Source: an optimization exercise on an open RTL-to-GDS flow (aim: small area and a short achievable clock period). Production flows keep margins and buffers that such runs may drop.
RTL that was checked went through simulation tests only; none was proved equivalent to the original.
The series may have gaps, and a smaller design here may also do less where the tests do not look.
Only the layout flow was run in runs 5 to 10, 13 and 14; the RTL was not checked for function there.

File: run.sh
#!/bin/bash
# synth_recipe.tcl (not shown) runs the flow's synth.tcl, then flattens the netlist and writes it again
# the make line also repeats each setting of config.mk as NAME=value (left out here)
make -C /OpenROAD-flow-scripts/flow DESIGN_CONFIG=/design/flow/config.mk WORK_HOME=/design/flow/orfs CLKGATE_MAP_FILE= SYNTH_SCRIPT=/design/flow/synth_recipe.tcl finish
File: constraint.sdc
create_clock -name core_clock -period 30.0 [get_ports {clk}]
set_input_delay 6.0000 -clock core_clock [delete_from_list [all_inputs] [get_ports {clk}]]
set_output_delay 6.0000 -clock core_clock [all_outputs]
set_load 0.01 [all_outputs]
File: design.v
module axi_stream_insert_header #(
	parameter DATA_WD = 128,
	parameter DATA_BYTE_WD = DATA_WD / 8
) (
	input 							clk,
	input 							rst_n,
	input 							valid_in,
	input      [DATA_WD-1 : 0] 		data_in,
	input 	   [DATA_BYTE_WD-1 : 0] keep_in,
	input 							last_in,
	output reg 						ready_in,
	input 							valid_insert,
	input      [DATA_WD-1 : 0]		header_insert,
	input      [DATA_BYTE_WD-1 : 0] keep_insert,
	output reg 						ready_insert,
	output reg 						valid_out,
	output reg [DATA_WD-1 : 0] 		data_out,
	output reg [DATA_BYTE_WD-1 : 0] keep_out,
	output reg 						last_out,
	input 							ready_out
);
	reg   [DATA_WD-1 : 0] 		data_in_t;					 
	reg   [DATA_BYTE_WD-1 : 0] 	keep_in_t;					 
	reg 						ready_in_t;					 
	reg	  [DATA_BYTE_WD-1:0]	keep_in_count;				 
	reg	  [DATA_BYTE_WD-1:0]	keep_insert_count;			 
	reg   [DATA_BYTE_WD-1:0]	keep_insert_lock;			 
	wire 						ready_in_up; 				 
	wire						ready_in_down;				 
	wire  [DATA_WD*2-1:0]		header_data;				 
	wire  [DATA_WD*2-1:0]		data_2;						 
	integer 					i,j,k;
	assign ready_in_up   = ~ready_in_t && ready_in;    
	assign ready_in_down = ready_in_t && ~ready_in;	 
	assign header_data 	 = {header_insert, data_in};
	assign data_2 		 = {data_in_t, data_in};
	always @(keep_in_t) begin
		keep_in_count = 0;
		for (i = 0; i < DATA_BYTE_WD; i = i+1) begin
			if(keep_in_t[i])
               	keep_in_count = keep_in_count + 1;
		end
	end
	always @(keep_insert) begin
		keep_insert_count = 0;
		for (j = 0; j < DATA_BYTE_WD; j = j+1) begin
			if(keep_insert[j])
                keep_insert_count = keep_insert_count + 1;
		end
	end
	always @(posedge clk or negedge rst_n) begin 
		if(~rst_n) begin
			ready_in <= 0;
		end
		else if (last_in) begin
			ready_in <= 0;
		end
		else if (ready_out && valid_insert && valid_in) begin
			ready_in <= 1; 
		end
		else begin
			ready_in <= ready_in;
		end
	end
	always @(posedge clk or negedge rst_n) begin 
		if(~rst_n) begin
			ready_in_t <= 0;
		end
		else begin
			ready_in_t <= ready_in;
		end
	end
	always @(posedge clk or negedge rst_n) begin 
		if(~rst_n) begin
			ready_insert <= 0;
		end 
		else if (ready_in) begin
			ready_insert <= 0;
		end
		else if (ready_out && valid_insert && valid_in) begin
			ready_insert <= 1;
		end
		else begin
			ready_insert <= ready_insert;
		end
	end
	always @(posedge clk or negedge rst_n) begin 
		if(~rst_n) begin
			data_in_t <= 0;
			keep_in_t <= 0;
		end
		else if (ready_in) begin
			data_in_t <= data_in;
			keep_in_t <= keep_in;
		end
		else begin
			data_in_t <= data_in_t;
			keep_in_t <= keep_in_t;
		end
	end
	always @(posedge clk or negedge rst_n) begin 
		if(~rst_n) begin
			data_out  <= 0;
			keep_out  <= 0;
			last_out  <= 0;
			valid_out <= 0;
			keep_insert_lock <= 0;
		end
		else if (ready_in_up) begin
			data_out <= header_data[DATA_WD*2-1-((DATA_BYTE_WD-keep_insert_count)<<3) -: DATA_WD];
			valid_out <= 1;
			keep_out <= (1<<DATA_BYTE_WD)-1;
			last_out <= 0;
			keep_insert_lock <= keep_insert_count;
		end
		else if (ready_in) begin
			data_out <= data_2[DATA_WD*2-1-((DATA_BYTE_WD-keep_insert_lock)<<3) -: DATA_WD];
			valid_out <= 1;
			keep_out <= (1<<DATA_BYTE_WD)-1;
			last_out <= 0;
			keep_insert_lock <= keep_insert_lock;
		end
		else if (ready_in_down) begin
			data_out <= data_2[DATA_WD*2-1-((DATA_BYTE_WD-keep_insert_lock)<<3) -: DATA_WD];
			valid_out <= 1;
			for(k = 0;k < DATA_BYTE_WD;k=k+1)
				if(k < (DATA_BYTE_WD+DATA_BYTE_WD-keep_insert_lock-keep_in_count))
					keep_out[k] <= 0;
				else
					keep_out[k] <= 1; 
			last_out <= 1;
			keep_insert_lock <= keep_insert_lock;
		end
		else begin
			data_out <= data_out;
			keep_out <= keep_out;
			keep_insert_lock <= keep_insert_lock;
			last_out <= 0;
			valid_out <= 0;
		end
	end
endmodule
File: config.mk
export PLATFORM = sky130hd
export DESIGN_NAME = axi_stream_insert_header
export DESIGN_NICKNAME = axi_stream_insert_header
export VERILOG_FILES = /design/flow/design.v
export SDC_FILE = /design/flow/constraint.sdc
export NUM_CORES = 4
export LEC_CHECK = 0
export CAP_MARGIN = 20
export CORE_MARGIN = 2
export CORE_UTILIZATION = 30
export SLEW_MARGIN = 20
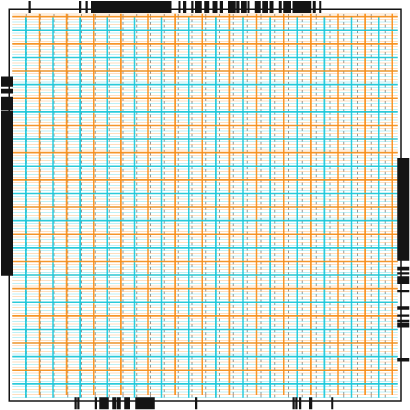
Figure 1: run 1, PDN straps and rails.
Scale: 1 px per µm. Pins as bars on the die edge. Tap cells in grey.
cyan -> VSS
orange -> VDD
met1 rails = 142
tap cells = 1930
met4 straps = 28
signal pins = 442
met5 straps = 28

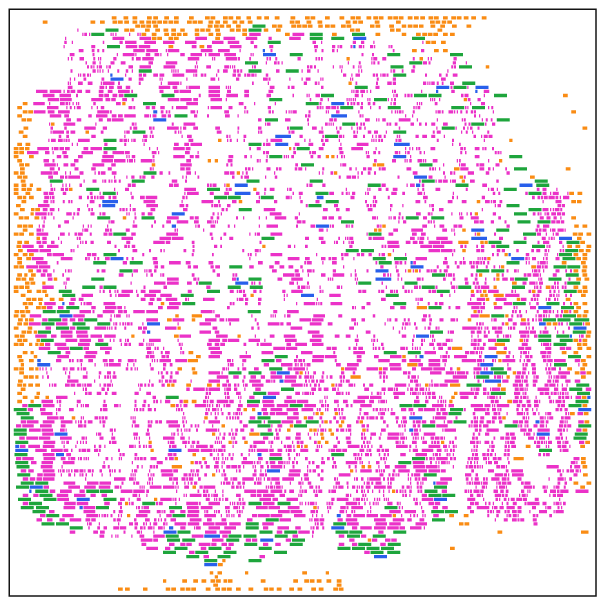
Figure 2: run 1, cell classes on the final placement.
Scale: 1.5 px per µm.
magenta -> remaining logic cells  # cells 4388, share of their area 70%
blue -> clock drivers and dummy loads  # cells 89, share of their area 3.4%
orange -> remaining buffers and delay cells  # cells 625, share of their area 12%
green -> sequential cells  # cells 309, share of their area 15%

==> results.yml, run 1 <==
outcome:
  run_status: "timing/DRC/antenna clean"
synth:
  yosys.area.top_type_share: 0.2265
  synth_area_leaders: "mux4_2 23%, dfrtp_1 17%, mux2i_1 9.7%"
  synthesis.area_um2: 44740
  post_synth_edffs: 0
  yosys_warnings: 1
  synthDominantAreaCellType: "mux4_2"
  synth_ff_type: "dfrtp_1"
route:
  met2_length_mm: 130.2
  dr.max_layer_used: "met5"
final_layout:
  flops_and_latches: 309
  layout_common_cells: "714 x nor2_1, 540 x nand2_1, 450 x mux4_2, 440 x clkdlybuf4s50_1, 432 x mux2i_1"
  multi_input_area_um2: 35230
  layout.area.top_class: "multi-input gates"
  area_growth_pct: 19.29
  layout.buffer.nonclock.area_share: 0.1124
  area_occupied_by_registers_um2: 7744
floorplan:
  tap_cells: 1930
  floorplan.core_area_um2: 147800
  start_util: 0.3026
  dieWidth_um: 390.2
worst_setup_path:
  critical_path.reg2reg.startpoint: "keep_in_t[0]$_DFFE_PN0P_"
  path_class: "in -> reg"
  critical-path-max-stage-delay_ns: 0.86
  cpMaxStageDelayCell: "mux2i_1"
  critPathMostFrequentCell: "ha_1"
job:
  max_cap_violations: 0
timing:
  worst_slew_margin: 0.08244
global_routing:
  pin_count_of_the_biggest_net_entering_global_routing: 165
  number_of_global_route_vias_before_repair: 48450
  number_of_antenna_violations_at_the_first_check_in_global_routing: 54
cts:
  number_of_buffers_added_by_the_clock_tree_synthesis_step: 48
  root_buffer: "clkbuf_16"
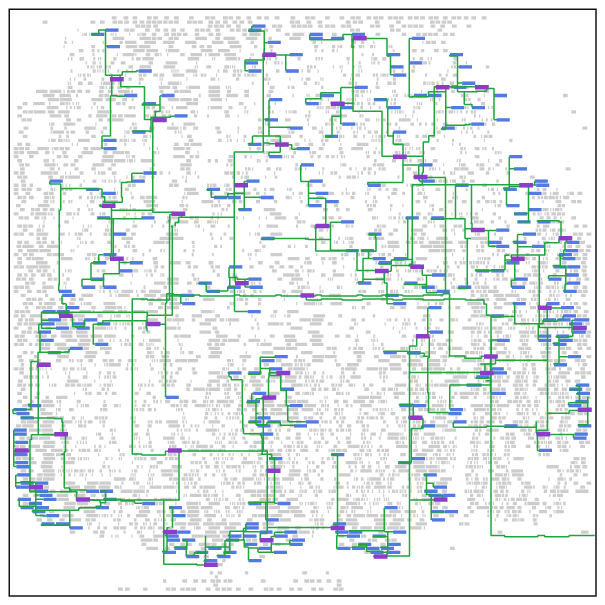
Figure 3: run 1, routed clock nets over the placement.
Scale: 1.5 px per µm.
purple -> clock-net drivers  # count 48
green -> clock wires  # length 7530 µm
blue -> flip-flops  # count 309
routed clock nets = 49

-- run 1: cells by family (layout without fill, tap and decap cells) --
logic type                 after synthesis  count (layout)  share of synthesized area
DFF                                    309             309                     0.1728
other                                    1              26                 0.00008381
AOI/OAI and AO/OA                     1326            1326                     0.1943
and+or+nand+nor                       1767            1767                     0.1716
buffers and inverters                  579             768                    0.05008
adders and majority gates               53              53                    0.01493
xor gates and xnor gates               134             134                    0.03221
muxes                                 1044            1044                     0.3639
-- run 1: metrics by stage --
step	instances	utilization	cell area, µm²
2_1_floorplan	5222	-	44780
3_3_place_gp	7248	0.3485	51520
4_1_cts	7340	0.3606	53310
6_report	7357	0.3610	53370
3_5_place_dp	7251	0.3489	51580
5_1_grt	7345	0.3608	53340
-- run 1: registers in the layout (all words and copies together) (netlist names), 16 cells and up --
signal / cells
data_out: 128
keep_out: 16
keep_insert_lock: 16
data_in_t: 128
keep_in_t: 16
-- run 1: metal layers --
metal / up-vias / track usage
li1: 20330 / -
met1: 26180 / 0.5162
met2: 4210 / 0.5809
met3: 1069 / 0.1550
met4: 80 / 0.3036
met5: - / 0
==> run 2: changes to the inputs <==
==> design.v (replaced) <==
module aish_merge #(
	parameter NB = 16
) (
	input  [8*NB-1:0] a,
	input  [8*NB-1:0] b,
	input  [8*NB-1:0] c,
	input  [NB-1:0]   sa,
	input  [NB-1:0]   sb,
	input  [NB-1:0]   sc,
	output [8*NB-1:0] y
);
	genvar j;
	generate
		for (j = 0; j < NB; j = j + 1) begin : g_byte
			assign y[8*j +: 8] = ~((a[8*j +: 8] & {8{sa[j]}}) |
			                       (b[8*j +: 8] & {8{sb[j]}}) |
			                       (c[8*j +: 8] & {8{sc[j]}}));
		end
	endgenerate
endmodule
module aish_rot #(
	parameter NB  = 16,
	parameter SH  = 1,
	parameter INV = 1
) (
	input  [8*NB-1:0] a,
	input             s,
	output [8*NB-1:0] y
);
	wire [8*NB-1:0] r = {a[8*SH-1:0], a[8*NB-1:8*SH]};
	wire [8*NB-1:0] m = s ? r : a;
	assign y = INV ? ~m : m;
endmodule
module axi_stream_insert_header #(
	parameter DATA_WD = 128,
	parameter DATA_BYTE_WD = DATA_WD / 8
) (
	input                           clk,
	input                           rst_n,
	input                           valid_in,
	input      [DATA_WD-1 : 0]      data_in,
	input      [DATA_BYTE_WD-1 : 0] keep_in,
	input                           last_in,
	output reg                      ready_in,
	input                           valid_insert,
	input      [DATA_WD-1 : 0]      header_insert,
	input      [DATA_BYTE_WD-1 : 0] keep_insert,
	output reg                      ready_insert,
	output                          valid_out,
	output     [DATA_WD-1 : 0]      data_out,
	output     [DATA_BYTE_WD-1 : 0] keep_out,
	output                          last_out,
	input                           ready_out
);
	localparam NB = DATA_BYTE_WD;
	reg               rdy_prev;    
	reg               rdy_prev2;   
	reg [DATA_WD-1:0] data_d;      
	reg [DATA_WD-1:0] merged_n;    
	reg [4:0]         hdr_cnt;     
	reg [5:0]         end_cnt;     
	function [4:0] popcount;
		input [NB-1:0] x;
		integer n;
		begin
			popcount = 0;
			for (n = 0; n < NB; n = n + 1)
				popcount = popcount + x[n];
		end
	endfunction
	wire start = ready_out & valid_insert & valid_in;
	wire up    = ready_in & ~rdy_prev;
	wire [4:0] ins_cnt = popcount(keep_insert);
	wire [4:0] shift   = up ? ins_cnt : hdr_cnt;
	reg [NB-1:0] sel_in, sel_hdr, sel_prev;
	integer j;
	always @(*) begin
		for (j = 0; j < NB; j = j + 1) begin
			sel_in[j]   = (j >= shift);
			sel_hdr[j]  = (j < shift) & up;
			sel_prev[j] = (j < shift) & ~up;
		end
	end
	wire [DATA_WD-1:0] merged_n_d;
	aish_merge #(.NB(NB)) u_merge (
		.a(data_in), .b(header_insert), .c(data_d),
		.sa(sel_in), .sb(sel_hdr), .sc(sel_prev), .y(merged_n_d));
	wire [DATA_WD-1:0] r0, r1, r2;
	aish_rot #(.NB(NB), .SH(1), .INV(1)) u_rot0 (.a(merged_n), .s(hdr_cnt[0]), .y(r0));
	aish_rot #(.NB(NB), .SH(2), .INV(1)) u_rot1 (.a(r0),       .s(hdr_cnt[1]), .y(r1));
	aish_rot #(.NB(NB), .SH(4), .INV(1)) u_rot2 (.a(r1),       .s(hdr_cnt[2]), .y(r2));
	aish_rot #(.NB(NB), .SH(8), .INV(0)) u_rot3 (.a(r2),       .s(hdr_cnt[3]), .y(data_out));
	reg [NB-1:0] last_keep;
	integer k;
	always @(*) begin
		for (k = 0; k < NB; k = k + 1)
			last_keep[k] = (end_cnt >= 2 * NB - k);
	end
	assign valid_out = rdy_prev | rdy_prev2;
	assign last_out  = rdy_prev2 & ~rdy_prev;
	assign keep_out  = rdy_prev ? {NB{1'b1}} : last_keep;
	always @(posedge clk or negedge rst_n) begin
		if (~rst_n) begin
			ready_in     <= 1'b0;
			ready_insert <= 1'b0;
			rdy_prev     <= 1'b0;
			rdy_prev2    <= 1'b0;
		end else begin
			if (last_in)
				ready_in <= 1'b0;
			else if (start)
				ready_in <= 1'b1;
			if (ready_in)
				ready_insert <= 1'b0;
			else if (start)
				ready_insert <= 1'b1;
			rdy_prev  <= ready_in;
			rdy_prev2 <= rdy_prev;
		end
	end
	always @(posedge clk) begin
		data_d   <= data_in;
		merged_n <= merged_n_d;
		if (up)
			hdr_cnt <= ins_cnt;
		if (ready_in)
			end_cnt <= shift + popcount(keep_in);
	end
endmodule
--- a/config.mk
+++ b/config.mk
@@ -11 +11,2 @@
 export SLEW_MARGIN = 20
+export SYNTH_HIERARCHICAL = 1
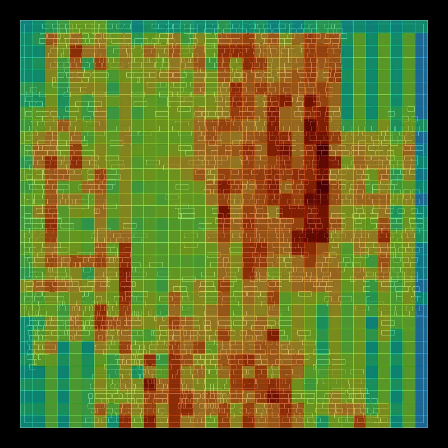
Figure 4: run 2, congestion heat map.
global-route met2 utilization: 0.3885
M1 GR Usage: 0.3141

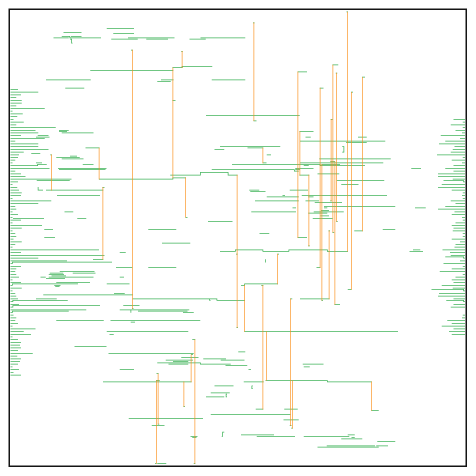
Figure 5: run 2, wiring by layer.
Scale: 2 px per µm. Only two layers are drawn.
orange -> M4  # wire length 1690 µm
green -> M3  # wire length 3930 µm

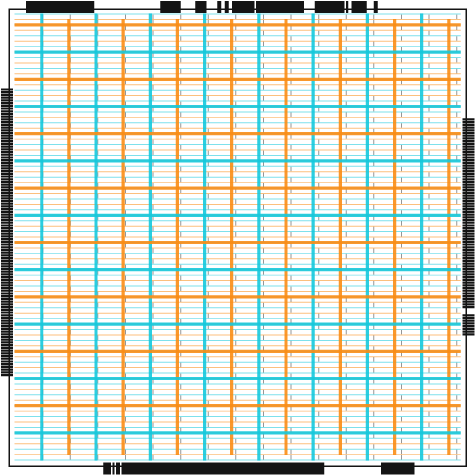
Figure 6: run 2, PDN straps and rails.
Scale: 2 px per µm. Pins as bars on the die edge. Tap cells in grey.
cyan -> VSS
orange -> VDD
met4 straps = 16
met5 straps = 16
met1 rails = 83
signal pins = 442
rows = 82

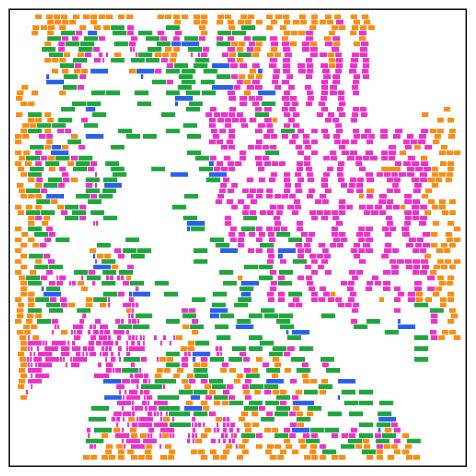
Figure 7: run 2, cell classes on the final placement.
Scale: 2 px per µm.
green -> sequential cells  # cells 271, share of their area 28%
orange -> remaining buffers and delay cells  # cells 451, share of their area 23%
magenta -> remaining logic cells  # cells 893, share of their area 43%
blue -> clock drivers and dummy loads  # cells 56, share of their area 5.3%

==> run 2 against run 1 <==
- critical path type unchanged
- wire length is 81% lower
- global-route usage is 18 points lower
- die area decreased by 66%
- largest cell class unchanged
- non-clock buffer count fell by 174
- final cell count down 68%
- clock-buffer cell count down 8
- sequential share of layout area grew 13 points
- maximum frequency increased by 64%
- clock skew down 0.020 ns
==> results.yml, run 2 <==
worst_setup_path:
  critical-path-max-stage-delay_ns: 0.69
  crit_fanout: 5
  critical_path.reg2reg.startpoint: "ready_in$_DFFE_PN0P_"
  critPathMostFrequentCell: "fa_1"
  r2r_setup_slack_ns: 25.19
  cpMaxStageDelayCell: "fa_1"
  path_class: "in -> reg"
hold_path:
  min-delay-path-class: "reg -> reg"
synth:
  synth_ff_type: "dfxtp_1"
  synthesis.area_um2: 15020
  yosys.area.top_type_share: 0.3479
  post_synth_edffs: 6
  synth_area_leaders: "dfxtp_1 35%, mux2i_1 26%, mux2_2 9.6%"
  yosys_warnings: 7
final_layout:
  flops_and_latches: 271
  area_occupied_by_registers_um2: 5520
  final_core_density: 0.4071
  layout.buffer.nonclock.area_share: 0.2228
  n_antenna_cell: 2
  finalNonFillerCells: 2345
  layout.area.top_class: "multi-input gates"
  area_growth_pct: 34.85
  layout_common_cells: "441 x clkdlybuf4s50_1, 386 x mux2i_1, 257 x dfxtp_1, 128 x a222oi_1, 128 x mux2_2"
  biggestRegsByFlops: "data_d (128), merged_n (128), end_cnt (6)"
  final_area_um2: 20260
global_routing:
  pin_count_of_the_biggest_net_entering_global_routing: 95
  number_of_antenna_violations_at_the_first_check_in_global_routing: 6
  number_of_global_route_vias_before_repair: 12630
  grt_most_used_layer: "met2"
  grt.met3_usage: 0.02975
placed_design:
  dp.cells: 2286
  place_area_um2: 19180
  buffer_ports.inserted: 441
cts:
  root_buffer: "clkbuf_16"
  ctsResizeCount: 0
route:
  dr.max_layer_used: "met4"
  met2_length_mm: 29.48
floorplan:
  start_util: 0.3019
  floorplan.core_area_um2: 49760
  dieWidth_um: 227.8
timing:
  worst_slew_margin: 0.2501
job:
  max_cap_violations: 0
outcome:
  run_status: "timing/DRC/antenna clean"
## run 2: changes by cell type after synthesis, moves of 107 or more
| cell | delta |
|---|---|
| dfrtp_1 | -305 |
| mux4_2 | -450 |
| clkbuf_1 | -342 |
| a222oi_1 | +128 |
| a22oi_1 | -134 |
| nor2_1 | -702 |
| a21oi_1 | -246 |
| dfxtp_1 | +261 |
| nand3_1 | -127 |
| o22ai_1 | -111 |
| o21ai_0 | -262 |
| buf_1 | -110 |
| nor3_1 | -107 |
| nand2_1 | -531 |
## run 2: cells by family (layout without fill, tap and decap cells)
| family | Yosys count | after routing | synth area share |
|---|---|---|---|
| multiplexers | 515 | 515 | 0.3547 |
| flip-flops | 271 | 271 | 0.3665 |
| AO/OA/AOI/OAI | 199 | 199 | 0.1158 |
| buffers and inverters | 166 | 575 | 0.09579 |
| AND/OR/NAND/NOR | 69 | 69 | 0.02299 |
| adder cells (fa/ha/maj) | 35 | 35 | 0.03965 |
| XOR/XNOR | 7 | 7 | 0.004582 |
| other | 0 | 2 | 0 |
==> run 3: changes to the inputs <==
==> flow/run.sh (new file) <==
#!/bin/bash
# Standard layout, with plain buf_1 cells as the port buffers.
set -euo pipefail
bash standard.sh 'BUFFER_PORTS_ARGS=-buffer_cell sky130_fd_sc_hd__buf_1' finish > make.log 2>&1
==> standard.sh (new file) <==
#!/bin/bash
# synth_recipe.tcl (not shown) runs the flow's synth.tcl, then flattens the netlist and writes it again
# the make line also repeats each setting of config.mk as NAME=value (left out here)
make -C /OpenROAD-flow-scripts/flow DESIGN_CONFIG=/design/flow/config.mk WORK_HOME=/design/flow/orfs CLKGATE_MAP_FILE= SYNTH_SCRIPT=/design/flow/synth_recipe.tcl "${@:-finish}"
removed: run.sh
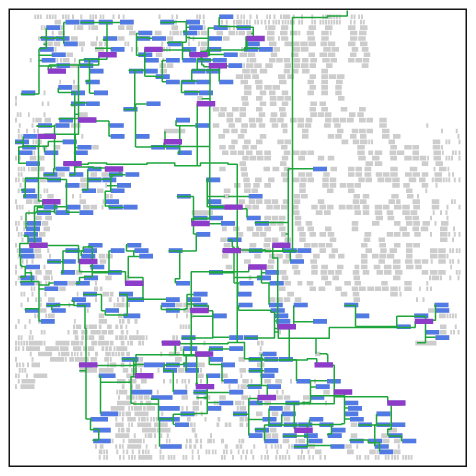
Figure 8: run 3, routed clock nets over the placement.
Scale: 2 px per µm.
blue -> flip-flops  # count 271
purple -> clock-net drivers  # count 34
green -> clock wires  # length 3970 µm
routed clock nets = 35

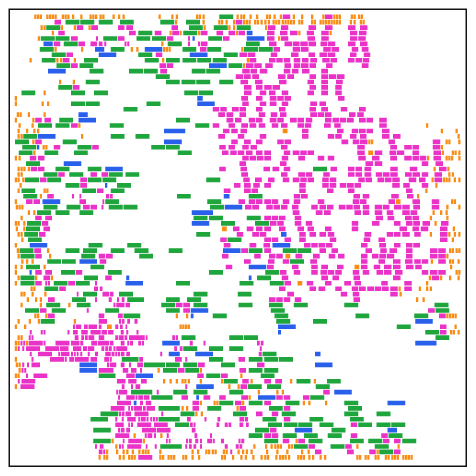
Figure 9: run 3, cell classes on the final placement.
Scale: 2 px per µm.
blue -> clock drivers and dummy loads  # cells 58, share of their area 6.7%
magenta -> remaining logic cells  # cells 893, share of their area 50%
green -> sequential cells  # cells 271, share of their area 33%
orange -> remaining buffers and delay cells  # cells 449, share of their area 10%

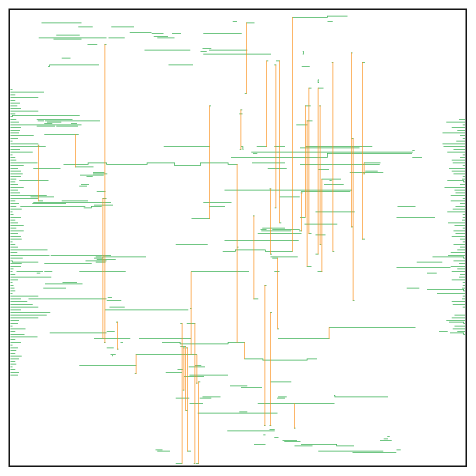
Figure 10: run 3, wiring by layer.
Scale: 2 px per µm. Only two layers are drawn.
orange -> M4  # wire length 2180 µm
green -> M3  # wire length 3640 µm

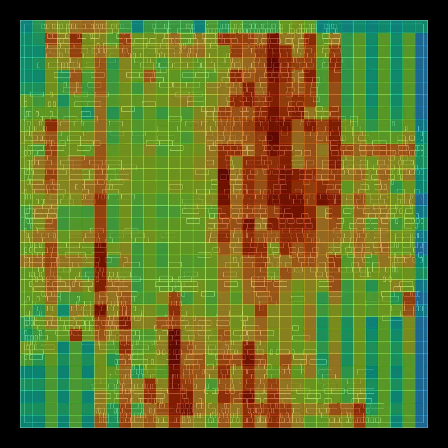
Figure 11: run 3, congestion heat map.
global-route met2 utilization: 0.3777
Wirelength per Cell: 26.82 µm
met3 track demand over resource in global routing: 0.03425
Final Core Density: 0.3530

==> run 3 against run 2 <==
- register-to-register slack gained 0.03 ns
- non-clock buffer count shrank 2
- hold slack got worse by 0.0057 ns
- maximum frequency is 2.4% higher
- still clean
- via count up 0.52%
- synthesized area unchanged
==> results.yml, run 3 <==
final_layout:
  final_area_um2: 17560
  n_antenna_cell: 7
  area_share_clock_buf_inv: 0.06411
  layout_common_cells: "441 x buf_1, 386 x mux2i_1, 257 x dfxtp_1, 128 x a222oi_1, 128 x mux2_2"
  layout.buffer.nonclock.area_share: 0.09766
  area_occupied_by_registers_um2: 5520
  multi_input_area_um2: 8089
  flops_and_latches: 271
  area_growth_pct: 16.93
  layout.area.top_class: "multi-input gates"
  biggestRegsByFlops: "data_d (128), merged_n (128), end_cnt (6)"
  finalNonFillerCells: 2350
worst_setup_path:
  cp_data_required_time_ns: 30.28
  critical-path-max-stage-delay_ns: 0.69
  cpMaxStageDelayCell: "fa_1"
  r2r_setup_slack_ns: 25.22
  path_class: "in -> reg"
  timing.critical_path.to: "end_cnt[5]$_DFFE_PP_"
  crit_arrival_ns: 11.85
  crit_fanout: 5
  crit_buf_inv: 7
  critical_path.reg2reg.startpoint: "ready_in$_DFFE_PN0P_"
global_routing:
  grt_most_used_layer: "met2"
  number_of_antenna_violations_at_the_first_check_in_global_routing: 8
  number_of_global_route_vias_before_repair: 12460
  pin_count_of_the_biggest_net_entering_global_routing: 84
floorplan:
  start_util: 0.3019
  dieWidth_um: 227.8
  floorplan.core_area_um2: 49760
  tap_cells: 672
synth:
  synthesis.area_um2: 15020
  synthDominantAreaCellType: "dfxtp_1"
  synth_ff_type: "dfxtp_1"
  post_synth_edffs: 6
  yosys_warnings: 7
  yosys.area.top_type_share: 0.3479
  synth_area_leaders: "dfxtp_1 35%, mux2i_1 26%, mux2_2 9.6%"
  syn_inst: 1262
cts:
  cts.sink_count: 271
  cts_hold_repair.buffers: 0
  number_of_buffers_added_by_the_clock_tree_synthesis_step: 34
  root_buffer: "clkbuf_16"
  cts_tree: "done"
  ctsResizeCount: 0
outcome:
  run_status: "timing/DRC/antenna clean"
placed_design:
  buffer_ports.inserted: 441
  dp.cells: 2285
  globalplace.congestion: 0.9398
  place_area_um2: 16410
route:
  dr.max_layer_used: "met4"
  met3WireLength_mm: 3.639
  met2_length_mm: 28.64
timing:
  worst_slew_margin: 0.2696
job:
  max_cap_violations: 0
hold_path:
  min-delay-path-class: "reg -> reg"
-- run 3: cell types whose count changed in the layout (fill, tap and decap cells not counted), moves of 2 or more --
cell	before	now
clkbuf_8	7	4
clkbuf_1	6	4
clkdlybuf4s50_1	441	0
clkinvlp_4	3	0
inv_6	0	2
buf_1	0	441
clkinv_4	0	3
diode_2	2	7
clkbuf_16	32	35
-- run 3: kinds of logic (layout without fill, tap and decap cells) --
group | Yosys count | count (layout) | share of synthesized area
flip-flops | 271 | 271 | 0.3665
AO/OA/AOI/OAI | 199 | 199 | 0.1158
buffers and inverters | 166 | 575 | 0.09579
adder cells (fa/ha/maj) | 35 | 35 | 0.03965
AND/OR/NAND/NOR | 69 | 69 | 0.02299
XOR/XNOR | 7 | 7 | 0.004582
other | 0 | 7 | 0
multiplexers | 515 | 515 | 0.3547
==> run 4: changes to the inputs <==
==> flow/run.sh (replaced) <==
#!/bin/bash
# Standard layout, with plain buf_1 cells as the port buffers and timing repair aiming well below the period.
set -euo pipefail
bash standard.sh 'BUFFER_PORTS_ARGS=-buffer_cell sky130_fd_sc_hd__buf_1' SETUP_SLACK_MARGIN=21 finish > make.log 2>&1
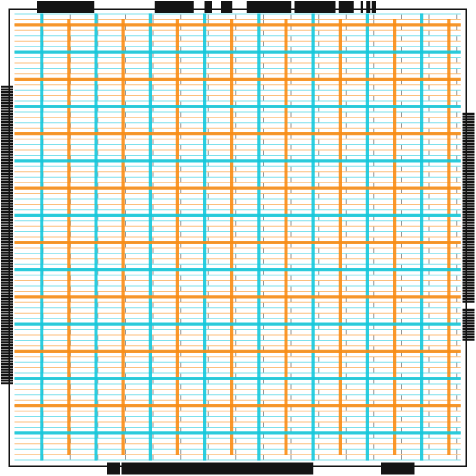
Figure 12: run 4, PDN straps and rails.
Scale: 2 px per µm. Pins as bars on the die edge. Tap cells in grey.
cyan -> VSS
orange -> VDD
rows = 82
met4 straps = 16
tap cells = 672

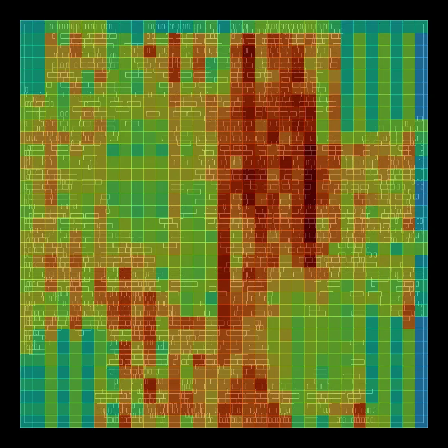
Figure 13: run 4, congestion heat map.
M1 GR Usage: 0.3223
GRT Max-Usage Layer: met2
global-route met2 utilization: 0.3919
Wirelength per Cell: 26.87 µm
Final Core Density: 0.3860

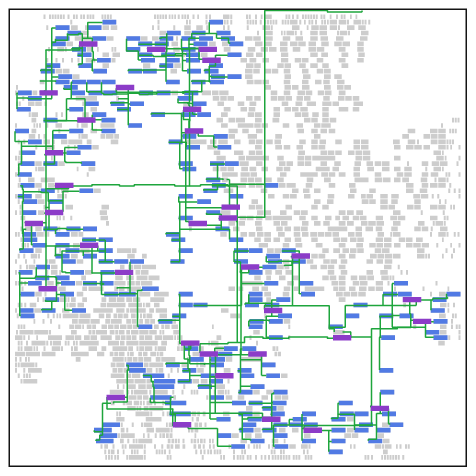
Figure 14: run 4, routed clock nets over the placement.
Scale: 2 px per µm.
blue -> flip-flops  # count 271
green -> clock wires  # length 3710 µm
purple -> clock-net drivers  # count 34
flops lie = spread over the die
routed clock nets = 35

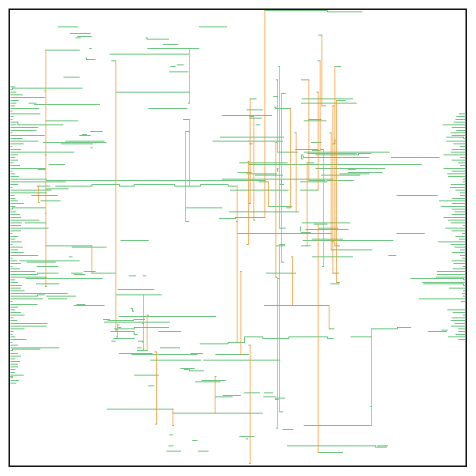
Figure 15: run 4, wiring by layer.
Scale: 2 px per µm. Only two layers are drawn.
orange -> M4  # wire length 2250 µm
green -> M3  # wire length 4300 µm

==> run 4 against run 3 <==
- clock-buffer cell count is 1 lower
- core utilization increased by 3.3 points
- clock skew down 0.0048 ns
- non-clock buffer count grew 91
- global-route usage grew 0.61 points
- maximum frequency increased by 3.5%
==> results.yml, run 4 <==
outcome:
  run_status: "timing/DRC/antenna clean"
final_layout:
  layout.area.top_class: "multi-input gates"
  area_share_clock_buf_inv: 0.06025
  flops_and_latches: 271
  n_antenna_cell: 3
  biggestRegsByFlops: "data_d (128), merged_n (128), end_cnt (6)"
  final_area_um2: 19210
  area_occupied_by_registers_um2: 5520
synth:
  post_synth_and_or_nand_nor_area_fraction: 0.02299
  yosys.area.top_type_share: 0.3479
  yosys_warnings: 7
  synth_adder_area_share: 0.03965
  dominant_combinational_cell_family_by_area_after_synthesis: "multiplexers"
  synthesis.area_um2: 15020
  syn_inst: 1262
  synth_compound_gate_area_share: 0.1158
  synth_area_leaders: "dfxtp_1 35%, mux2i_1 26%, mux2_2 9.6%"
  post_synth_edffs: 6
floorplan:
  start_util: 0.3019
  tap_cells: 672
worst_setup_path:
  path_class: "in -> reg"
  cpMaxStageDelayCell: "fa_2"
  crit_arrival_ns: 11.46
  critical-path-max-stage-delay_ns: 0.60
global_routing:
  number_of_antenna_violations_at_the_first_check_in_global_routing: 3
  pin_count_of_the_biggest_net_entering_global_routing: 93
timing:
  worst_slew_margin: 0.2832
job:
  max_cap_violations: 0
hold_path:
  min-delay-path-class: "reg -> reg"
placed_design:
  place_area_um2: 16580
  globalplace.congestion: 0.9341
cts:
  cts_tree: "done"
  cts_hold_repair.buffers: 0
-- run 4: cell types whose count changed in the layout (fill, tap and decap cells not counted), moves of 8 or more --
cell and delta:
nor2_1 -14, a21oi_1 -13, buf_4 +57, buf_12 +12
nor2_4 +16, mux2i_2 +19, buf_6 +14, inv_1 -8
mux2i_1 -22
-- run 4: how the worst max path moves through the flow --
stage / cells past startpoint / to / slack (ns) / from
final: 23 / end_cnt[5]$_DFFE_PP_ / 18.83 / keep_insert[9]
after global routing: 23 / end_cnt[5]$_DFFE_PP_ / 18.63 / keep_insert[9]
after CTS: 23 / end_cnt[5]$_DFFE_PP_ / 18.94 / keep_insert[9]
after detailed placement: 23 / end_cnt[5]$_DFFE_PP_ / 18.05 / keep_insert[15]
after global placement: 23 / end_cnt[5]$_DFFE_PP_ / 18.22 / keep_insert[15]
after floorplan: 22 / end_cnt[5]$_DFFE_PP_ / 18.60 / keep_insert[15]
-- run 4: routing by layer --
metal	wire, µm	vias to the layer above
met5	0	-
met2	30150	612
met1	28830	6375
met4	2250	0
met3	4299	101
li1	-	5817
-- run 4: repair_timing --
action,in CTS,in global routing
gates cloned,2,1
setup buffers,59,27
pin swaps,48,35
setup endpoints to repair,266,240
resized for setup,116,22
==> run 5: changes to the inputs <==
--- a/design.v
+++ b/design.v
@@ -33,2 +33,55 @@
 endmodule
+module aish_thermo16 (
+	input  [15:0] x,
+	output [15:0] t
+);
+	function [3:0] sort4;
+		input [3:0] v;
+		begin
+			sort4[0] = |v;
+			sort4[1] = (v[0] & v[1]) | (v[0] & v[2]) | (v[0] & v[3]) |
+			           (v[1] & v[2]) | (v[1] & v[3]) | (v[2] & v[3]);
+			sort4[2] = (v[0] & v[1] & v[2]) | (v[0] & v[1] & v[3]) |
+			           (v[0] & v[2] & v[3]) | (v[1] & v[2] & v[3]);
+			sort4[3] = &v;
+		end
+	endfunction
+	function [7:0] add44;
+		input [3:0] a;
+		input [3:0] b;
+		integer m, i;
+		reg [4:0] ae, be;
+		begin
+			ae = {a, 1'b1};
+			be = {b, 1'b1};
+			for (m = 1; m <= 8; m = m + 1) begin
+				add44[m-1] = 1'b0;
+				for (i = 0; i <= 4; i = i + 1)
+					if (m - i >= 0 && m - i <= 4 && i <= 4)
+						add44[m-1] = add44[m-1] | (ae[i] & be[m-i]);
+			end
+		end
+	endfunction
+	function [15:0] add88;
+		input [7:0] a;
+		input [7:0] b;
+		integer m, i;
+		reg [8:0] ae, be;
+		begin
+			ae = {a, 1'b1};
+			be = {b, 1'b1};
+			for (m = 1; m <= 16; m = m + 1) begin
+				add88[m-1] = 1'b0;
+				for (i = 0; i <= 8; i = i + 1)
+					if (m - i >= 0 && m - i <= 8)
+						add88[m-1] = add88[m-1] | (ae[i] & be[m-i]);
+			end
+		end
+	endfunction
+	wire [3:0] n0 = sort4(x[3:0]);
+	wire [3:0] n1 = sort4(x[7:4]);
+	wire [3:0] n2 = sort4(x[11:8]);
+	wire [3:0] n3 = sort4(x[15:12]);
+	assign t = add88(add44(n0, n1), add44(n2, n3));
+endmodule
 module axi_stream_insert_header #(
@@ -60,17 +113,18 @@
 	reg [4:0]         hdr_cnt;     
-	reg [5:0]         end_cnt;     
-	function [4:0] popcount;
-		input [NB-1:0] x;
-		integer n;
-		begin
-			popcount = 0;
-			for (n = 0; n < NB; n = n + 1)
-				popcount = popcount + x[n];
-		end
-	endfunction
+	reg [4:0]         keep_cnt;    
 	wire start = ready_out & valid_insert & valid_in;
 	wire up    = ready_in & ~rdy_prev;
-	wire [4:0] ins_cnt = popcount(keep_insert);
-	wire [4:0] shift   = up ? ins_cnt : hdr_cnt;
-	reg [NB-1:0] sel_in, sel_hdr, sel_prev;
+	wire [15:0] ins_t;
+	aish_thermo16 u_ins_t (.x(keep_insert), .t(ins_t));
+	wire [4:0] ins_cnt;
+	assign ins_cnt[4] = ins_t[15];
+	assign ins_cnt[3] = ins_t[7] & ~ins_t[15];
+	assign ins_cnt[2] = (ins_t[3] & ~ins_t[7]) | (ins_t[11] & ~ins_t[15]);
+	assign ins_cnt[1] = (ins_t[1] & ~ins_t[3]) | (ins_t[5] & ~ins_t[7]) |
+	                    (ins_t[9] & ~ins_t[11]) | (ins_t[13] & ~ins_t[15]);
+	assign ins_cnt[0] = (ins_t[0] & ~ins_t[1]) | (ins_t[2] & ~ins_t[3]) |
+	                    (ins_t[4] & ~ins_t[5]) | (ins_t[6] & ~ins_t[7]) |
+	                    (ins_t[8] & ~ins_t[9]) | (ins_t[10] & ~ins_t[11]) |
+	                    (ins_t[12] & ~ins_t[13]) | (ins_t[14] & ~ins_t[15]);
+	reg [NB-1:0] low, sel_in, sel_hdr, sel_prev;
 	integer j;
@@ -78,5 +132,6 @@
 		for (j = 0; j < NB; j = j + 1) begin
-			sel_in[j]   = (j >= shift);
-			sel_hdr[j]  = (j < shift) & up;
-			sel_prev[j] = (j < shift) & ~up;
+			low[j]      = up ? ins_t[j] : (hdr_cnt > j);
+			sel_in[j]   = ~low[j];
+			sel_hdr[j]  = low[j] & up;
+			sel_prev[j] = low[j] & ~up;
 		end
@@ -92,2 +147,3 @@
 	aish_rot #(.NB(NB), .SH(8), .INV(0)) u_rot3 (.a(r2),       .s(hdr_cnt[3]), .y(data_out));
+	wire [5:0] end_cnt = hdr_cnt + keep_cnt;
 	reg [NB-1:0] last_keep;
@@ -126,3 +182,3 @@
 		if (ready_in)
-			end_cnt <= shift + popcount(keep_in);
+			keep_cnt <= $countones(keep_in);
 	end
==> flow/run.sh (replaced) <==
#!/bin/bash
# Standard layout, with plain buf_1 cells as the port buffers.
set -euo pipefail
bash standard.sh 'BUFFER_PORTS_ARGS=-buffer_cell sky130_fd_sc_hd__buf_1' finish > make.log 2>&1
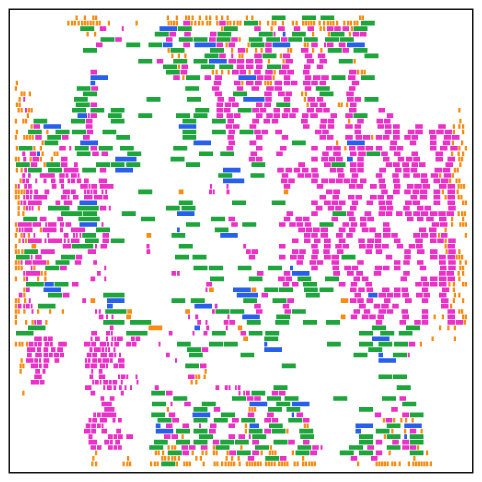
Figure 16: run 5, cell classes on the final placement.
Scale: 2 px per µm.
orange -> remaining buffers and delay cells  # cells 456, share of their area 10%
magenta -> remaining logic cells  # cells 953, share of their area 51%
blue -> clock drivers and dummy loads  # cells 56, share of their area 6.5%
green -> sequential cells  # cells 270, share of their area 32%

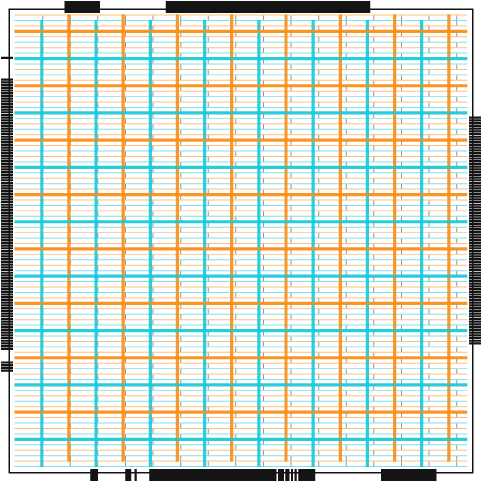
Figure 17: run 5, PDN straps and rails.
Scale: 2 px per µm. Pins as bars on the die edge. Tap cells in grey.
orange -> VDD
cyan -> VSS
met4 straps = 16
rows = 83
met1 rails = 84
met5 straps = 16

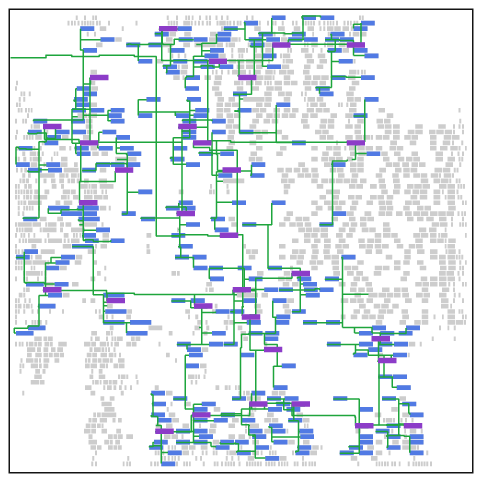
Figure 18: run 5, routed clock nets over the placement.
Scale: 2 px per µm.
purple -> clock-net drivers  # count 31
green -> clock wires  # length 3830 µm
blue -> flip-flops  # count 270
routed clock nets = 32

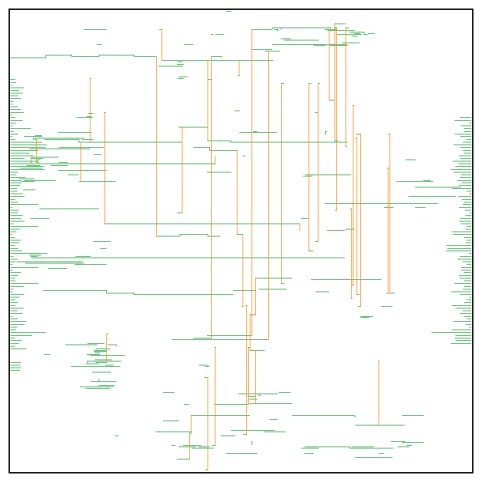
Figure 19: run 5, wiring by layer.
Scale: 2 px per µm. Only two layers are drawn.
green -> M3  # wire length 3550 µm
orange -> M4  # wire length 2110 µm

==> run 5 against run 4 <==
- cell area shrank 6.4%
- sequential share of layout area up 2.0 points
- wire length shrank 2.5%
- global-route usage down 1.2 points
- core utilization down 3.4 points
- flip-flop and latch count down 1
- clock-buffer cell count shrank 4
- largest cell class unchanged
- highest routed layer is now met5
==> results.yml, run 5 <==
floorplan:
  floorplan.core_area_um2: 51090
  dieWidth_um: 231.0
  start_util: 0.3025
worst_setup_path:
  cpMaxStageDelayCell: "buf_4"
  r2r_setup_slack_ns: 25.85
  critPathMostFrequentCell: "mux2i_1"
  crit_arrival_ns: 4.55
  path_class: "reg -> out"
  worst-path-stages: 7
  crit_fanout: 68
  critical-path-max-stage-delay_ns: 0.92
global_routing:
  number_of_antenna_violations_at_the_first_check_in_global_routing: 4
  grt_util_met2: 0.4044
  grtUsageMet1: 0.2816
  grt_most_used_layer: "met2"
  pin_count_of_the_biggest_net_entering_global_routing: 139
  grt.met3_usage: 0.03323
  number_of_global_route_vias_before_repair: 12800
synth:
  synth_compound_gate_area_share: 0.1399
  post_synth_and_or_nand_nor_area_fraction: 0.04322
  post_synth_xor_area_fraction: 0.001700
  yosys_warnings: 8
  post_synth_edffs: 10
  yosys.area.top_type_share: 0.3316
  synthesis.area_um2: 15460
  dominant_combinational_cell_family_by_area_after_synthesis: "multiplexers"
  synth_adder_area_share: 0.02509
  synth_ff_type: "dfxtp_1"
placed_design:
  buffer_ports.inserted: 441
  globalplace.congestion: 0.9420
  dp.cells: 2358
cts:
  cts.sink_count: 270
  number_of_buffers_added_by_the_clock_tree_synthesis_step: 31
  cts_tree: "done"
  ctsResizeCount: 0
  cts_hold_repair.buffers: 0
outcome:
  run_status: "timing/DRC/antenna clean"
route:
  met2_length_mm: 31.56
  route.detailed.wl_per_inst_um: 26.44
  met3WireLength_mm: 3.549
  dr.max_layer_used: "met5"
final_layout:
  multi_input_area_um2: 8547
  finalNonFillerCells: 2416
  layout_common_cells: "441 x buf_1, 384 x mux2i_1, 256 x dfxtp_1, 137 x a222oi_1, 129 x mux2_2"
  area_occupied_by_registers_um2: 5525
hold_path:
  min-delay-path-class: "reg -> reg"
job:
  max_cap_violations: 0
## run 5: cell types whose count changed after synthesis, moves of 7 or more
cell / delta
inv_1: -18
o211ai_1: +16
a22oi_1: +14
nor2_1: +14
and2_1: +12
fa_1: -10
a21oi_1: -9
a222oi_1: +9
nand4_1: +7
## run 5: metrics by stage
stage          utilization  instance area, µm²  worst slack, ns
2_1_floorplan            -               15460            20.99
3_3_place_gp        0.3299               16850            20.09
3_5_place_dp        0.3299               16850            20.05
4_1_cts             0.3516               17970            19.46
5_1_grt             0.3520               17980            19.21
6_report            0.3520               17990            19.45
## run 5: layout make-up
| type | count | share of cell area |
|---|---|---|
| repair buffers | 456 | 0.09920 |
| flip-flops and latches | 270 | 0.3072 |
| multi-input cells | 909 | 0.4752 |
| clock buffers | 38 | 0.04856 |
| inverters | 44 | 0.009183 |
| well taps | 680 | 0.04730 |
| diodes | 1 | 0.0001391 |
| clock inverters | 18 | 0.01322 |
## run 5: worst reg2reg max path: cells and delay by family, from the launching register on
family	cells	cell delay, ns
compound gates	3	1.88
flops	1	0.32
simple gates	1	0.36
buf+inv	2	1.43
==> run 6: changes to the inputs <==
==> flow/run.sh (replaced) <==
#!/bin/bash
# Standard layout, with plain buf_1 cells as the port buffers and timing repair aiming well below the period.
set -euo pipefail
bash standard.sh 'BUFFER_PORTS_ARGS=-buffer_cell sky130_fd_sc_hd__buf_1' SETUP_SLACK_MARGIN=20 finish > make.log 2>&1
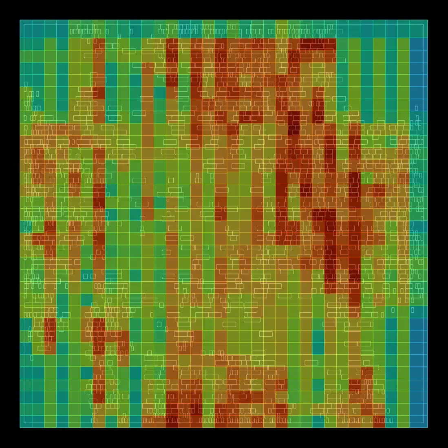
Figure 20: run 6, congestion heat map.
met3 track demand over resource in global routing: 0.03323
Wirelength per Cell: 26.74 µm

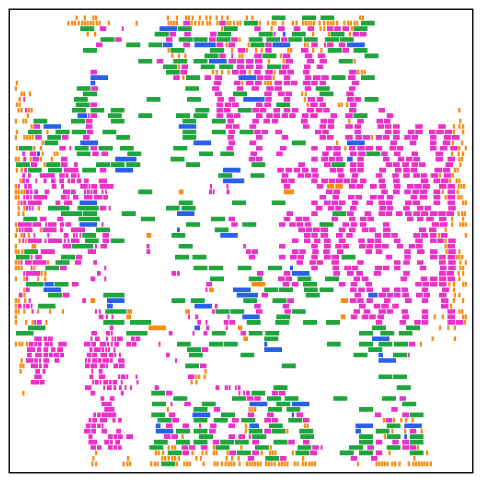
Figure 21: run 6, cell classes on the final placement.
Scale: 2 px per µm.
green -> sequential cells  # cells 270, share of their area 32%
blue -> clock drivers and dummy loads  # cells 56, share of their area 6.5%
orange -> remaining buffers and delay cells  # cells 458, share of their area 11%
magenta -> remaining logic cells  # cells 953, share of their area 51%

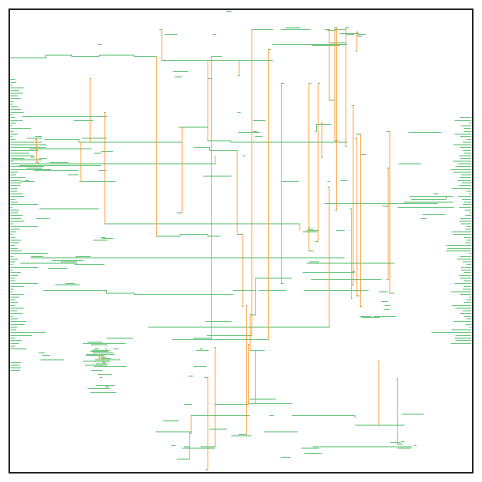
Figure 22: run 6, wiring by layer.
Scale: 2 px per µm. Only two layers are drawn.
green -> M3  # wire length 3680 µm
orange -> M4  # wire length 2220 µm

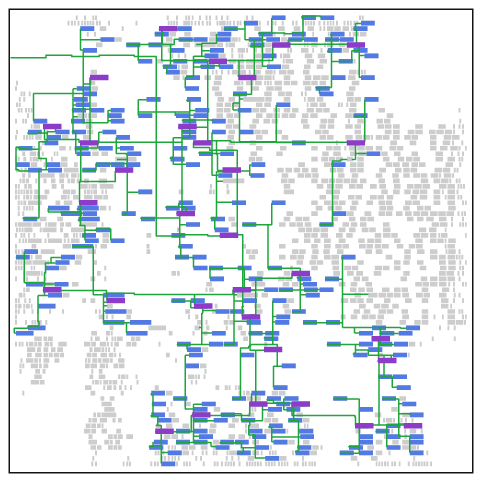
Figure 23: run 6, routed clock nets over the placement.
Scale: 2 px per µm.
green -> clock wires  # length 3860 µm
purple -> clock-net drivers  # count 31
blue -> flip-flops  # count 270
flops lie = spread over the die
routed clock nets = 32

==> run 6 against run 5 <==
- first-iteration DRC count is 3.3% higher
- cell area up 0.26%
- synthesized cell count unchanged
- setup slack better by 0.86 ns
- maximum frequency rose by 8.8%
- sequential share of layout area shrank 0.081 points
- largest cell class unchanged
- die area unchanged
- flip-flop and latch count unchanged
- highest routed layer unchanged
- register-to-register slack worse by 0.02 ns
- wire length up 1.2%
- critical path depth is 2 higher
- still clean
==> results.yml, run 6 <==
outcome:
  run_status: "timing/DRC/antenna clean"
final_layout:
  layout.clock_buffers: 38
  seq_area_frac: 0.3064
  multi_input_area_um2: 8547
  layout_common_cells: "441 x buf_1, 384 x mux2i_1, 256 x dfxtp_1, 137 x a222oi_1, 129 x mux2_2"
  layout.area.top_class: "multi-input gates"
  final_core_density: 0.3529
  layout.buffer.nonclock.area_share: 0.1016
  buffers: 458
  n_antenna_cell: 1
  biggestRegsByFlops: "data_d (128), merged_n (128)"
  multi_input_area_share: 0.4739
synth:
  synth_adder_area_share: 0.02509
  dominant_combinational_cell_family_by_area_after_synthesis: "multiplexers"
  synth_compound_gate_area_share: 0.1399
  synth_area_leaders: "dfxtp_1 33%, mux2i_1 25%, mux2_2 9.4%"
  synthDominantAreaCellType: "dfxtp_1"
  post_synth_and_or_nand_nor_area_fraction: 0.04322
  synth.area.mux_share: 0.3426
  yosys.area.top_type_share: 0.3316
  post_synth_xor_area_fraction: 0.001700
  synthesis.area_um2: 15460
  synth_ff_type: "dfxtp_1"
global_routing:
  number_of_global_route_vias_before_repair: 12800
  number_of_antenna_violations_at_the_first_check_in_global_routing: 4
  grtUsageMet1: 0.2815
  grt_util_met2: 0.4044
worst_setup_path:
  path_class: "reg -> out"
  critical-path-max-stage-delay_ns: 0.59
  cp_data_required_time_ns: 24.00
  crit_buf_inv: 3
floorplan:
  dieWidth_um: 231.0
  start_util: 0.3025
  floorplan.core_area_um2: 51090
  tap_cells: 680
timing:
  worst_slew_margin: 0.2612
cts:
  root_buffer: "clkbuf_16"
  cts_tree: "done"
  number_of_buffers_added_by_the_clock_tree_synthesis_step: 31
route:
  dr.max_layer_used: "met5"
  met3WireLength_mm: 3.675
placed_design:
  dp.cells: 2358
job:
  max_cap_violations: 0
## run 6: worst max path at each step
stage,slack [ns],depth (start not counted),start,endpoint
after floorplan,20.99,10,keep_in[11],keep_cnt[2]$_DFFE_PP_
after global placement,20.09,7,hdr_cnt[0]$_DFFE_PP_,data_out[27]
after detailed placement,20.05,7,hdr_cnt[0]$_DFFE_PP_,data_out[27]
after CTS,20.02,9,hdr_cnt[1]$_DFFE_PP_,keep_out[15]
after global routing,20.00,9,hdr_cnt[1]$_DFFE_PP_,keep_out[13]
final,20.30,9,hdr_cnt[1]$_DFFE_PP_,keep_out[15]
## run 6: through the flow
step	area, µm²	worst slack (ns)	hold slack, ns
floorplan	15460	20.99	0.3928
global placement	16850	20.09	0.4019
detailed placement	16850	20.05	0.4015
CTS	17980	20.02	0.4068
global route	18030	20.00	0.4157
finish	18030	20.30	0.4062
## run 6: what timing repair did
action                                  4_1_cts  5_1_grt
hold buffers                                  0        0
resized for setup                             3        5
endpoints found under the setup margin       96       27
cloned                                        0        2
==> run 7: changes to the inputs <==
--- a/design.v
+++ b/design.v
@@ -114,4 +114,6 @@
 	reg [4:0]         keep_cnt;    
+	reg [3:0]         rot;         
 	wire start = ready_out & valid_insert & valid_in;
 	wire up    = ready_in & ~rdy_prev;
+	wire [4:0] shift;
 	wire [15:0] ins_t;
@@ -128,2 +130,3 @@
 	                    (ins_t[12] & ~ins_t[13]) | (ins_t[14] & ~ins_t[15]);
+	assign shift = up ? ins_cnt : hdr_cnt;
 	reg [NB-1:0] low, sel_in, sel_hdr, sel_prev;
@@ -143,6 +146,6 @@
 	wire [DATA_WD-1:0] r0, r1, r2;
-	aish_rot #(.NB(NB), .SH(1), .INV(1)) u_rot0 (.a(merged_n), .s(hdr_cnt[0]), .y(r0));
-	aish_rot #(.NB(NB), .SH(2), .INV(1)) u_rot1 (.a(r0),       .s(hdr_cnt[1]), .y(r1));
-	aish_rot #(.NB(NB), .SH(4), .INV(1)) u_rot2 (.a(r1),       .s(hdr_cnt[2]), .y(r2));
-	aish_rot #(.NB(NB), .SH(8), .INV(0)) u_rot3 (.a(r2),       .s(hdr_cnt[3]), .y(data_out));
+	aish_rot #(.NB(NB), .SH(1), .INV(1)) u_rot0 (.a(merged_n), .s(rot[0]), .y(r0));
+	aish_rot #(.NB(NB), .SH(2), .INV(1)) u_rot1 (.a(r0),       .s(rot[1]), .y(r1));
+	aish_rot #(.NB(NB), .SH(4), .INV(1)) u_rot2 (.a(r1),       .s(rot[2]), .y(r2));
+	aish_rot #(.NB(NB), .SH(8), .INV(0)) u_rot3 (.a(r2),       .s(rot[3]), .y(data_out));
 	wire [5:0] end_cnt = hdr_cnt + keep_cnt;
@@ -179,2 +182,3 @@
 		merged_n <= merged_n_d;
+		rot      <= shift[3:0];
 		if (up)
==> flow/run.sh (replaced) <==
#!/bin/bash
# Standard layout, with plain buf_1 cells as the port buffers and timing repair aiming well below the period.
set -euo pipefail
bash standard.sh 'BUFFER_PORTS_ARGS=-buffer_cell sky130_fd_sc_hd__buf_1' SETUP_SLACK_MARGIN=22 finish > make.log 2>&1
--- a/config.mk
+++ b/config.mk
@@ -9,3 +9,3 @@
 export CORE_MARGIN = 2
-export CORE_UTILIZATION = 30
+export CORE_UTILIZATION = 50
 export SLEW_MARGIN = 20
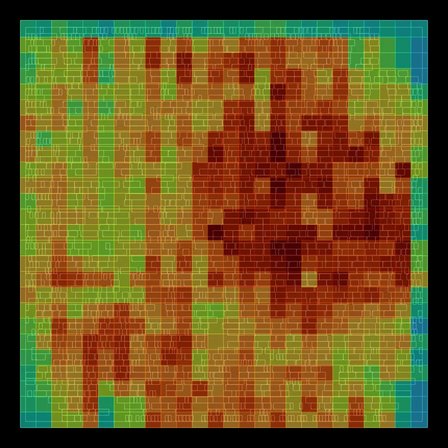
Figure 24: run 7, congestion heat map.
global-route met2 utilization: 0.5712
Final Core Density: 0.7099
M1 GR Usage: 0.4288
overall global routing resource usage: 0.3402

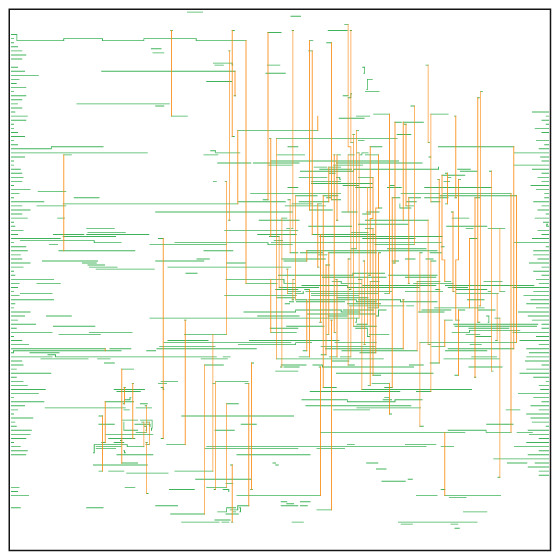
Figure 25: run 7, wiring by layer.
Scale: 3 px per µm. Only two layers are drawn.
orange -> M4  # wire length 3880 µm
green -> M3  # wire length 5500 µm

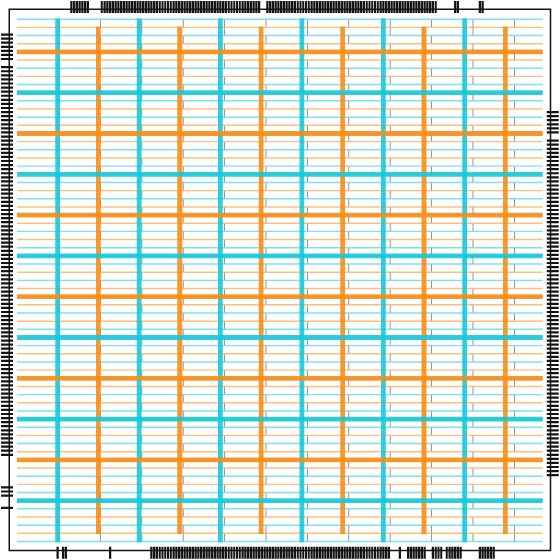
Figure 26: run 7, PDN straps and rails.
Scale: 3 px per µm. Pins as bars on the die edge. Tap cells in grey.
orange -> VDD
cyan -> VSS
signal pins = 442
met4 straps = 12
met5 straps = 12

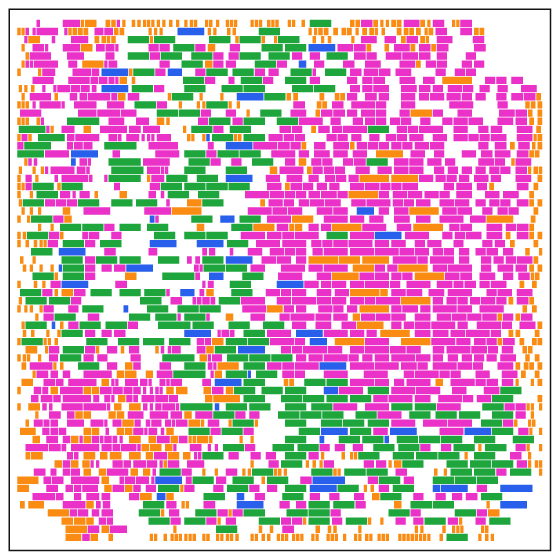
Figure 27: run 7, cell classes on the final placement.
Scale: 3 px per µm.
orange -> remaining buffers and delay cells  # cells 562, share of their area 16%
green -> sequential cells  # cells 270, share of their area 26%
blue -> clock drivers and dummy loads  # cells 52, share of their area 4.6%
magenta -> remaining logic cells  # cells 961, share of their area 53%

==> run 7 against run 6 <==
- first-iteration DRC count increased by 17%
- clock-buffer cell count unchanged
- clock skew is 0.017 ns lower
- critical path type unchanged
==> results.yml, run 7 <==
placed_design:
  globalplace.congestion: 0.9721
  place_area_um2: 16820
  buffer_ports.inserted: 441
  dp.cells: 2071
cts:
  number_of_buffers_inserted_to_repair_setup_after_cts: 51
  cts.sink_count: 270
  number_of_buffers_added_by_the_clock_tree_synthesis_step: 28
  root_buffer: "clkbuf_16"
  cts_hold_repair.buffers: 0
  cts_tree: "done"
final_layout:
  layout_common_cells: "304 x buf_1, 256 x dfxtp_1, 190 x mux2i_1, 137 x a222oi_1, 117 x mux2i_2"
  finalNonFillerCells: 2241
  area_growth_pct: 40.03
  final_area_um2: 21660
  n_antenna_cell: 0
  biggestRegsByFlops: "data_d (128), merged_n (128), keep_cnt (5)"
timing:
  worst_slew_margin: 0.1942
  fin_worst_hold_slack_ns: 0.4071
global_routing:
  number_of_antenna_violations_at_the_first_check_in_global_routing: 2
  grt.met3_usage: 0.04477
  number_of_global_route_vias_before_repair: 13500
  grt_most_used_layer: "met2"
worst_setup_path:
  critical_path.reg2reg.startpoint: "ready_in$_DFFE_PN0P_"
  crit_fanout: 8
  cpMaxStageDelayCell: "mux2i_2"
  setup.worst_path.start: "rot[0]$_DFFE_PP_"
  r2r_setup_slack_ns: 26.14
  critPathMostFrequentCell: "mux2i_2"
  cp_data_required_time_ns: 24.00
  crit_arrival_ns: 2.90
  path_class: "reg -> out"
synth:
  synthDominantAreaCellType: "dfxtp_1"
  synthesis.area_um2: 15470
  yosys.area.top_type_share: 0.3313
  syn_inst: 1332
  synth_ff_type: "dfxtp_1"
  synth_area_leaders: "dfxtp_1 33%, mux2i_1 25%, mux2_2 9.4%"
job:
  max_cap_violations: 0
floorplan:
  start_util: 0.5070
route:
  met2_length_mm: 29.41
  route.detailed.wl_per_inst_um: 27.73
outcome:
  run_status: "timing/DRC/antenna clean"
hold_path:
  min-delay-path-class: "reg -> reg"
==> run 7: worst max-delay path: cells and delay by family, from the launching register on <==
kind | cells | cell delay [ns]
flip-flops | 1 | 0.42
buffers and inverters | 5 | 0.76
multiplexers | 4 | 1.17
==> run 7: cell type report <==
type | instances | area [µm²] | area share
clock buffers | 38 | 809.5 | 0.03738
clock inverters | 14 | 153.9 | 0.007106
inverters | 45 | 176.4 | 0.008146
multi-input cells | 916 | 11020 | 0.5087
flip-flops and latches | 270 | 5525 | 0.2551
well taps | 396 | 495.5 | 0.02288
repair buffers | 562 | 3481 | 0.1607
==> run 7: through the flow <==
step | worst slack [ns] | utilization
finish | 21.10 | 0.7099
global route | 21.02 | 0.7099
CTS | 21.22 | 0.6476
detailed placement | 20.62 | 0.5513
global placement | 20.64 | 0.5513
floorplan | 20.94 | -
==> run 7: cells by family after synthesis <==
logic type      after synthesis  share of synthesized area
xor+xnor                      3                   0.001699
flops                       270                     0.3572
simple gates                123                    0.04368
mux                         513                     0.3424
compound gates              247                     0.1395
fa+ha+maj                    25                    0.02508
buf+inv                     151                    0.09044
==> run 8: changes to the inputs <==
--- a/config.mk
+++ b/config.mk
@@ -10,2 +10,3 @@
 export CORE_UTILIZATION = 50
+export CTS_BUF_LIST = sky130_fd_sc_hd__clkbuf_4
 export SLEW_MARGIN = 20
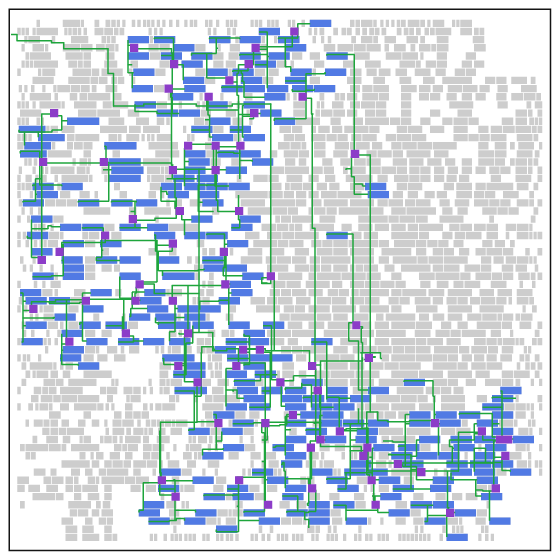
Figure 28: run 8, routed clock nets over the placement.
Scale: 3 px per µm.
green -> clock wires  # length 3760 µm
blue -> flip-flops  # count 270
purple -> clock-net drivers  # count 71
routed clock nets = 72
flops lie = spread over the die

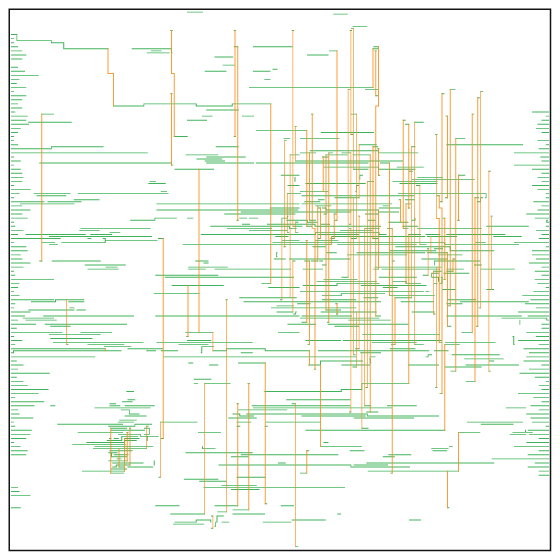
Figure 29: run 8, wiring by layer.
Scale: 3 px per µm. Only two layers are drawn.
green -> M3  # wire length 5950 µm
orange -> M4  # wire length 3650 µm

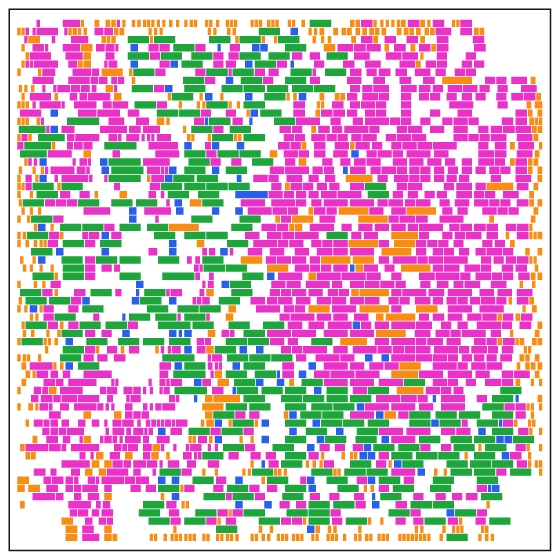
Figure 30: run 8, cell classes on the final placement.
Scale: 3 px per µm.
magenta -> remaining logic cells  # cells 960, share of their area 54%
orange -> remaining buffers and delay cells  # cells 512, share of their area 14%
green -> sequential cells  # cells 270, share of their area 27%
blue -> clock drivers and dummy loads  # cells 123, share of their area 4.4%

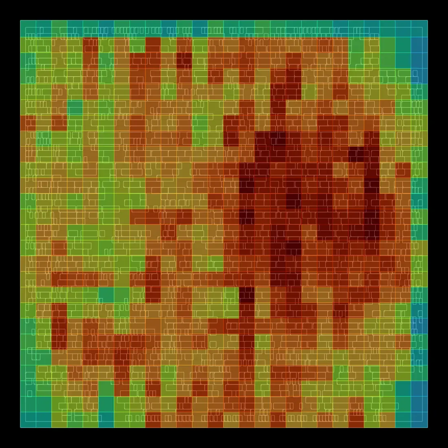
Figure 31: run 8, congestion heat map.
Final Core Density: 0.6773
global-route met2 utilization: 0.5568
overall global routing resource usage: 0.3401
M1 GR Usage: 0.4241
Wirelength per Cell: 27.07 µm

==> run 8 against run 7 <==
- still clean
- critical path depth is 1 higher
- critical endpoint is now data_out[37]
- largest cell class unchanged
==> results.yml, run 8 <==
global_routing:
  number_of_antenna_violations_at_the_first_check_in_global_routing: 3
  pin_count_of_the_biggest_net_entering_global_routing: 78
  grt_most_used_layer: "met2"
  number_of_global_route_vias_before_repair: 13630
worst_setup_path:
  critical-path-max-stage-delay_ns: 0.43
  r2r_setup_slack_ns: 26.24
  timing.critical_path.to: "data_out[37]"
  reg2reg_to: "merged_n[33]$_DFF_P_"
  crit_fanout: 8
  crit_buf_inv: 6
  crit_arrival_ns: 3.04
  cp_data_required_time_ns: 24.00
  critPathMostFrequentCell: "buf_12"
  critical_path.reg2reg.startpoint: "ready_in$_DFFE_PN0P_"
  worst-path-stages: 10
  setup.worst_path.start: "rot[0]$_DFFE_PP_"
cts:
  root_buffer: "clkbuf_4"
  number_of_buffers_added_by_the_clock_tree_synthesis_step: 71
  cts_hold_repair.buffers: 0
  cts_tree: "done"
  cts.sink_count: 270
  ctsResizeCount: 182
placed_design:
  dp.cells: 2071
  buffer_ports.inserted: 441
synth:
  synthesis.area_um2: 15470
  syn_inst: 1332
  synth_adder_area_share: 0.02508
  synth.area.mux_share: 0.3424
  synth_area_leaders: "dfxtp_1 33%, mux2i_1 25%, mux2_2 9.4%"
  post_synth_and_or_nand_nor_area_fraction: 0.04368
  synth_ff_type: "dfxtp_1"
  dominant_combinational_cell_family_by_area_after_synthesis: "multiplexers"
  synthDominantAreaCellType: "dfxtp_1"
final_layout:
  area_growth_pct: 33.60
  layout_common_cells: "320 x buf_1, 256 x dfxtp_1, 211 x mux2i_1, 137 x a222oi_1, 107 x mux2i_2"
  finalNonFillerCells: 2263
floorplan:
  start_util: 0.5070
  dieWidth_um: 179.9
  floorplan.core_area_um2: 30510
route:
  met1_length_mm: 22.70
  dr.max_layer_used: "met5"
  met3WireLength_mm: 5.952
hold_path:
  min-delay-path-class: "reg -> reg"
outcome:
  run_status: "timing/DRC/antenna clean"
==> run 8: cell types whose count changed in the layout (fill, tap and decap cells not counted), moves of 6 or more <==
cell,previous run,this run
buf_4,71,41
buf_6,27,11
mux2i_4,77,66
clkbuf_8,6,0
mux2i_2,117,107
clkbuf_16,36,7
mux2i_1,190,211
mux2_4,64,53
clkinv_1,0,14
buf_1,304,320
clkbuf_4,1,100
mux2_2,65,76
clkbuf_2,103,91
nor2_4,23,14
==> run 8: stage by stage <==
stage | cell area [µm²] | worst slack, ns | hold WS [ns]
6_report | 20660 | 20.96 | 0.3682
5_1_grt | 20660 | 20.94 | 0.3754
4_1_cts | 18980 | 21.07 | 0.3735
3_5_place_dp | 16820 | 20.62 | 0.3971
3_3_place_gp | 16820 | 20.64 | 0.3962
2_1_floorplan | 15870 | 20.94 | 0.3928
==> run 8: cell type report <==
cell class	count	area, µm²
multi-input cells	915	10670
fillers	2410	9844
flip-flops and latches	270	5525
repair buffers	512	2917
clock buffers	100	750.7
well taps	396	495.5
inverters	45	176.4
clock inverters	23	127.6
diodes	2	5.005
==> run 9: changes to the inputs <==
--- a/design.v
+++ b/design.v
@@ -111,6 +111,6 @@
 	reg [DATA_WD-1:0] data_d;      
-	reg [DATA_WD-1:0] merged_n;    
+	reg [DATA_WD-1:0] merged;      
 	reg [4:0]         hdr_cnt;     
 	reg [4:0]         keep_cnt;    
-	reg [3:0]         rot;         
+	reg [2:0]         rot;         
 	wire start = ready_out & valid_insert & valid_in;
@@ -141,3 +141,3 @@
 	end
-	wire [DATA_WD-1:0] merged_n_d;
+	wire [DATA_WD-1:0] merged_n_d, merged_d;
 	aish_merge #(.NB(NB)) u_merge (
@@ -145,7 +145,7 @@
 		.sa(sel_in), .sb(sel_hdr), .sc(sel_prev), .y(merged_n_d));
-	wire [DATA_WD-1:0] r0, r1, r2;
-	aish_rot #(.NB(NB), .SH(1), .INV(1)) u_rot0 (.a(merged_n), .s(rot[0]), .y(r0));
-	aish_rot #(.NB(NB), .SH(2), .INV(1)) u_rot1 (.a(r0),       .s(rot[1]), .y(r1));
-	aish_rot #(.NB(NB), .SH(4), .INV(1)) u_rot2 (.a(r1),       .s(rot[2]), .y(r2));
-	aish_rot #(.NB(NB), .SH(8), .INV(0)) u_rot3 (.a(r2),       .s(rot[3]), .y(data_out));
+	aish_rot #(.NB(NB), .SH(8), .INV(1)) u_rot3 (.a(merged_n_d), .s(shift[3]), .y(merged_d));
+	wire [DATA_WD-1:0] r0, r1;
+	aish_rot #(.NB(NB), .SH(1), .INV(1)) u_rot0 (.a(merged), .s(rot[0]), .y(r0));
+	aish_rot #(.NB(NB), .SH(2), .INV(1)) u_rot1 (.a(r0),     .s(rot[1]), .y(r1));
+	aish_rot #(.NB(NB), .SH(4), .INV(0)) u_rot2 (.a(r1),     .s(rot[2]), .y(data_out));
 	wire [5:0] end_cnt = hdr_cnt + keep_cnt;
@@ -181,4 +181,4 @@
 		data_d   <= data_in;
-		merged_n <= merged_n_d;
-		rot      <= shift[3:0];
+		merged   <= merged_d;
+		rot      <= shift[2:0];
 		if (up)
==> flow/run.sh (replaced) <==
#!/bin/bash
# Standard layout, with plain buf_1 cells as the port buffers and timing repair aiming well below the period.
set -euo pipefail
bash standard.sh 'BUFFER_PORTS_ARGS=-buffer_cell sky130_fd_sc_hd__buf_1' SETUP_SLACK_MARGIN=20 finish > make.log 2>&1
--- a/config.mk
+++ b/config.mk
@@ -9,4 +9,3 @@
 export CORE_MARGIN = 2
-export CORE_UTILIZATION = 50
-export CTS_BUF_LIST = sky130_fd_sc_hd__clkbuf_4
+export CORE_UTILIZATION = 30
 export SLEW_MARGIN = 20
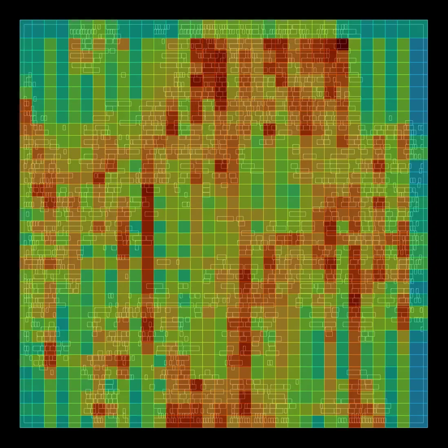
Figure 32: run 9, congestion heat map.
M1 GR Usage: 0.2790
overall global routing resource usage: 0.2275
global-route met2 utilization: 0.3843
Final Core Density: 0.3548

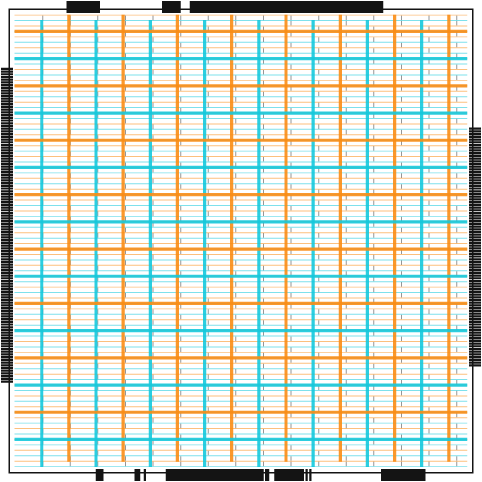
Figure 33: run 9, PDN straps and rails.
Scale: 2 px per µm. Pins as bars on the die edge. Tap cells in grey.
orange -> VDD
cyan -> VSS
rows = 83
met5 straps = 16
met1 rails = 84
tap cells = 680

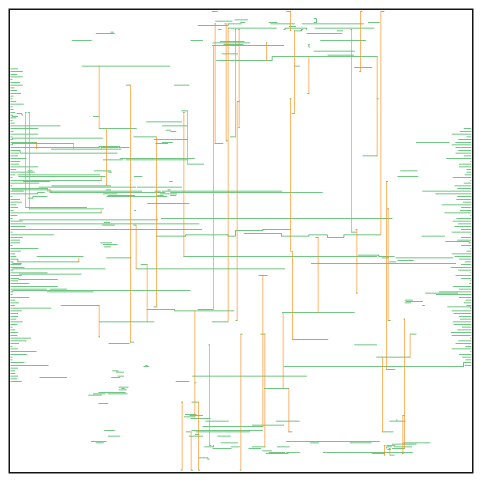
Figure 34: run 9, wiring by layer.
Scale: 2 px per µm. Only two layers are drawn.
orange -> M4  # wire length 2460 µm
green -> M3  # wire length 5000 µm

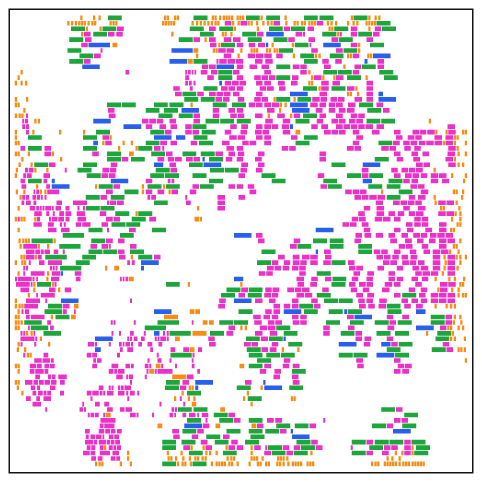
Figure 35: run 9, cell classes on the final placement.
Scale: 2 px per µm.
orange -> remaining buffers and delay cells  # cells 469, share of their area 11%
blue -> clock drivers and dummy loads  # cells 61, share of their area 6.4%
magenta -> remaining logic cells  # cells 963, share of their area 51%
green -> sequential cells  # cells 270, share of their area 32%

==> run 9 against run 8 <==
- still clean on timing, DRC and antenna
- setup slack got worse by 0.62 ns
- die area grew 65%
- via count shrank 7.8%
- critical path depth decreased by 1
- first-iteration DRC count shrank 22%
- critical path type unchanged
- critical endpoint is now keep_out[9]
==> results.yml, run 9 <==
worst_setup_path:
  r2r_setup_slack_ns: 26.64
  crit_fanout: 139
  cpMaxStageDelayCell: "fa_1"
  reg2reg_to: "merged[32]$_DFF_P_"
  setup.worst_path.start: "rot[1]$_DFFE_PP_"
final_layout:
  n_antenna_cell: 4
  finalNonFillerCells: 2447
  multi_input_area_share: 0.4730
  nonClockInverterCount: 43
  area_occupied_by_registers_um2: 5515
  layout.buffer.nonclock.area_share: 0.1050
  layout.clock_buffers: 48
  area_growth_pct: 17.23
route:
  met1_length_mm: 25.59
global_routing:
  pin_count_of_the_biggest_net_entering_global_routing: 140
floorplan:
  start_util: 0.3026
  floorplan.core_area_um2: 51090
  dieWidth_um: 231.0
placed_design:
  place_ws_ns: 20.23
cts:
  ctsResizeCount: 0
outcome:
  run_status: "timing/DRC/antenna clean"
-- run 9: cell count changes in the layout (fill, tap and decap cells not counted), moves of 16 or more --
cell / previous run / this run
mux2i_1: 211 / 384
mux2i_2: 107 / 0
mux2i_4: 66 / 0
clkbuf_4: 100 / 0
mux2_4: 53 / 0
clkbuf_2: 91 / 0
buf_4: 41 / 25
buf_2: 19 / 0
inv_2: 17 / 0
nor2_1: 23 / 47
clkbuf_16: 7 / 35
buf_1: 320 / 441
mux2_2: 76 / 128
-- run 9: cells by family (layout without fill, tap and decap cells) --
group / count (synthesis) / count (layout) / share of synthesized area
compound gates: 252 / 252 / 0.1414
simple gates: 126 / 126 / 0.04264
flops: 270 / 270 / 0.3567
fa+ha+maj: 25 / 25 / 0.02508
buf+inv: 148 / 573 / 0.08965
mux: 512 / 512 / 0.3418
xor+xnor: 5 / 5 / 0.002832
other cells: 0 / 4 / 0
-- run 9: per-module statistics from Yosys (local to each module, per instance), a selection --
module	cells	copies in the design	cell area (µm²)	flip-flops and latches
axi_stream_insert_header	479	1	6813	270
aish_thermo16	131	1	950.9	0
==> run 10: changes to the inputs <==
==> flow/run.sh (replaced) <==
#!/bin/bash
# Standard layout, with plain buf_1 cells as the port buffers and timing repair aiming well below the period.
set -euo pipefail
bash standard.sh 'BUFFER_PORTS_ARGS=-buffer_cell sky130_fd_sc_hd__buf_1' SETUP_SLACK_MARGIN=21 finish > make.log 2>&1
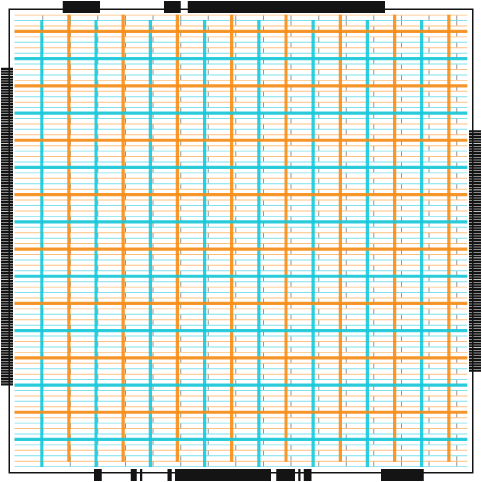
Figure 36: run 10, PDN straps and rails.
Scale: 2 px per µm. Pins as bars on the die edge. Tap cells in grey.
orange -> VDD
cyan -> VSS
signal pins = 442
tap cells = 680

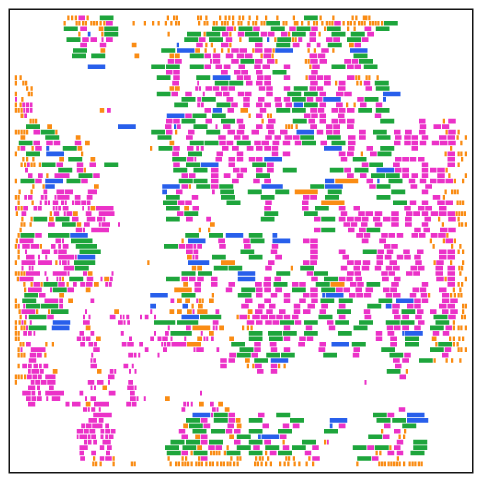
Figure 37: run 10, cell classes on the final placement.
Scale: 2 px per µm.
green -> sequential cells  # cells 270, share of their area 31%
orange -> remaining buffers and delay cells  # cells 520, share of their area 13%
blue -> clock drivers and dummy loads  # cells 61, share of their area 6.6%
magenta -> remaining logic cells  # cells 963, share of their area 49%

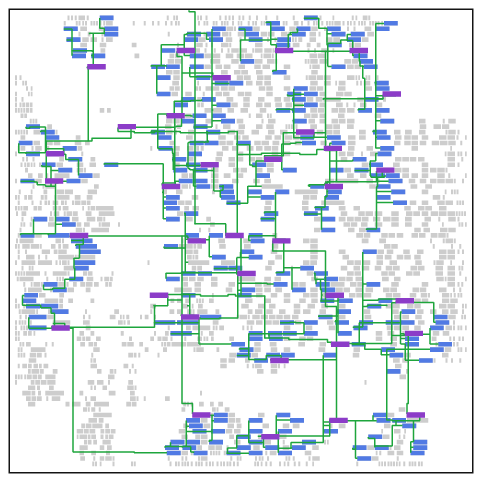
Figure 38: run 10, routed clock nets over the placement.
Scale: 2 px per µm.
purple -> clock-net drivers  # count 34
blue -> flip-flops  # count 270
green -> clock wires  # length 4140 µm
routed clock nets = 35
flops lie = spread over the die

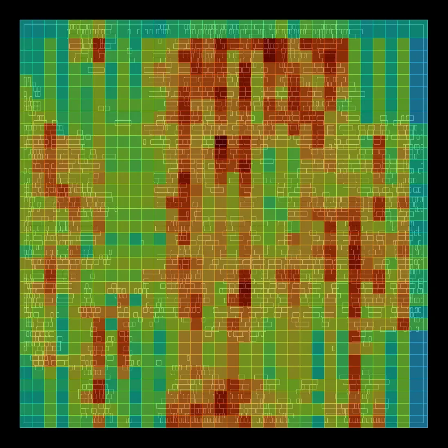
Figure 39: run 10, congestion heat map.
Final Core Density: 0.3694
global-route met2 utilization: 0.4032
met3 track demand over resource in global routing: 0.04220
Wirelength per Cell: 26.16 µm
overall global routing resource usage: 0.2336

==> run 10 against run 9 <==
- still clean on timing, DRC and antenna
- critical path depth grew 2
- clock-buffer cell count shrank 1
- core utilization grew 1.5 points
- sequential share of layout area shrank 1.2 points
- critical endpoint is now merged[127]$_DFF_P_
- highest routed layer unchanged
==> results.yml, run 10 <==
worst_setup_path:
  cpMaxStageDelayCell: "a222oi_1"
  crit_buf_inv: 3
  family_with_the_most_delay_on_the_worst_path: "compound AO/OA/AOI/OAI gates"
  setup.worst_path.start: "keep_insert[15]"
  reg2reg_to: "merged[68]$_DFF_P_"
  crit_arrival_ns: 9.27
  critical_path.reg2reg.startpoint: "hdr_cnt[4]$_DFFE_PP_"
  r2r_setup_slack_ns: 26.19
final_layout:
  flops_and_latches: 270
  layout.buffer.nonclock.area_share: 0.1276
  multi_input_area_um2: 8742
  final_area_um2: 18870
  layout_common_cells: "440 x buf_1, 384 x mux2i_1, 257 x dfxtp_1, 137 x a222oi_1, 128 x mux2_2"
  buffers: 520
  layout.filler_cells: 5168
  layout.area.top_class: "multi-input gates"
  n_antenna_cell: 0
  nonClockInverterCount: 43
synth:
  synth_compound_gate_area_share: 0.1414
  synth_ff_type: "dfxtp_1"
  syn_inst: 1338
  synth_area_leaders: "dfxtp_1 33%, mux2i_1 25%, mux2_2 9.3%"
  synthDominantAreaCellType: "dfxtp_1"
  yosys.area.top_type_share: 0.3327
  post_synth_xor_area_fraction: 0.002832
global_routing:
  number_of_antenna_violations_at_the_first_check_in_global_routing: 2
floorplan:
  floorplan.core_area_um2: 51090
  dieWidth_um: 231.0
  start_util: 0.3026
placed_design:
  globalplace.congestion: 0.9466
  buffer_ports.inserted: 441
  place_ws_ns: 19.58
cts:
  root_buffer: "clkbuf_16"
  cts_hold_repair.buffers: 0
  cts.sink_count: 270
  cts_tree: "done"
outcome:
  run_status: "timing/DRC/antenna clean"
timing:
  worst_slew_margin: 0.2870
  fin_worst_hold_slack_ns: 0.5019
==> run 10: cell types whose count changed in the layout (fill, tap and decap cells not counted), moves of 3 or more <==
cell,delta
buf_4,+44
nor2_1,-14
nor2_2,+12
clkbuf_16,+5
diode_2,-4
bufbuf_16,+3
ha_1,-3
inv_1,-3
==> run 10: what timing repair did <==
item                                    in CTS  in global routing
pin swaps                                   25                 20
buffers inserted                            30                 18
resized for setup                           30                 23
hold endpoints to repair                     0                  0
endpoints found under the setup margin     179                119
cloned                                       3                  1
==> run 10: routing by layer <==
metal | vias up | wire length [µm] | global-route usage
met5 | - | 30 | 0
li1 | 6185 | - | -
met1 | 6693 | 27500 | 0.2930
met3 | 89 | 4350 | 0.04220
met2 | 606 | 31280 | 0.4032
met4 | 4 | 2086 | 0.07681
==> run 10: how the worst max path moves through the flow <==
stage | endpoint | slack, ns | depth (start not counted)
finish | merged[127]$_DFF_P_ | 21.08 | 11
global route | merged[34]$_DFF_P_ | 21.00 | 11
CTS | merged[34]$_DFF_P_ | 20.95 | 11
detailed placement | merged[65]$_DFF_P_ | 19.58 | 10
global placement | merged[71]$_DFF_P_ | 19.71 | 11
floorplan | keep_cnt[1]$_DFFE_PP_ | 20.92 | 12
==> run 11: changes to the inputs <==
--- a/design.v
+++ b/design.v
@@ -115,2 +115,18 @@
 	reg [2:0]         rot;         
+	wire [1:0] in_c2 [0:7];
+	wire [2:0] in_c4 [0:3];
+	wire [3:0] in_c8 [0:1];
+	genvar g;
+	generate
+		for (g = 0; g < 8; g = g + 1) begin : g_c2
+			assign in_c2[g] = keep_in[2*g] + keep_in[2*g+1];
+		end
+		for (g = 0; g < 4; g = g + 1) begin : g_c4
+			assign in_c4[g] = in_c2[2*g] + in_c2[2*g+1];
+		end
+		for (g = 0; g < 2; g = g + 1) begin : g_c8
+			assign in_c8[g] = in_c4[2*g] + in_c4[2*g+1];
+		end
+	endgenerate
+	wire [4:0] in_cnt = in_c8[0] + in_c8[1];
 	wire start = ready_out & valid_insert & valid_in;
@@ -186,4 +202,4 @@
 		if (ready_in)
-			keep_cnt <= $countones(keep_in);
-	end
-endmodule
+			keep_cnt <= in_cnt;
+	end
+endmodule
--- a/config.mk
+++ b/config.mk
@@ -10,2 +10,4 @@
 export CORE_UTILIZATION = 30
+export CTS_CLUSTER_DIAMETER = 90
+export CTS_CLUSTER_SIZE = 24
 export SLEW_MARGIN = 20
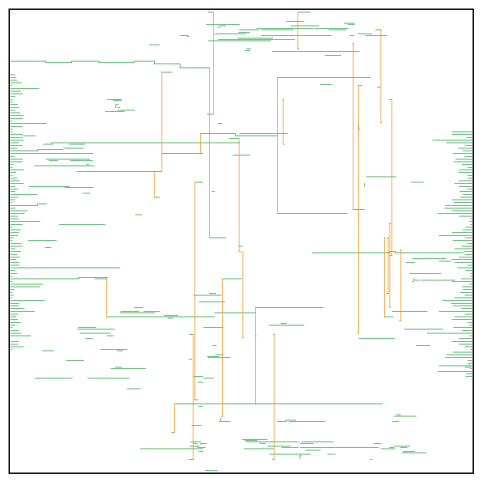
Figure 40: run 11, wiring by layer.
Scale: 2 px per µm. Only two layers are drawn.
green -> M3  # wire length 3360 µm
orange -> M4  # wire length 1280 µm

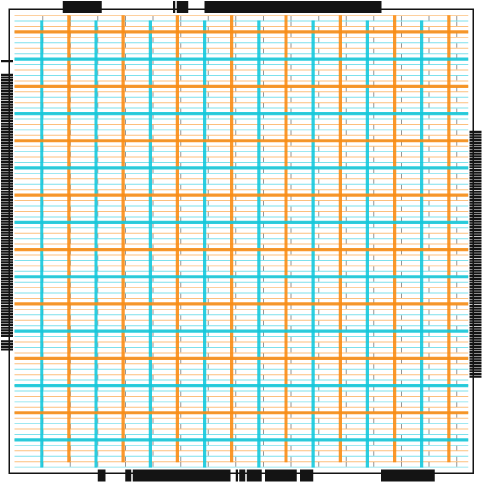
Figure 41: run 11, PDN straps and rails.
Scale: 2 px per µm. Pins as bars on the die edge. Tap cells in grey.
orange -> VDD
cyan -> VSS
met4 straps = 16
met1 rails = 84
tap cells = 680
met5 straps = 16

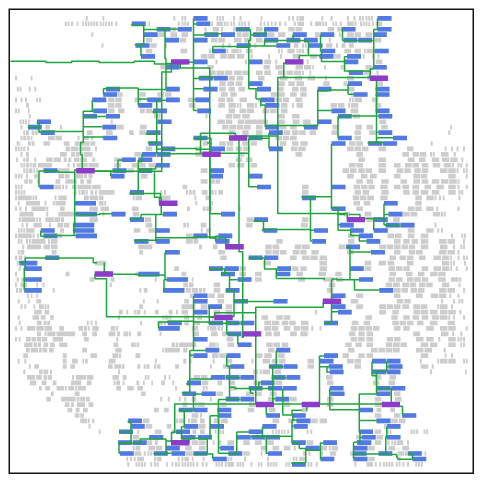
Figure 42: run 11, routed clock nets over the placement.
Scale: 2 px per µm.
green -> clock wires  # length 3550 µm
purple -> clock-net drivers  # count 17
blue -> flip-flops  # count 270
routed clock nets = 18

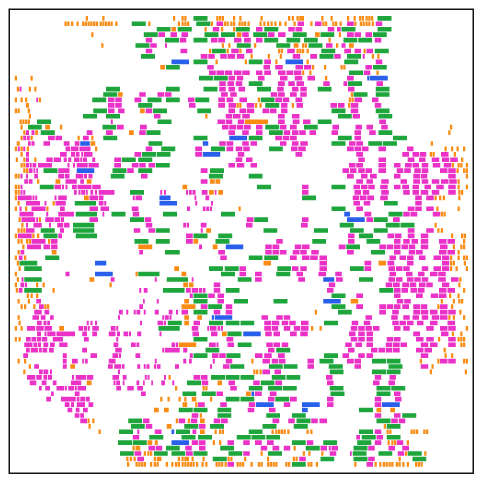
Figure 43: run 11, cell classes on the final placement.
Scale: 2 px per µm.
blue -> clock drivers and dummy loads  # cells 28, share of their area 3.1%
magenta -> remaining logic cells  # cells 966, share of their area 52%
orange -> remaining buffers and delay cells  # cells 501, share of their area 13%
green -> sequential cells  # cells 270, share of their area 32%

==> run 11 against run 10 <==
- setup slack improved by 0.039 ns
- synthesized area rose by 0.23%
- wire length fell by 2.0%
- global-route usage fell by 0.77 points
- clock skew rose by 0.012 ns
- hold slack got worse by 0.0053 ns
- first-iteration DRC count rose by 5.0%
- via count fell by 1.5%
- cell area fell by 4.7%
==> results.yml, run 11 <==
synth:
  post_synth_edffs: 9
  syn_inst: 1342
  synth_ff_type: "dfxtp_1"
  synthesis.area_um2: 15500
  synth_adder_area_share: 0.02503
  dominant_combinational_cell_family_by_area_after_synthesis: "multiplexers"
  synth_area_leaders: "dfxtp_1 33%, mux2i_1 25%, mux2_2 9.3%"
placed_design:
  buffer_ports.inserted: 441
  place_ws_ns: 20.17
  globalplace.congestion: 0.9537
  dp.cells: 2388
global_routing:
  number_of_antenna_violations_at_the_first_check_in_global_routing: 2
  grt_usage: 0.2259
  number_of_global_route_vias_before_repair: 13110
worst_setup_path:
  critical_path.reg2reg.startpoint: "hdr_cnt[2]$_DFFE_PP_"
  setup.worst_path.start: "rot[1]$_DFFE_PP_"
  reg2reg_to: "merged[8]$_DFF_P_"
  crit_fanout: 19
  critical-path-max-stage-delay_ns: 0.40
final_layout:
  multi_input_area_um2: 8742
  n_antenna_cell: 2
  layout.clock_buffers: 20
  layout.area.top_class: "multi-input gates"
  area_growth_pct: 16.10
  layout.buffer.nonclock.area_share: 0.1215
  layout_common_cells: "438 x buf_1, 384 x mux2i_1, 256 x dfxtp_1, 137 x a222oi_1, 128 x mux2_2"
cts:
  cts.sink_count: 270
  number_of_buffers_inserted_to_repair_setup_after_cts: 14
  root_buffer: "clkbuf_16"
  cts_tree: "done"
job:
  max_cap_violations: 0
hold_path:
  min-delay-path-class: "reg -> reg"
timing:
  fin_worst_hold_slack_ns: 0.4967
  worst_slew_margin: 0.3276
floorplan:
  dieWidth_um: 231.3
  tap_cells: 680
outcome:
  run_status: "timing/DRC/antenna clean"
run 11: worst max-delay path, delay by kind of cell (launching register included):
family	cells	cell delay, ns
AO/OA/AOI/OAI	4	0.75
buffers and inverters	4	0.70
AND/OR/NAND/NOR	1	0.19
flip-flops	1	0.40
adder cells (fa/ha/maj)	1	0.32
run 11: how the worst max path moves through the flow:
stage / end / slack (ns) / cells after the start
final: keep_out[14] / 21.12 / 10
after global placement: merged[50]$_DFF_P_ / 20.12 / 10
after CTS: keep_out[13] / 21.02 / 9
after detailed placement: merged[55]$_DFF_P_ / 20.17 / 10
after global routing: keep_out[13] / 20.97 / 10
after floorplan: keep_cnt[4]$_DFFE_PP_ / 21.01 / 12
run 11: per-module statistics from Yosys (local to each module, per instance), a selection:
module                    copies in the design  flip-flops and latches  area [µm²]
aish_thermo16                                1                       0       950.9
axi_stream_insert_header                     1                     270        6848
run 11: per-layer routing:
layer  track usage  vias up  wire [µm]
met4       0.05282        0       1278
met5             0        -          0
met2        0.3977      560      31610
li1              -     6099          -
met3       0.02325       53       3360
met1        0.2956     6663      27690
==> run 12: changes to the inputs <==
--- a/config.mk
+++ b/config.mk
@@ -10,4 +10,2 @@
 export CORE_UTILIZATION = 30
-export CTS_CLUSTER_DIAMETER = 90
-export CTS_CLUSTER_SIZE = 24
 export SLEW_MARGIN = 20
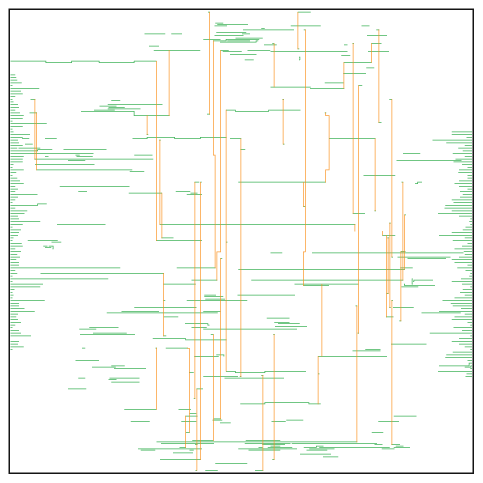
Figure 44: run 12, wiring by layer.
Scale: 2 px per µm. Only two layers are drawn.
orange -> M4  # wire length 2500 µm
green -> M3  # wire length 4430 µm

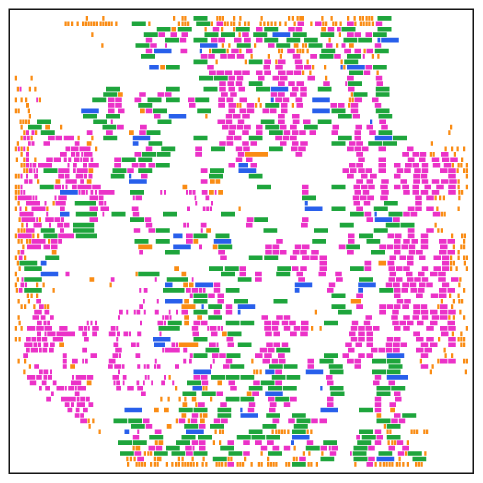
Figure 45: run 12, cell classes on the final placement.
Scale: 2 px per µm.
blue -> clock drivers and dummy loads  # cells 63, share of their area 6.4%
orange -> remaining buffers and delay cells  # cells 499, share of their area 12%
magenta -> remaining logic cells  # cells 966, share of their area 50%
green -> sequential cells  # cells 270, share of their area 31%

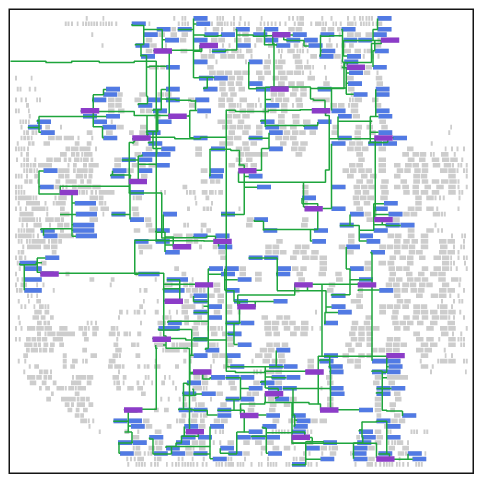
Figure 46: run 12, routed clock nets over the placement.
Scale: 2 px per µm.
blue -> flip-flops  # count 270
green -> clock wires  # length 4090 µm
purple -> clock-net drivers  # count 35
routed clock nets = 36

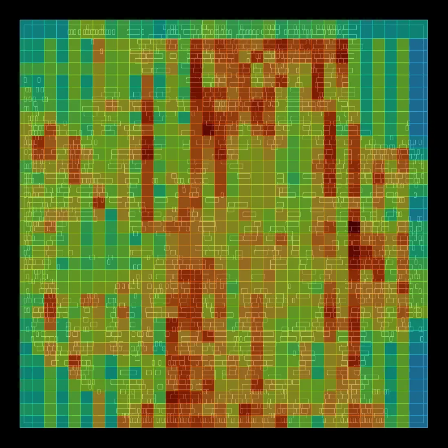
Figure 47: run 12, congestion heat map.
M1 GR Usage: 0.2861
Final Core Density: 0.3630
met3 track demand over resource in global routing: 0.04577
overall global routing resource usage: 0.2292
global-route met2 utilization: 0.3822

==> run 12 against run 11 <==
- still clean
- clock-buffer cell count grew 30
- first-iteration DRC count up 5.0%
- wire length is 0.24% lower
- global-route usage up 0.32 points
- synthesized cell count is the same
- non-clock buffer count shrank 2
- via count grew 0.11%
- final cell count rose by 1.3%
- core utilization rose by 1.2 points
- critical endpoint is now data_out[84]
- largest cell class unchanged
==> results.yml, run 12 <==
worst_setup_path:
  cpMaxStageDelayCell: "buf_12"
  crit_buf_inv: 2
  family_with_the_most_delay_on_the_worst_path: "multiplexers"
  worst-path-stages: 5
global_routing:
  number_of_antenna_violations_at_the_first_check_in_global_routing: 4
final_layout:
  final_area_um2: 18580
  layout.filler_cells: 5204
outcome:
  run_status: "timing/DRC/antenna clean"
cts:
  cts_hold_repair.buffers: 0
  number_of_buffers_inserted_to_repair_setup_after_cts: 13
  number_of_buffers_added_by_the_clock_tree_synthesis_step: 35
route:
  route.detailed.wl_per_inst_um: 25.72
hold_path:
  min-delay-path-class: "reg -> reg"
synth:
  synth_ff_type: "dfxtp_1"
  post_synth_edffs: 9
timing:
  fin_worst_hold_slack_ns: 0.5056
floorplan:
  floorplan.core_area_um2: 51200
placed_design:
  place_ws_ns: 20.17
  place_area_um2: 17050
==> run 12: area by class of cell <==
| class | count | area [µm²] | share of cell area |
|---|---|---|---|
| Antenna cell | 2 | 5.005 | 0.0002693 |
| Clock buffer | 50 | 1013 | 0.05453 |
| Clock inverter | 13 | 122.6 | 0.006598 |
| Inverter | 42 | 161.4 | 0.008685 |
| Multi-Input combinational cell | 924 | 8743 | 0.4705 |
| Sequential cell | 270 | 5517 | 0.2968 |
| Tap cell | 680 | 850.8 | 0.04578 |
| Timing Repair Buffer | 499 | 2171 | 0.1168 |
==> run 12: cells by family (layout without fill, tap and decap cells) <==
group,Yosys count,count (layout),share of synthesized area
other cells,0,2,0
xor+xnor,7,7,0.003956
compound gates,250,250,0.1406
mux,512,512,0.3410
buf+inv,148,604,0.08969
flops,270,270,0.3559
fa+ha+maj,25,25,0.02503
simple gates,130,130,0.04392
==> run 12: per-layer routing <==
layer  up-vias  global-route usage  share of wire
met5         -                   0        0.00020
met4         2             0.09940          0.039
met3       103             0.04577          0.069
met2       620              0.3822           0.47
met1      6509              0.2861           0.42
li1       6156                   -              -
==> run 13: changes to the inputs <==
--- a/design.v
+++ b/design.v
@@ -23,3 +23,4 @@
 	parameter SH  = 1,
-	parameter INV = 1
+	parameter INV = 1,
+	parameter SN  = 0
 ) (
@@ -30,3 +31,3 @@
 	wire [8*NB-1:0] r = {a[8*SH-1:0], a[8*NB-1:8*SH]};
-	wire [8*NB-1:0] m = s ? r : a;
+	wire [8*NB-1:0] m = (SN ? ~s : s) ? r : a;
 	assign y = INV ? ~m : m;
@@ -114,3 +115,4 @@
 	reg [4:0]         keep_cnt;    
-	reg [2:0]         rot;         
+	reg [5:0]         end_cnt;     
+	reg [2:0]         rot_n;       
 	wire [1:0] in_c2 [0:7];
@@ -163,6 +165,5 @@
 	wire [DATA_WD-1:0] r0, r1;
-	aish_rot #(.NB(NB), .SH(1), .INV(1)) u_rot0 (.a(merged), .s(rot[0]), .y(r0));
-	aish_rot #(.NB(NB), .SH(2), .INV(1)) u_rot1 (.a(r0),     .s(rot[1]), .y(r1));
-	aish_rot #(.NB(NB), .SH(4), .INV(0)) u_rot2 (.a(r1),     .s(rot[2]), .y(data_out));
-	wire [5:0] end_cnt = hdr_cnt + keep_cnt;
+	aish_rot #(.NB(NB), .SH(1), .INV(1), .SN(1)) u_rot0 (.a(merged), .s(rot_n[0]), .y(r0));
+	aish_rot #(.NB(NB), .SH(2), .INV(1), .SN(1)) u_rot1 (.a(r0),     .s(rot_n[1]), .y(r1));
+	aish_rot #(.NB(NB), .SH(4), .INV(0), .SN(1)) u_rot2 (.a(r1),     .s(rot_n[2]), .y(data_out));
 	reg [NB-1:0] last_keep;
@@ -198,8 +199,8 @@
 		merged   <= merged_d;
-		rot      <= shift[2:0];
+		rot_n    <= ~shift[2:0];
 		if (up)
 			hdr_cnt <= ins_cnt;
-		if (ready_in)
-			keep_cnt <= in_cnt;
-	end
-endmodule
+		keep_cnt <= in_cnt;
+		end_cnt  <= hdr_cnt + keep_cnt;
+	end
+endmodule
--- a/config.mk
+++ b/config.mk
@@ -9,3 +9,5 @@
 export CORE_MARGIN = 2
-export CORE_UTILIZATION = 30
+export CORE_UTILIZATION = 45
+export CTS_CLUSTER_DIAMETER = 90
+export CTS_CLUSTER_SIZE = 24
 export SLEW_MARGIN = 20
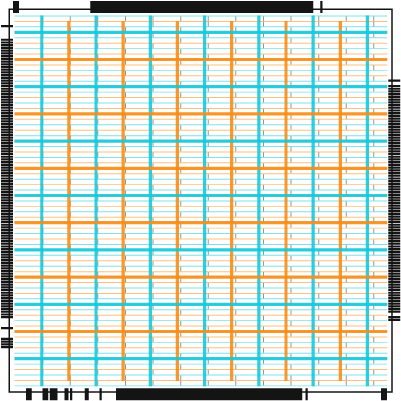
Figure 48: run 13, PDN straps and rails.
Scale: 2 px per µm. Pins as bars on the die edge. Tap cells in grey.
cyan -> VSS
orange -> VDD
met5 straps = 13
signal pins = 442
met1 rails = 69

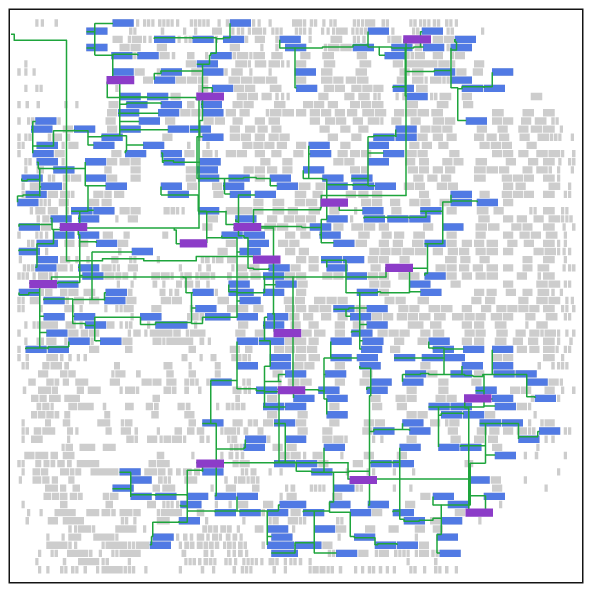
Figure 49: run 13, routed clock nets over the placement.
Scale: 3 px per µm.
purple -> clock-net drivers  # count 16
green -> clock wires  # length 3080 µm
blue -> flip-flops  # count 279
routed clock nets = 17
flops lie = spread over the die

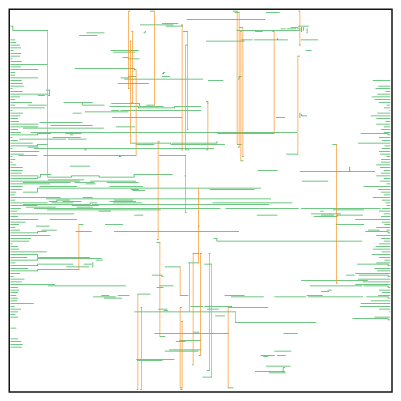
Figure 50: run 13, wiring by layer.
Scale: 2 px per µm. Only two layers are drawn.
orange -> M4  # wire length 1580 µm
green -> M3  # wire length 4630 µm

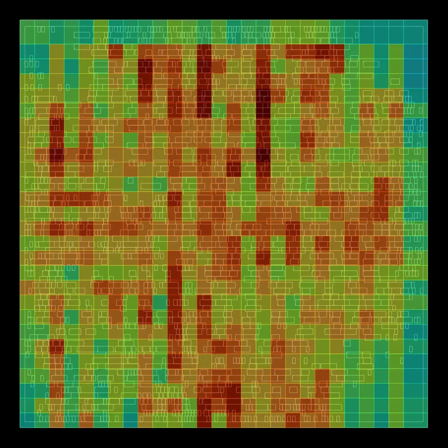
Figure 51: run 13, congestion heat map.
Wirelength per Cell: 24.84 µm
overall global routing resource usage: 0.2837
global-route met2 utilization: 0.4754
M1 GR Usage: 0.3647
met3 track demand over resource in global routing: 0.06165

==> run 13 against run 12 <==
- register-to-register slack lost 0.14 ns
- core utilization increased by 14 points
- global-route usage increased by 5.4 points
- clock skew is 0.0050 ns lower
- flip-flop and latch count grew 9
- still clean on timing, DRC and antenna
- sequential share of layout area is 2.5 points higher
- hold slack got worse by 0.049 ns
- critical path type unchanged
- maximum frequency about the same
==> results.yml, run 13 <==
placed_design:
  globalplace.congestion: 0.9099
  buffer_ports.inserted: 441
  place_area_um2: 16720
  dp.cells: 2162
worst_setup_path:
  reg2reg_to: "merged[6]$_DFF_P_"
  crit_arrival_ns: 2.89
  cp_data_required_time_ns: 24.00
  path_class: "reg -> out"
  setup.worst_path.start: "rot_n[0]$_DFF_P_"
  critical_path.reg2reg.startpoint: "rdy_prev$_DFF_PN0_"
  timing.critical_path.to: "data_out[100]"
  r2r_setup_slack_ns: 26.29
  crit_fanout: 64
cts:
  number_of_buffers_inserted_to_repair_setup_after_cts: 3
  root_buffer: "clkbuf_16"
  cts.sink_count: 279
  ctsResizeCount: 5
  insertion_delay_ns: 0.52
  cts_hold_repair.buffers: 0
  cts_tree: "done"
  number_of_buffers_added_by_the_clock_tree_synthesis_step: 16
final_layout:
  biggestRegsByFlops: "data_d (128), merged (128), end_cnt (6)"
  finalNonFillerCells: 2205
  final_area_um2: 17470
  layout_common_cells: "441 x buf_1, 384 x mux2i_1, 271 x dfxtp_1, 137 x a222oi_1, 128 x mux2_2"
  layout.filler_cells: 3300
  n_antenna_cell: 0
  multi_input_area_um2: 8678
  area_growth_pct: 11.44
  area_occupied_by_registers_um2: 5627
synth:
  synthDominantAreaCellType: "dfxtp_1"
  post_synth_edffs: 1
  syn_inst: 1369
  synthesis.area_um2: 15680
  synth_area_leaders: "dfxtp_1 35%, mux2i_1 25%, mux2_2 9.2%"
  yosys.area.top_type_share: 0.3498
hold_path:
  min-delay-path-class: "reg -> reg"
floorplan:
  dieWidth_um: 190.7
  start_util: 0.4550
  floorplan.core_area_um2: 34460
global_routing:
  pin_count_of_the_biggest_net_entering_global_routing: 130
  number_of_antenna_violations_at_the_first_check_in_global_routing: 1
  number_of_global_route_vias_before_repair: 12720
outcome:
  run_status: "timing/DRC/antenna clean"
timing:
  fin_worst_hold_slack_ns: 0.4564
  worst_slew_margin: 0.2635
run 13: metal layers:
layer	wire, µm	up-vias	GRT usage
met1	22880	6319	0.3647
met3	4633	73	0.06165
met4	1577	0	0.08497
li1	-	6095	-
met5	0	-	0
met2	25680	617	0.4754
run 13: kinds of logic after synthesis:
group           share of synthesized area
compound gates                     0.1413
flops                              0.3581
xor+xnor                         0.002234
mux                                0.3371
simple gates                      0.04333
fa+ha+maj                         0.02474
buf+inv                           0.09320
run 13: per-module statistics from Yosys (local to each module, per instance), a selection:
| module | cells inside | flops+latches | cell area (µm²) |
|---|---|---|---|
| axi_stream_insert_header | 510 | 279 | 7029 |
| aish_thermo16 | 131 | 0 | 950.9 |
run 13: final cells by class:
| class | instances | share of cell area |
|---|---|---|
| clock buffers | 20 | 0.02499 |
| clock inverters | 4 | 0.003795 |
| inverters | 45 | 0.009666 |
| multi-input cells | 932 | 0.4966 |
| flip-flops and latches | 279 | 0.3220 |
| well taps | 455 | 0.03258 |
| repair buffers | 470 | 0.1103 |
run 13: worst max-delay path, stage by stage (launching register included):
cell and delay (ns):
dfxtp_4 0.76, buf_8 0.54, mux2i_1 0.41, mux2i_1 0.16, mux2_2 0.31, buf_1 0.13
==> run 14: changes to the inputs <==
--- a/config.mk
+++ b/config.mk
@@ -9,3 +9,3 @@
 export CORE_MARGIN = 2
-export CORE_UTILIZATION = 45
+export CORE_UTILIZATION = 30
 export CTS_CLUSTER_DIAMETER = 90
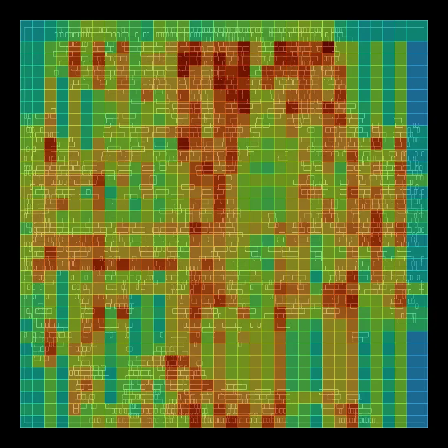
Figure 52: run 14, congestion heat map.
Wirelength per Cell: 26.03 µm
met3 track demand over resource in global routing: 0.03186

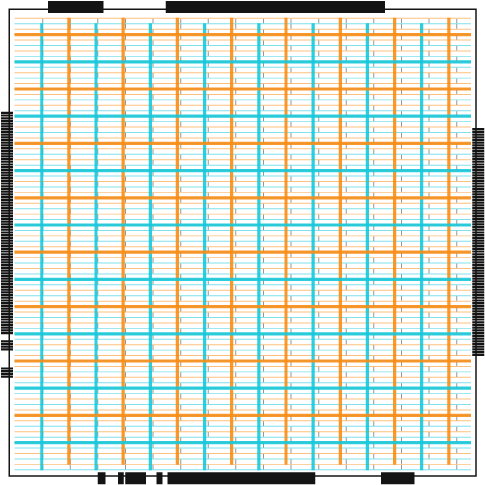
Figure 53: run 14, PDN straps and rails.
Scale: 2 px per µm. Pins as bars on the die edge. Tap cells in grey.
cyan -> VSS
orange -> VDD
met5 straps = 16
tap cells = 680
met1 rails = 84

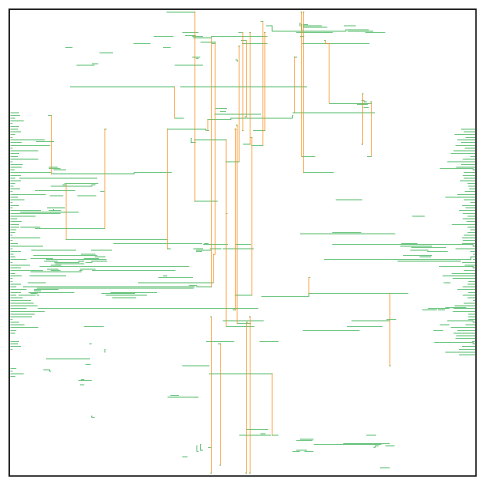
Figure 54: run 14, wiring by layer.
Scale: 2 px per µm. Only two layers are drawn.
green -> M3  # wire length 3920 µm
orange -> M4  # wire length 1830 µm

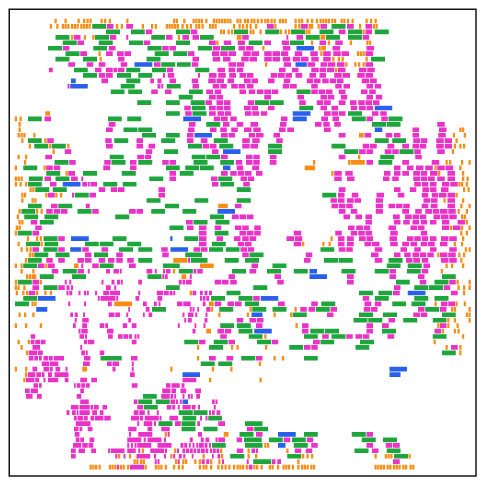
Figure 55: run 14, cell classes on the final placement.
Scale: 2 px per µm.
orange -> remaining buffers and delay cells  # cells 460, share of their area 11%
blue -> clock drivers and dummy loads  # cells 33, share of their area 3.9%
green -> sequential cells  # cells 279, share of their area 33%
magenta -> remaining logic cells  # cells 977, share of their area 52%

==> run 14 against run 13 <==
- core utilization fell by 16 points
- wire length rose by 16%
- largest cell class unchanged
- critical path type is now in -> reg
- via count rose by 0.93%
- sequential share of layout area fell by 0.71 points
- highest routed layer unchanged
- maximum frequency fell by 0.34%
- synthesized cell count did not move
==> results.yml, run 14 <==
cts:
  cts_tree: "done"
  number_of_buffers_added_by_the_clock_tree_synthesis_step: 20
  ctsResizeCount: 10
synth:
  synth_compound_gate_area_share: 0.1413
  synth_area_leaders: "dfxtp_1 35%, mux2i_1 25%, mux2_2 9.2%"
  post_synth_edffs: 1
  synth_adder_area_share: 0.02474
  synthesis.area_um2: 15680
  synth.area.mux_share: 0.3371
global_routing:
  grtUsageMet1: 0.2874
  pin_count_of_the_biggest_net_entering_global_routing: 130
  number_of_antenna_violations_at_the_first_check_in_global_routing: 6
floorplan:
  dieWidth_um: 232.6
timing:
  setup_slack_ns: 21.08
route:
  met3WireLength_mm: 3.921
worst_setup_path:
  cp_data_required_time_ns: 30.38
  crit_arrival_ns: 9.30
  critPathMostFrequentCell: "a222oi_1"
  crit_path_cell_trace: "buf_1, maj3_2, o21ai_0, o211ai_1, a222oi_1, nand3_1, and2_1, a222oi_1, mux2i_1"
  cpMaxStageDelayCell: "a222oi_1"
final_layout:
  area_growth_pct: 13.97
  final_core_density: 0.3469
placed_design:
  place_area_um2: 17010
  place_ws_ns: 20.10
outcome:
  run_status: "timing/DRC/antenna clean"
==> run 14: cell counts after synthesis <==
No cell type changed its count.
==> run 14: worst paths after layout <==
path	from	to	slack [ns]	cells after the start
min reg2reg	keep_cnt[0]$_DFF_P_	end_cnt[0]$_DFF_P_	0.45	1
min in group asynchronous	rst_n	rdy_prev2$_DFF_PN0_	5.28	1
max	keep_insert[2]	merged[75]$_DFF_P_	21.08	9
max in group asynchronous	rst_n	ready_in$_DFFE_PN0P_	24.54	1
min	keep_cnt[0]$_DFF_P_	end_cnt[0]$_DFF_P_	0.45	1
max reg2reg	rdy_prev$_DFF_PN0_	merged[69]$_DFF_P_	26.19	8
==> run 14: cell type report <==
cell class                 instances  area, µm²  share of cell area
sequential                       279       5627              0.3148
inverter                          45      168.9            0.009452
clock buffer                      21      504.2             0.02822
tap                              680      850.8             0.04761
multi-input combinational        932       8676              0.4855
timing repair buffer             460       1867              0.1045
antenna                            6      15.01           0.0008402
clock inverter                    12      162.7            0.009102
==> run 14: worst max-delay path: cells and delay by family <==
family	cells	cell delay, ns
fa+ha+maj	1	0.36
mux	1	0.20
simple gates	2	0.74
buf+inv	1	0.15
compound gates	4	1.85
==> run 15: changes to the inputs <==
--- a/design.v
+++ b/design.v
@@ -34,2 +34,36 @@
 endmodule
+module aish_sort4 (
+	input  [3:0] v,
+	output [3:0] t
+);
+	assign t[0] = |v;
+	assign t[1] = (v[0] & v[1]) | (v[0] & v[2]) | (v[0] & v[3]) |
+	              (v[1] & v[2]) | (v[1] & v[3]) | (v[2] & v[3]);
+	assign t[2] = (v[0] & v[1] & v[2]) | (v[0] & v[1] & v[3]) |
+	              (v[0] & v[2] & v[3]) | (v[1] & v[2] & v[3]);
+	assign t[3] = &v;
+endmodule
+module aish_tadd #(
+	parameter N = 4
+) (
+	input  [N-1:0]   a,
+	input  [N-1:0]   b,
+	output [2*N-1:0] c
+);
+	wire [N:0] ae = {a, 1'b1};
+	wire [N:0] be = {b, 1'b1};
+	genvar m, i;
+	generate
+		for (m = 1; m <= 2 * N; m = m + 1) begin : g_m
+			wire [N:0] term;
+			for (i = 0; i <= N; i = i + 1) begin : g_i
+				if (m - i >= 0 && m - i <= N)
+					assign term[i] = ae[i] & be[m-i];
+				else
+					assign term[i] = 1'b0;
+			end
+			assign c[m-1] = |term;
+		end
+	endgenerate
+endmodule
 module aish_thermo16 (
@@ -38,50 +72,25 @@
 );
-	function [3:0] sort4;
-		input [3:0] v;
-		begin
-			sort4[0] = |v;
-			sort4[1] = (v[0] & v[1]) | (v[0] & v[2]) | (v[0] & v[3]) |
-			           (v[1] & v[2]) | (v[1] & v[3]) | (v[2] & v[3]);
-			sort4[2] = (v[0] & v[1] & v[2]) | (v[0] & v[1] & v[3]) |
-			           (v[0] & v[2] & v[3]) | (v[1] & v[2] & v[3]);
-			sort4[3] = &v;
-		end
-	endfunction
-	function [7:0] add44;
-		input [3:0] a;
-		input [3:0] b;
-		integer m, i;
-		reg [4:0] ae, be;
-		begin
-			ae = {a, 1'b1};
-			be = {b, 1'b1};
-			for (m = 1; m <= 8; m = m + 1) begin
-				add44[m-1] = 1'b0;
-				for (i = 0; i <= 4; i = i + 1)
-					if (m - i >= 0 && m - i <= 4 && i <= 4)
-						add44[m-1] = add44[m-1] | (ae[i] & be[m-i]);
-			end
-		end
-	endfunction
-	function [15:0] add88;
-		input [7:0] a;
-		input [7:0] b;
-		integer m, i;
-		reg [8:0] ae, be;
-		begin
-			ae = {a, 1'b1};
-			be = {b, 1'b1};
-			for (m = 1; m <= 16; m = m + 1) begin
-				add88[m-1] = 1'b0;
-				for (i = 0; i <= 8; i = i + 1)
-					if (m - i >= 0 && m - i <= 8)
-						add88[m-1] = add88[m-1] | (ae[i] & be[m-i]);
-			end
-		end
-	endfunction
-	wire [3:0] n0 = sort4(x[3:0]);
-	wire [3:0] n1 = sort4(x[7:4]);
-	wire [3:0] n2 = sort4(x[11:8]);
-	wire [3:0] n3 = sort4(x[15:12]);
-	assign t = add88(add44(n0, n1), add44(n2, n3));
+	wire [3:0] n0, n1, n2, n3;
+	wire [7:0] h0, h1;
+	aish_sort4 u_n0 (.v(x[3:0]),   .t(n0));
+	aish_sort4 u_n1 (.v(x[7:4]),   .t(n1));
+	aish_sort4 u_n2 (.v(x[11:8]),  .t(n2));
+	aish_sort4 u_n3 (.v(x[15:12]), .t(n3));
+	aish_tadd #(.N(4)) u_h0 (.a(n0), .b(n1), .c(h0));
+	aish_tadd #(.N(4)) u_h1 (.a(n2), .b(n3), .c(h1));
+	aish_tadd #(.N(8)) u_t  (.a(h0), .b(h1), .c(t));
+endmodule
+module aish_sel #(
+	parameter NB = 16
+) (
+	input  [NB-1:0] t,
+	input  [NB-1:0] h,
+	input           up,
+	output [NB-1:0] sa,
+	output [NB-1:0] sb,
+	output [NB-1:0] sc
+);
+	assign sa = up ? ~t : ~h;
+	assign sb = {NB{up}} & t;
+	assign sc = {NB{~up}} & h;
 endmodule
@@ -149,12 +158,12 @@
 	assign shift = up ? ins_cnt : hdr_cnt;
-	reg [NB-1:0] low, sel_in, sel_hdr, sel_prev;
+	reg [NB-1:0] hdr_low;
 	integer j;
 	always @(*) begin
-		for (j = 0; j < NB; j = j + 1) begin
-			low[j]      = up ? ins_t[j] : (hdr_cnt > j);
-			sel_in[j]   = ~low[j];
-			sel_hdr[j]  = low[j] & up;
-			sel_prev[j] = low[j] & ~up;
-		end
-	end
+		for (j = 0; j < NB; j = j + 1)
+			hdr_low[j] = (hdr_cnt > j);
+	end
+	wire [NB-1:0] sel_in, sel_hdr, sel_prev;
+	aish_sel #(.NB(NB)) u_sel (
+		.t(ins_t), .h(hdr_low), .up(up),
+		.sa(sel_in), .sb(sel_hdr), .sc(sel_prev));
 	wire [DATA_WD-1:0] merged_n_d, merged_d;
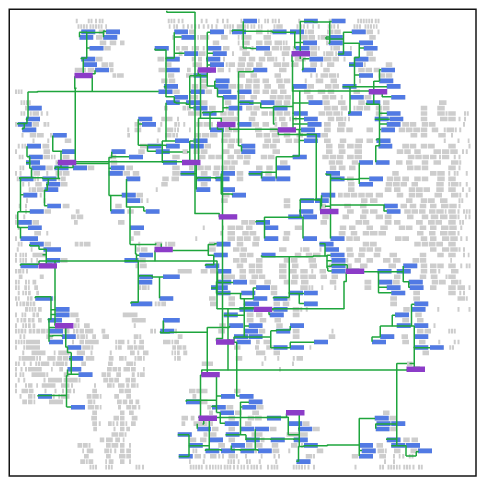
Figure 56: run 15, routed clock nets over the placement.
Scale: 2 px per µm.
green -> clock wires  # length 3640 µm
purple -> clock-net drivers  # count 20
blue -> flip-flops  # count 279
routed clock nets = 21

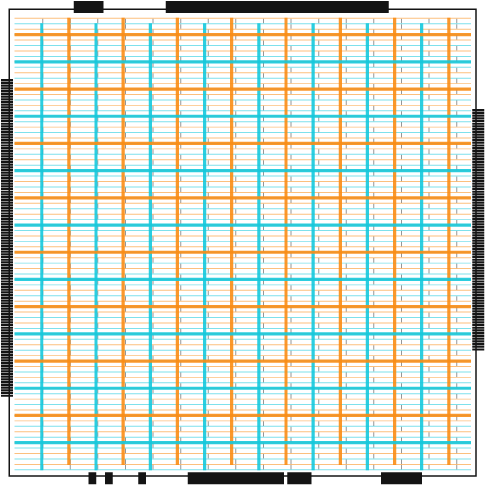
Figure 57: run 15, PDN straps and rails.
Scale: 2 px per µm. Pins as bars on the die edge. Tap cells in grey.
orange -> VDD
cyan -> VSS
rows = 83
met1 rails = 84
met4 straps = 16
signal pins = 442

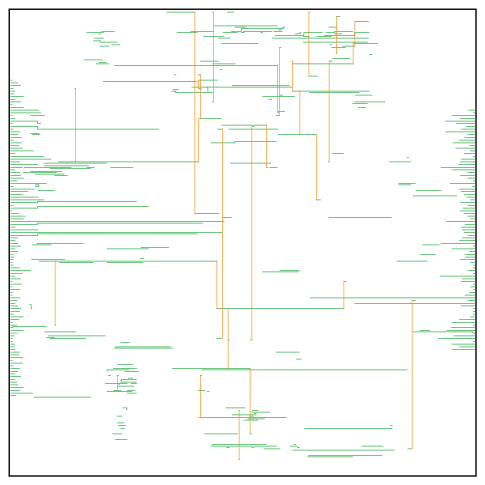
Figure 58: run 15, wiring by layer.
Scale: 2 px per µm. Only two layers are drawn.
orange -> M4  # wire length 973 µm
green -> M3  # wire length 4360 µm

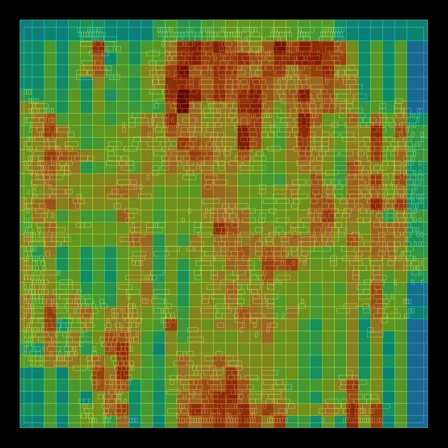
Figure 59: run 15, congestion heat map.
met3 track demand over resource in global routing: 0.03321
Final Core Density: 0.3449
M1 GR Usage: 0.2785
overall global routing resource usage: 0.2158
global-route met2 utilization: 0.3813

==> run 15 against run 14 <==
- maximum frequency increased by 0.60%
- hold slack improved by 0.0035 ns
- first-iteration DRC count increased by 1.3%
- global-route usage decreased by 0.27 points
- critical endpoint is now data_out[33]
- die area about the same
==> results.yml, run 15 <==
outcome:
  run_status: "timing/DRC/antenna clean"
cts:
  cts.sink_count: 279
  cts_hold_repair.buffers: 0
  number_of_buffers_added_by_the_clock_tree_synthesis_step: 20
synth:
  post_synth_edffs: 1
  synthDominantAreaCellType: "dfxtp_1"
  synth_ff_type: "dfxtp_1"
  dominant_combinational_cell_family_by_area_after_synthesis: "multiplexers"
  syn_inst: 1358
  post_synth_and_or_nand_nor_area_fraction: 0.04164
  synth_compound_gate_area_share: 0.1327
  synth_adder_area_share: 0.02202
floorplan:
  floorplan.core_area_um2: 51510
  tap_cells: 680
final_layout:
  n_antenna_cell: 0
  layout.buffer.nonclock.area_share: 0.1021
  layout.area.top_class: "multi-input gates"
  buffers: 456
  seq_area_frac: 0.3168
  flops_and_latches: 279
  layout.clock_buffers: 22
worst_setup_path:
  setup.worst_path.start: "rot_n[2]$_DFF_P_"
  critical_path.reg2reg.startpoint: "rdy_prev$_DFF_PN0_"
  crit_path_cell_trace: "buf_4, mux2_2, buf_1"
job:
  max_cap_violations: 0
route:
  dr.max_layer_used: "met4"
  met2_length_mm: 29.96
placed_design:
  buffer_ports.inserted: 441
  dp.cells: 2371
timing:
  setup_slack_ns: 21.13
## run 15: changes by cell type after synthesis, sizes merged, moves of 6 or more
cell	previous run	this run
a211oi	8	21
nand4	8	2
mux2i	384	400
buf	66	74
o211ai	16	8
o22ai	7	1
nor2	42	17
nor2b	3	19
nor4	7	1
a22oi	10	30
and2	9	19
a21oi	19	6
o21ai	30	20
## run 15: path summary, 6_finish.rpt
path                                       endpoint  slack (ns)  cells past startpoint
min in group asynchronous  ready_insert$_DFFE_PN0P_        5.28                      1
max reg2reg                      merged[93]$_DFF_P_       26.37                      6
min reg2reg                     rdy_prev2$_DFF_PN0_        0.46                      0
min                             rdy_prev2$_DFF_PN0_        0.46                      0
max in group asynchronous      ready_in$_DFFE_PN0P_       24.50                      1
max                                    data_out[33]       21.13                      3
## run 15: modules after synthesis, one instance, submodules excluded, a selection
| module | copies in the design | flip-flops and latches | area [µm²] | cells inside |
|---|---|---|---|---|
| aish_sort4 | 4 | 0 | 55.05 | 8 |
| axi_stream_insert_header | 1 | 279 | 6729 | 452 |
## run 15: routing by layer
metal  GRT usage  vias up
li1            -     5992
met1      0.2785     6337
met2      0.3813      616
met3     0.03321       57
met4     0.03981        0
met5           0        -

## port drivers added, routing unchanged
How much do the figures lean on ideal ports? The routed layouts below were timed once more, with nothing changed but the port constraints.
Step 1, drivers: a clkbuf_16 drives clk and a buf_2 each remaining input, both assumed.
Step 2 adds t to the input delays and takes it off the output delays; t is the mean of the earliest and latest rising clock arrival at the registers after step 1. Input paths then give back, and output paths get back, about the clock's delay inside the block.
Slacks: no drivers / after step 1 / after step 2; pairs: no drivers / after step 1.
| run | shift t [ns] | setup WS [ns] | worst setup path after step 2 |
|---|---|---|---|
| run 1 | 0.774 | 10.576 / 10.633 / 9.859 | input to register |
| run 2 | 0.619 | 18.163 / 18.198 / 17.579 | input to register |
| run 3 | 0.593 | 18.435 / 18.470 / 17.878 | input to register |
| run 4 | 0.589 | 18.831 / 18.837 / 18.248 | input to register |
| run 5 | 0.615 | 19.445 / 19.393 / 20.008 | register to output |
| run 6 | 0.616 | 20.301 / 20.248 / 20.123 | input to register |
| run 7 | 0.597 | 21.095 / 21.042 / 20.807 | input to register |
| run 8 | 0.746 | 20.956 / 20.907 / 20.810 | input to register |
| run 9 | 0.593 | 20.335 / 20.280 / 20.103 | input to register |
| run 10 | 0.585 | 21.078 / 21.052 / 20.521 | input to register |
| run 11 | 0.575 | 21.117 / 21.060 / 20.635 | input to register |
| run 12 | 0.587 | 21.119 / 21.065 / 20.607 | input to register |
| run 13 | 0.558 | 21.111 / 21.059 / 20.585 | input to register |
| run 14 | 0.595 | 21.081 / 21.057 / 20.510 | input to register |
| run 15 | 0.587 | 21.134 / 21.087 / 20.593 | input to register |
After both steps every run listed still meets setup and hold. For run 1, which loses most, drivers alone change the setup slack by +0.057 ns; drivers and shift together by -0.717 ns.
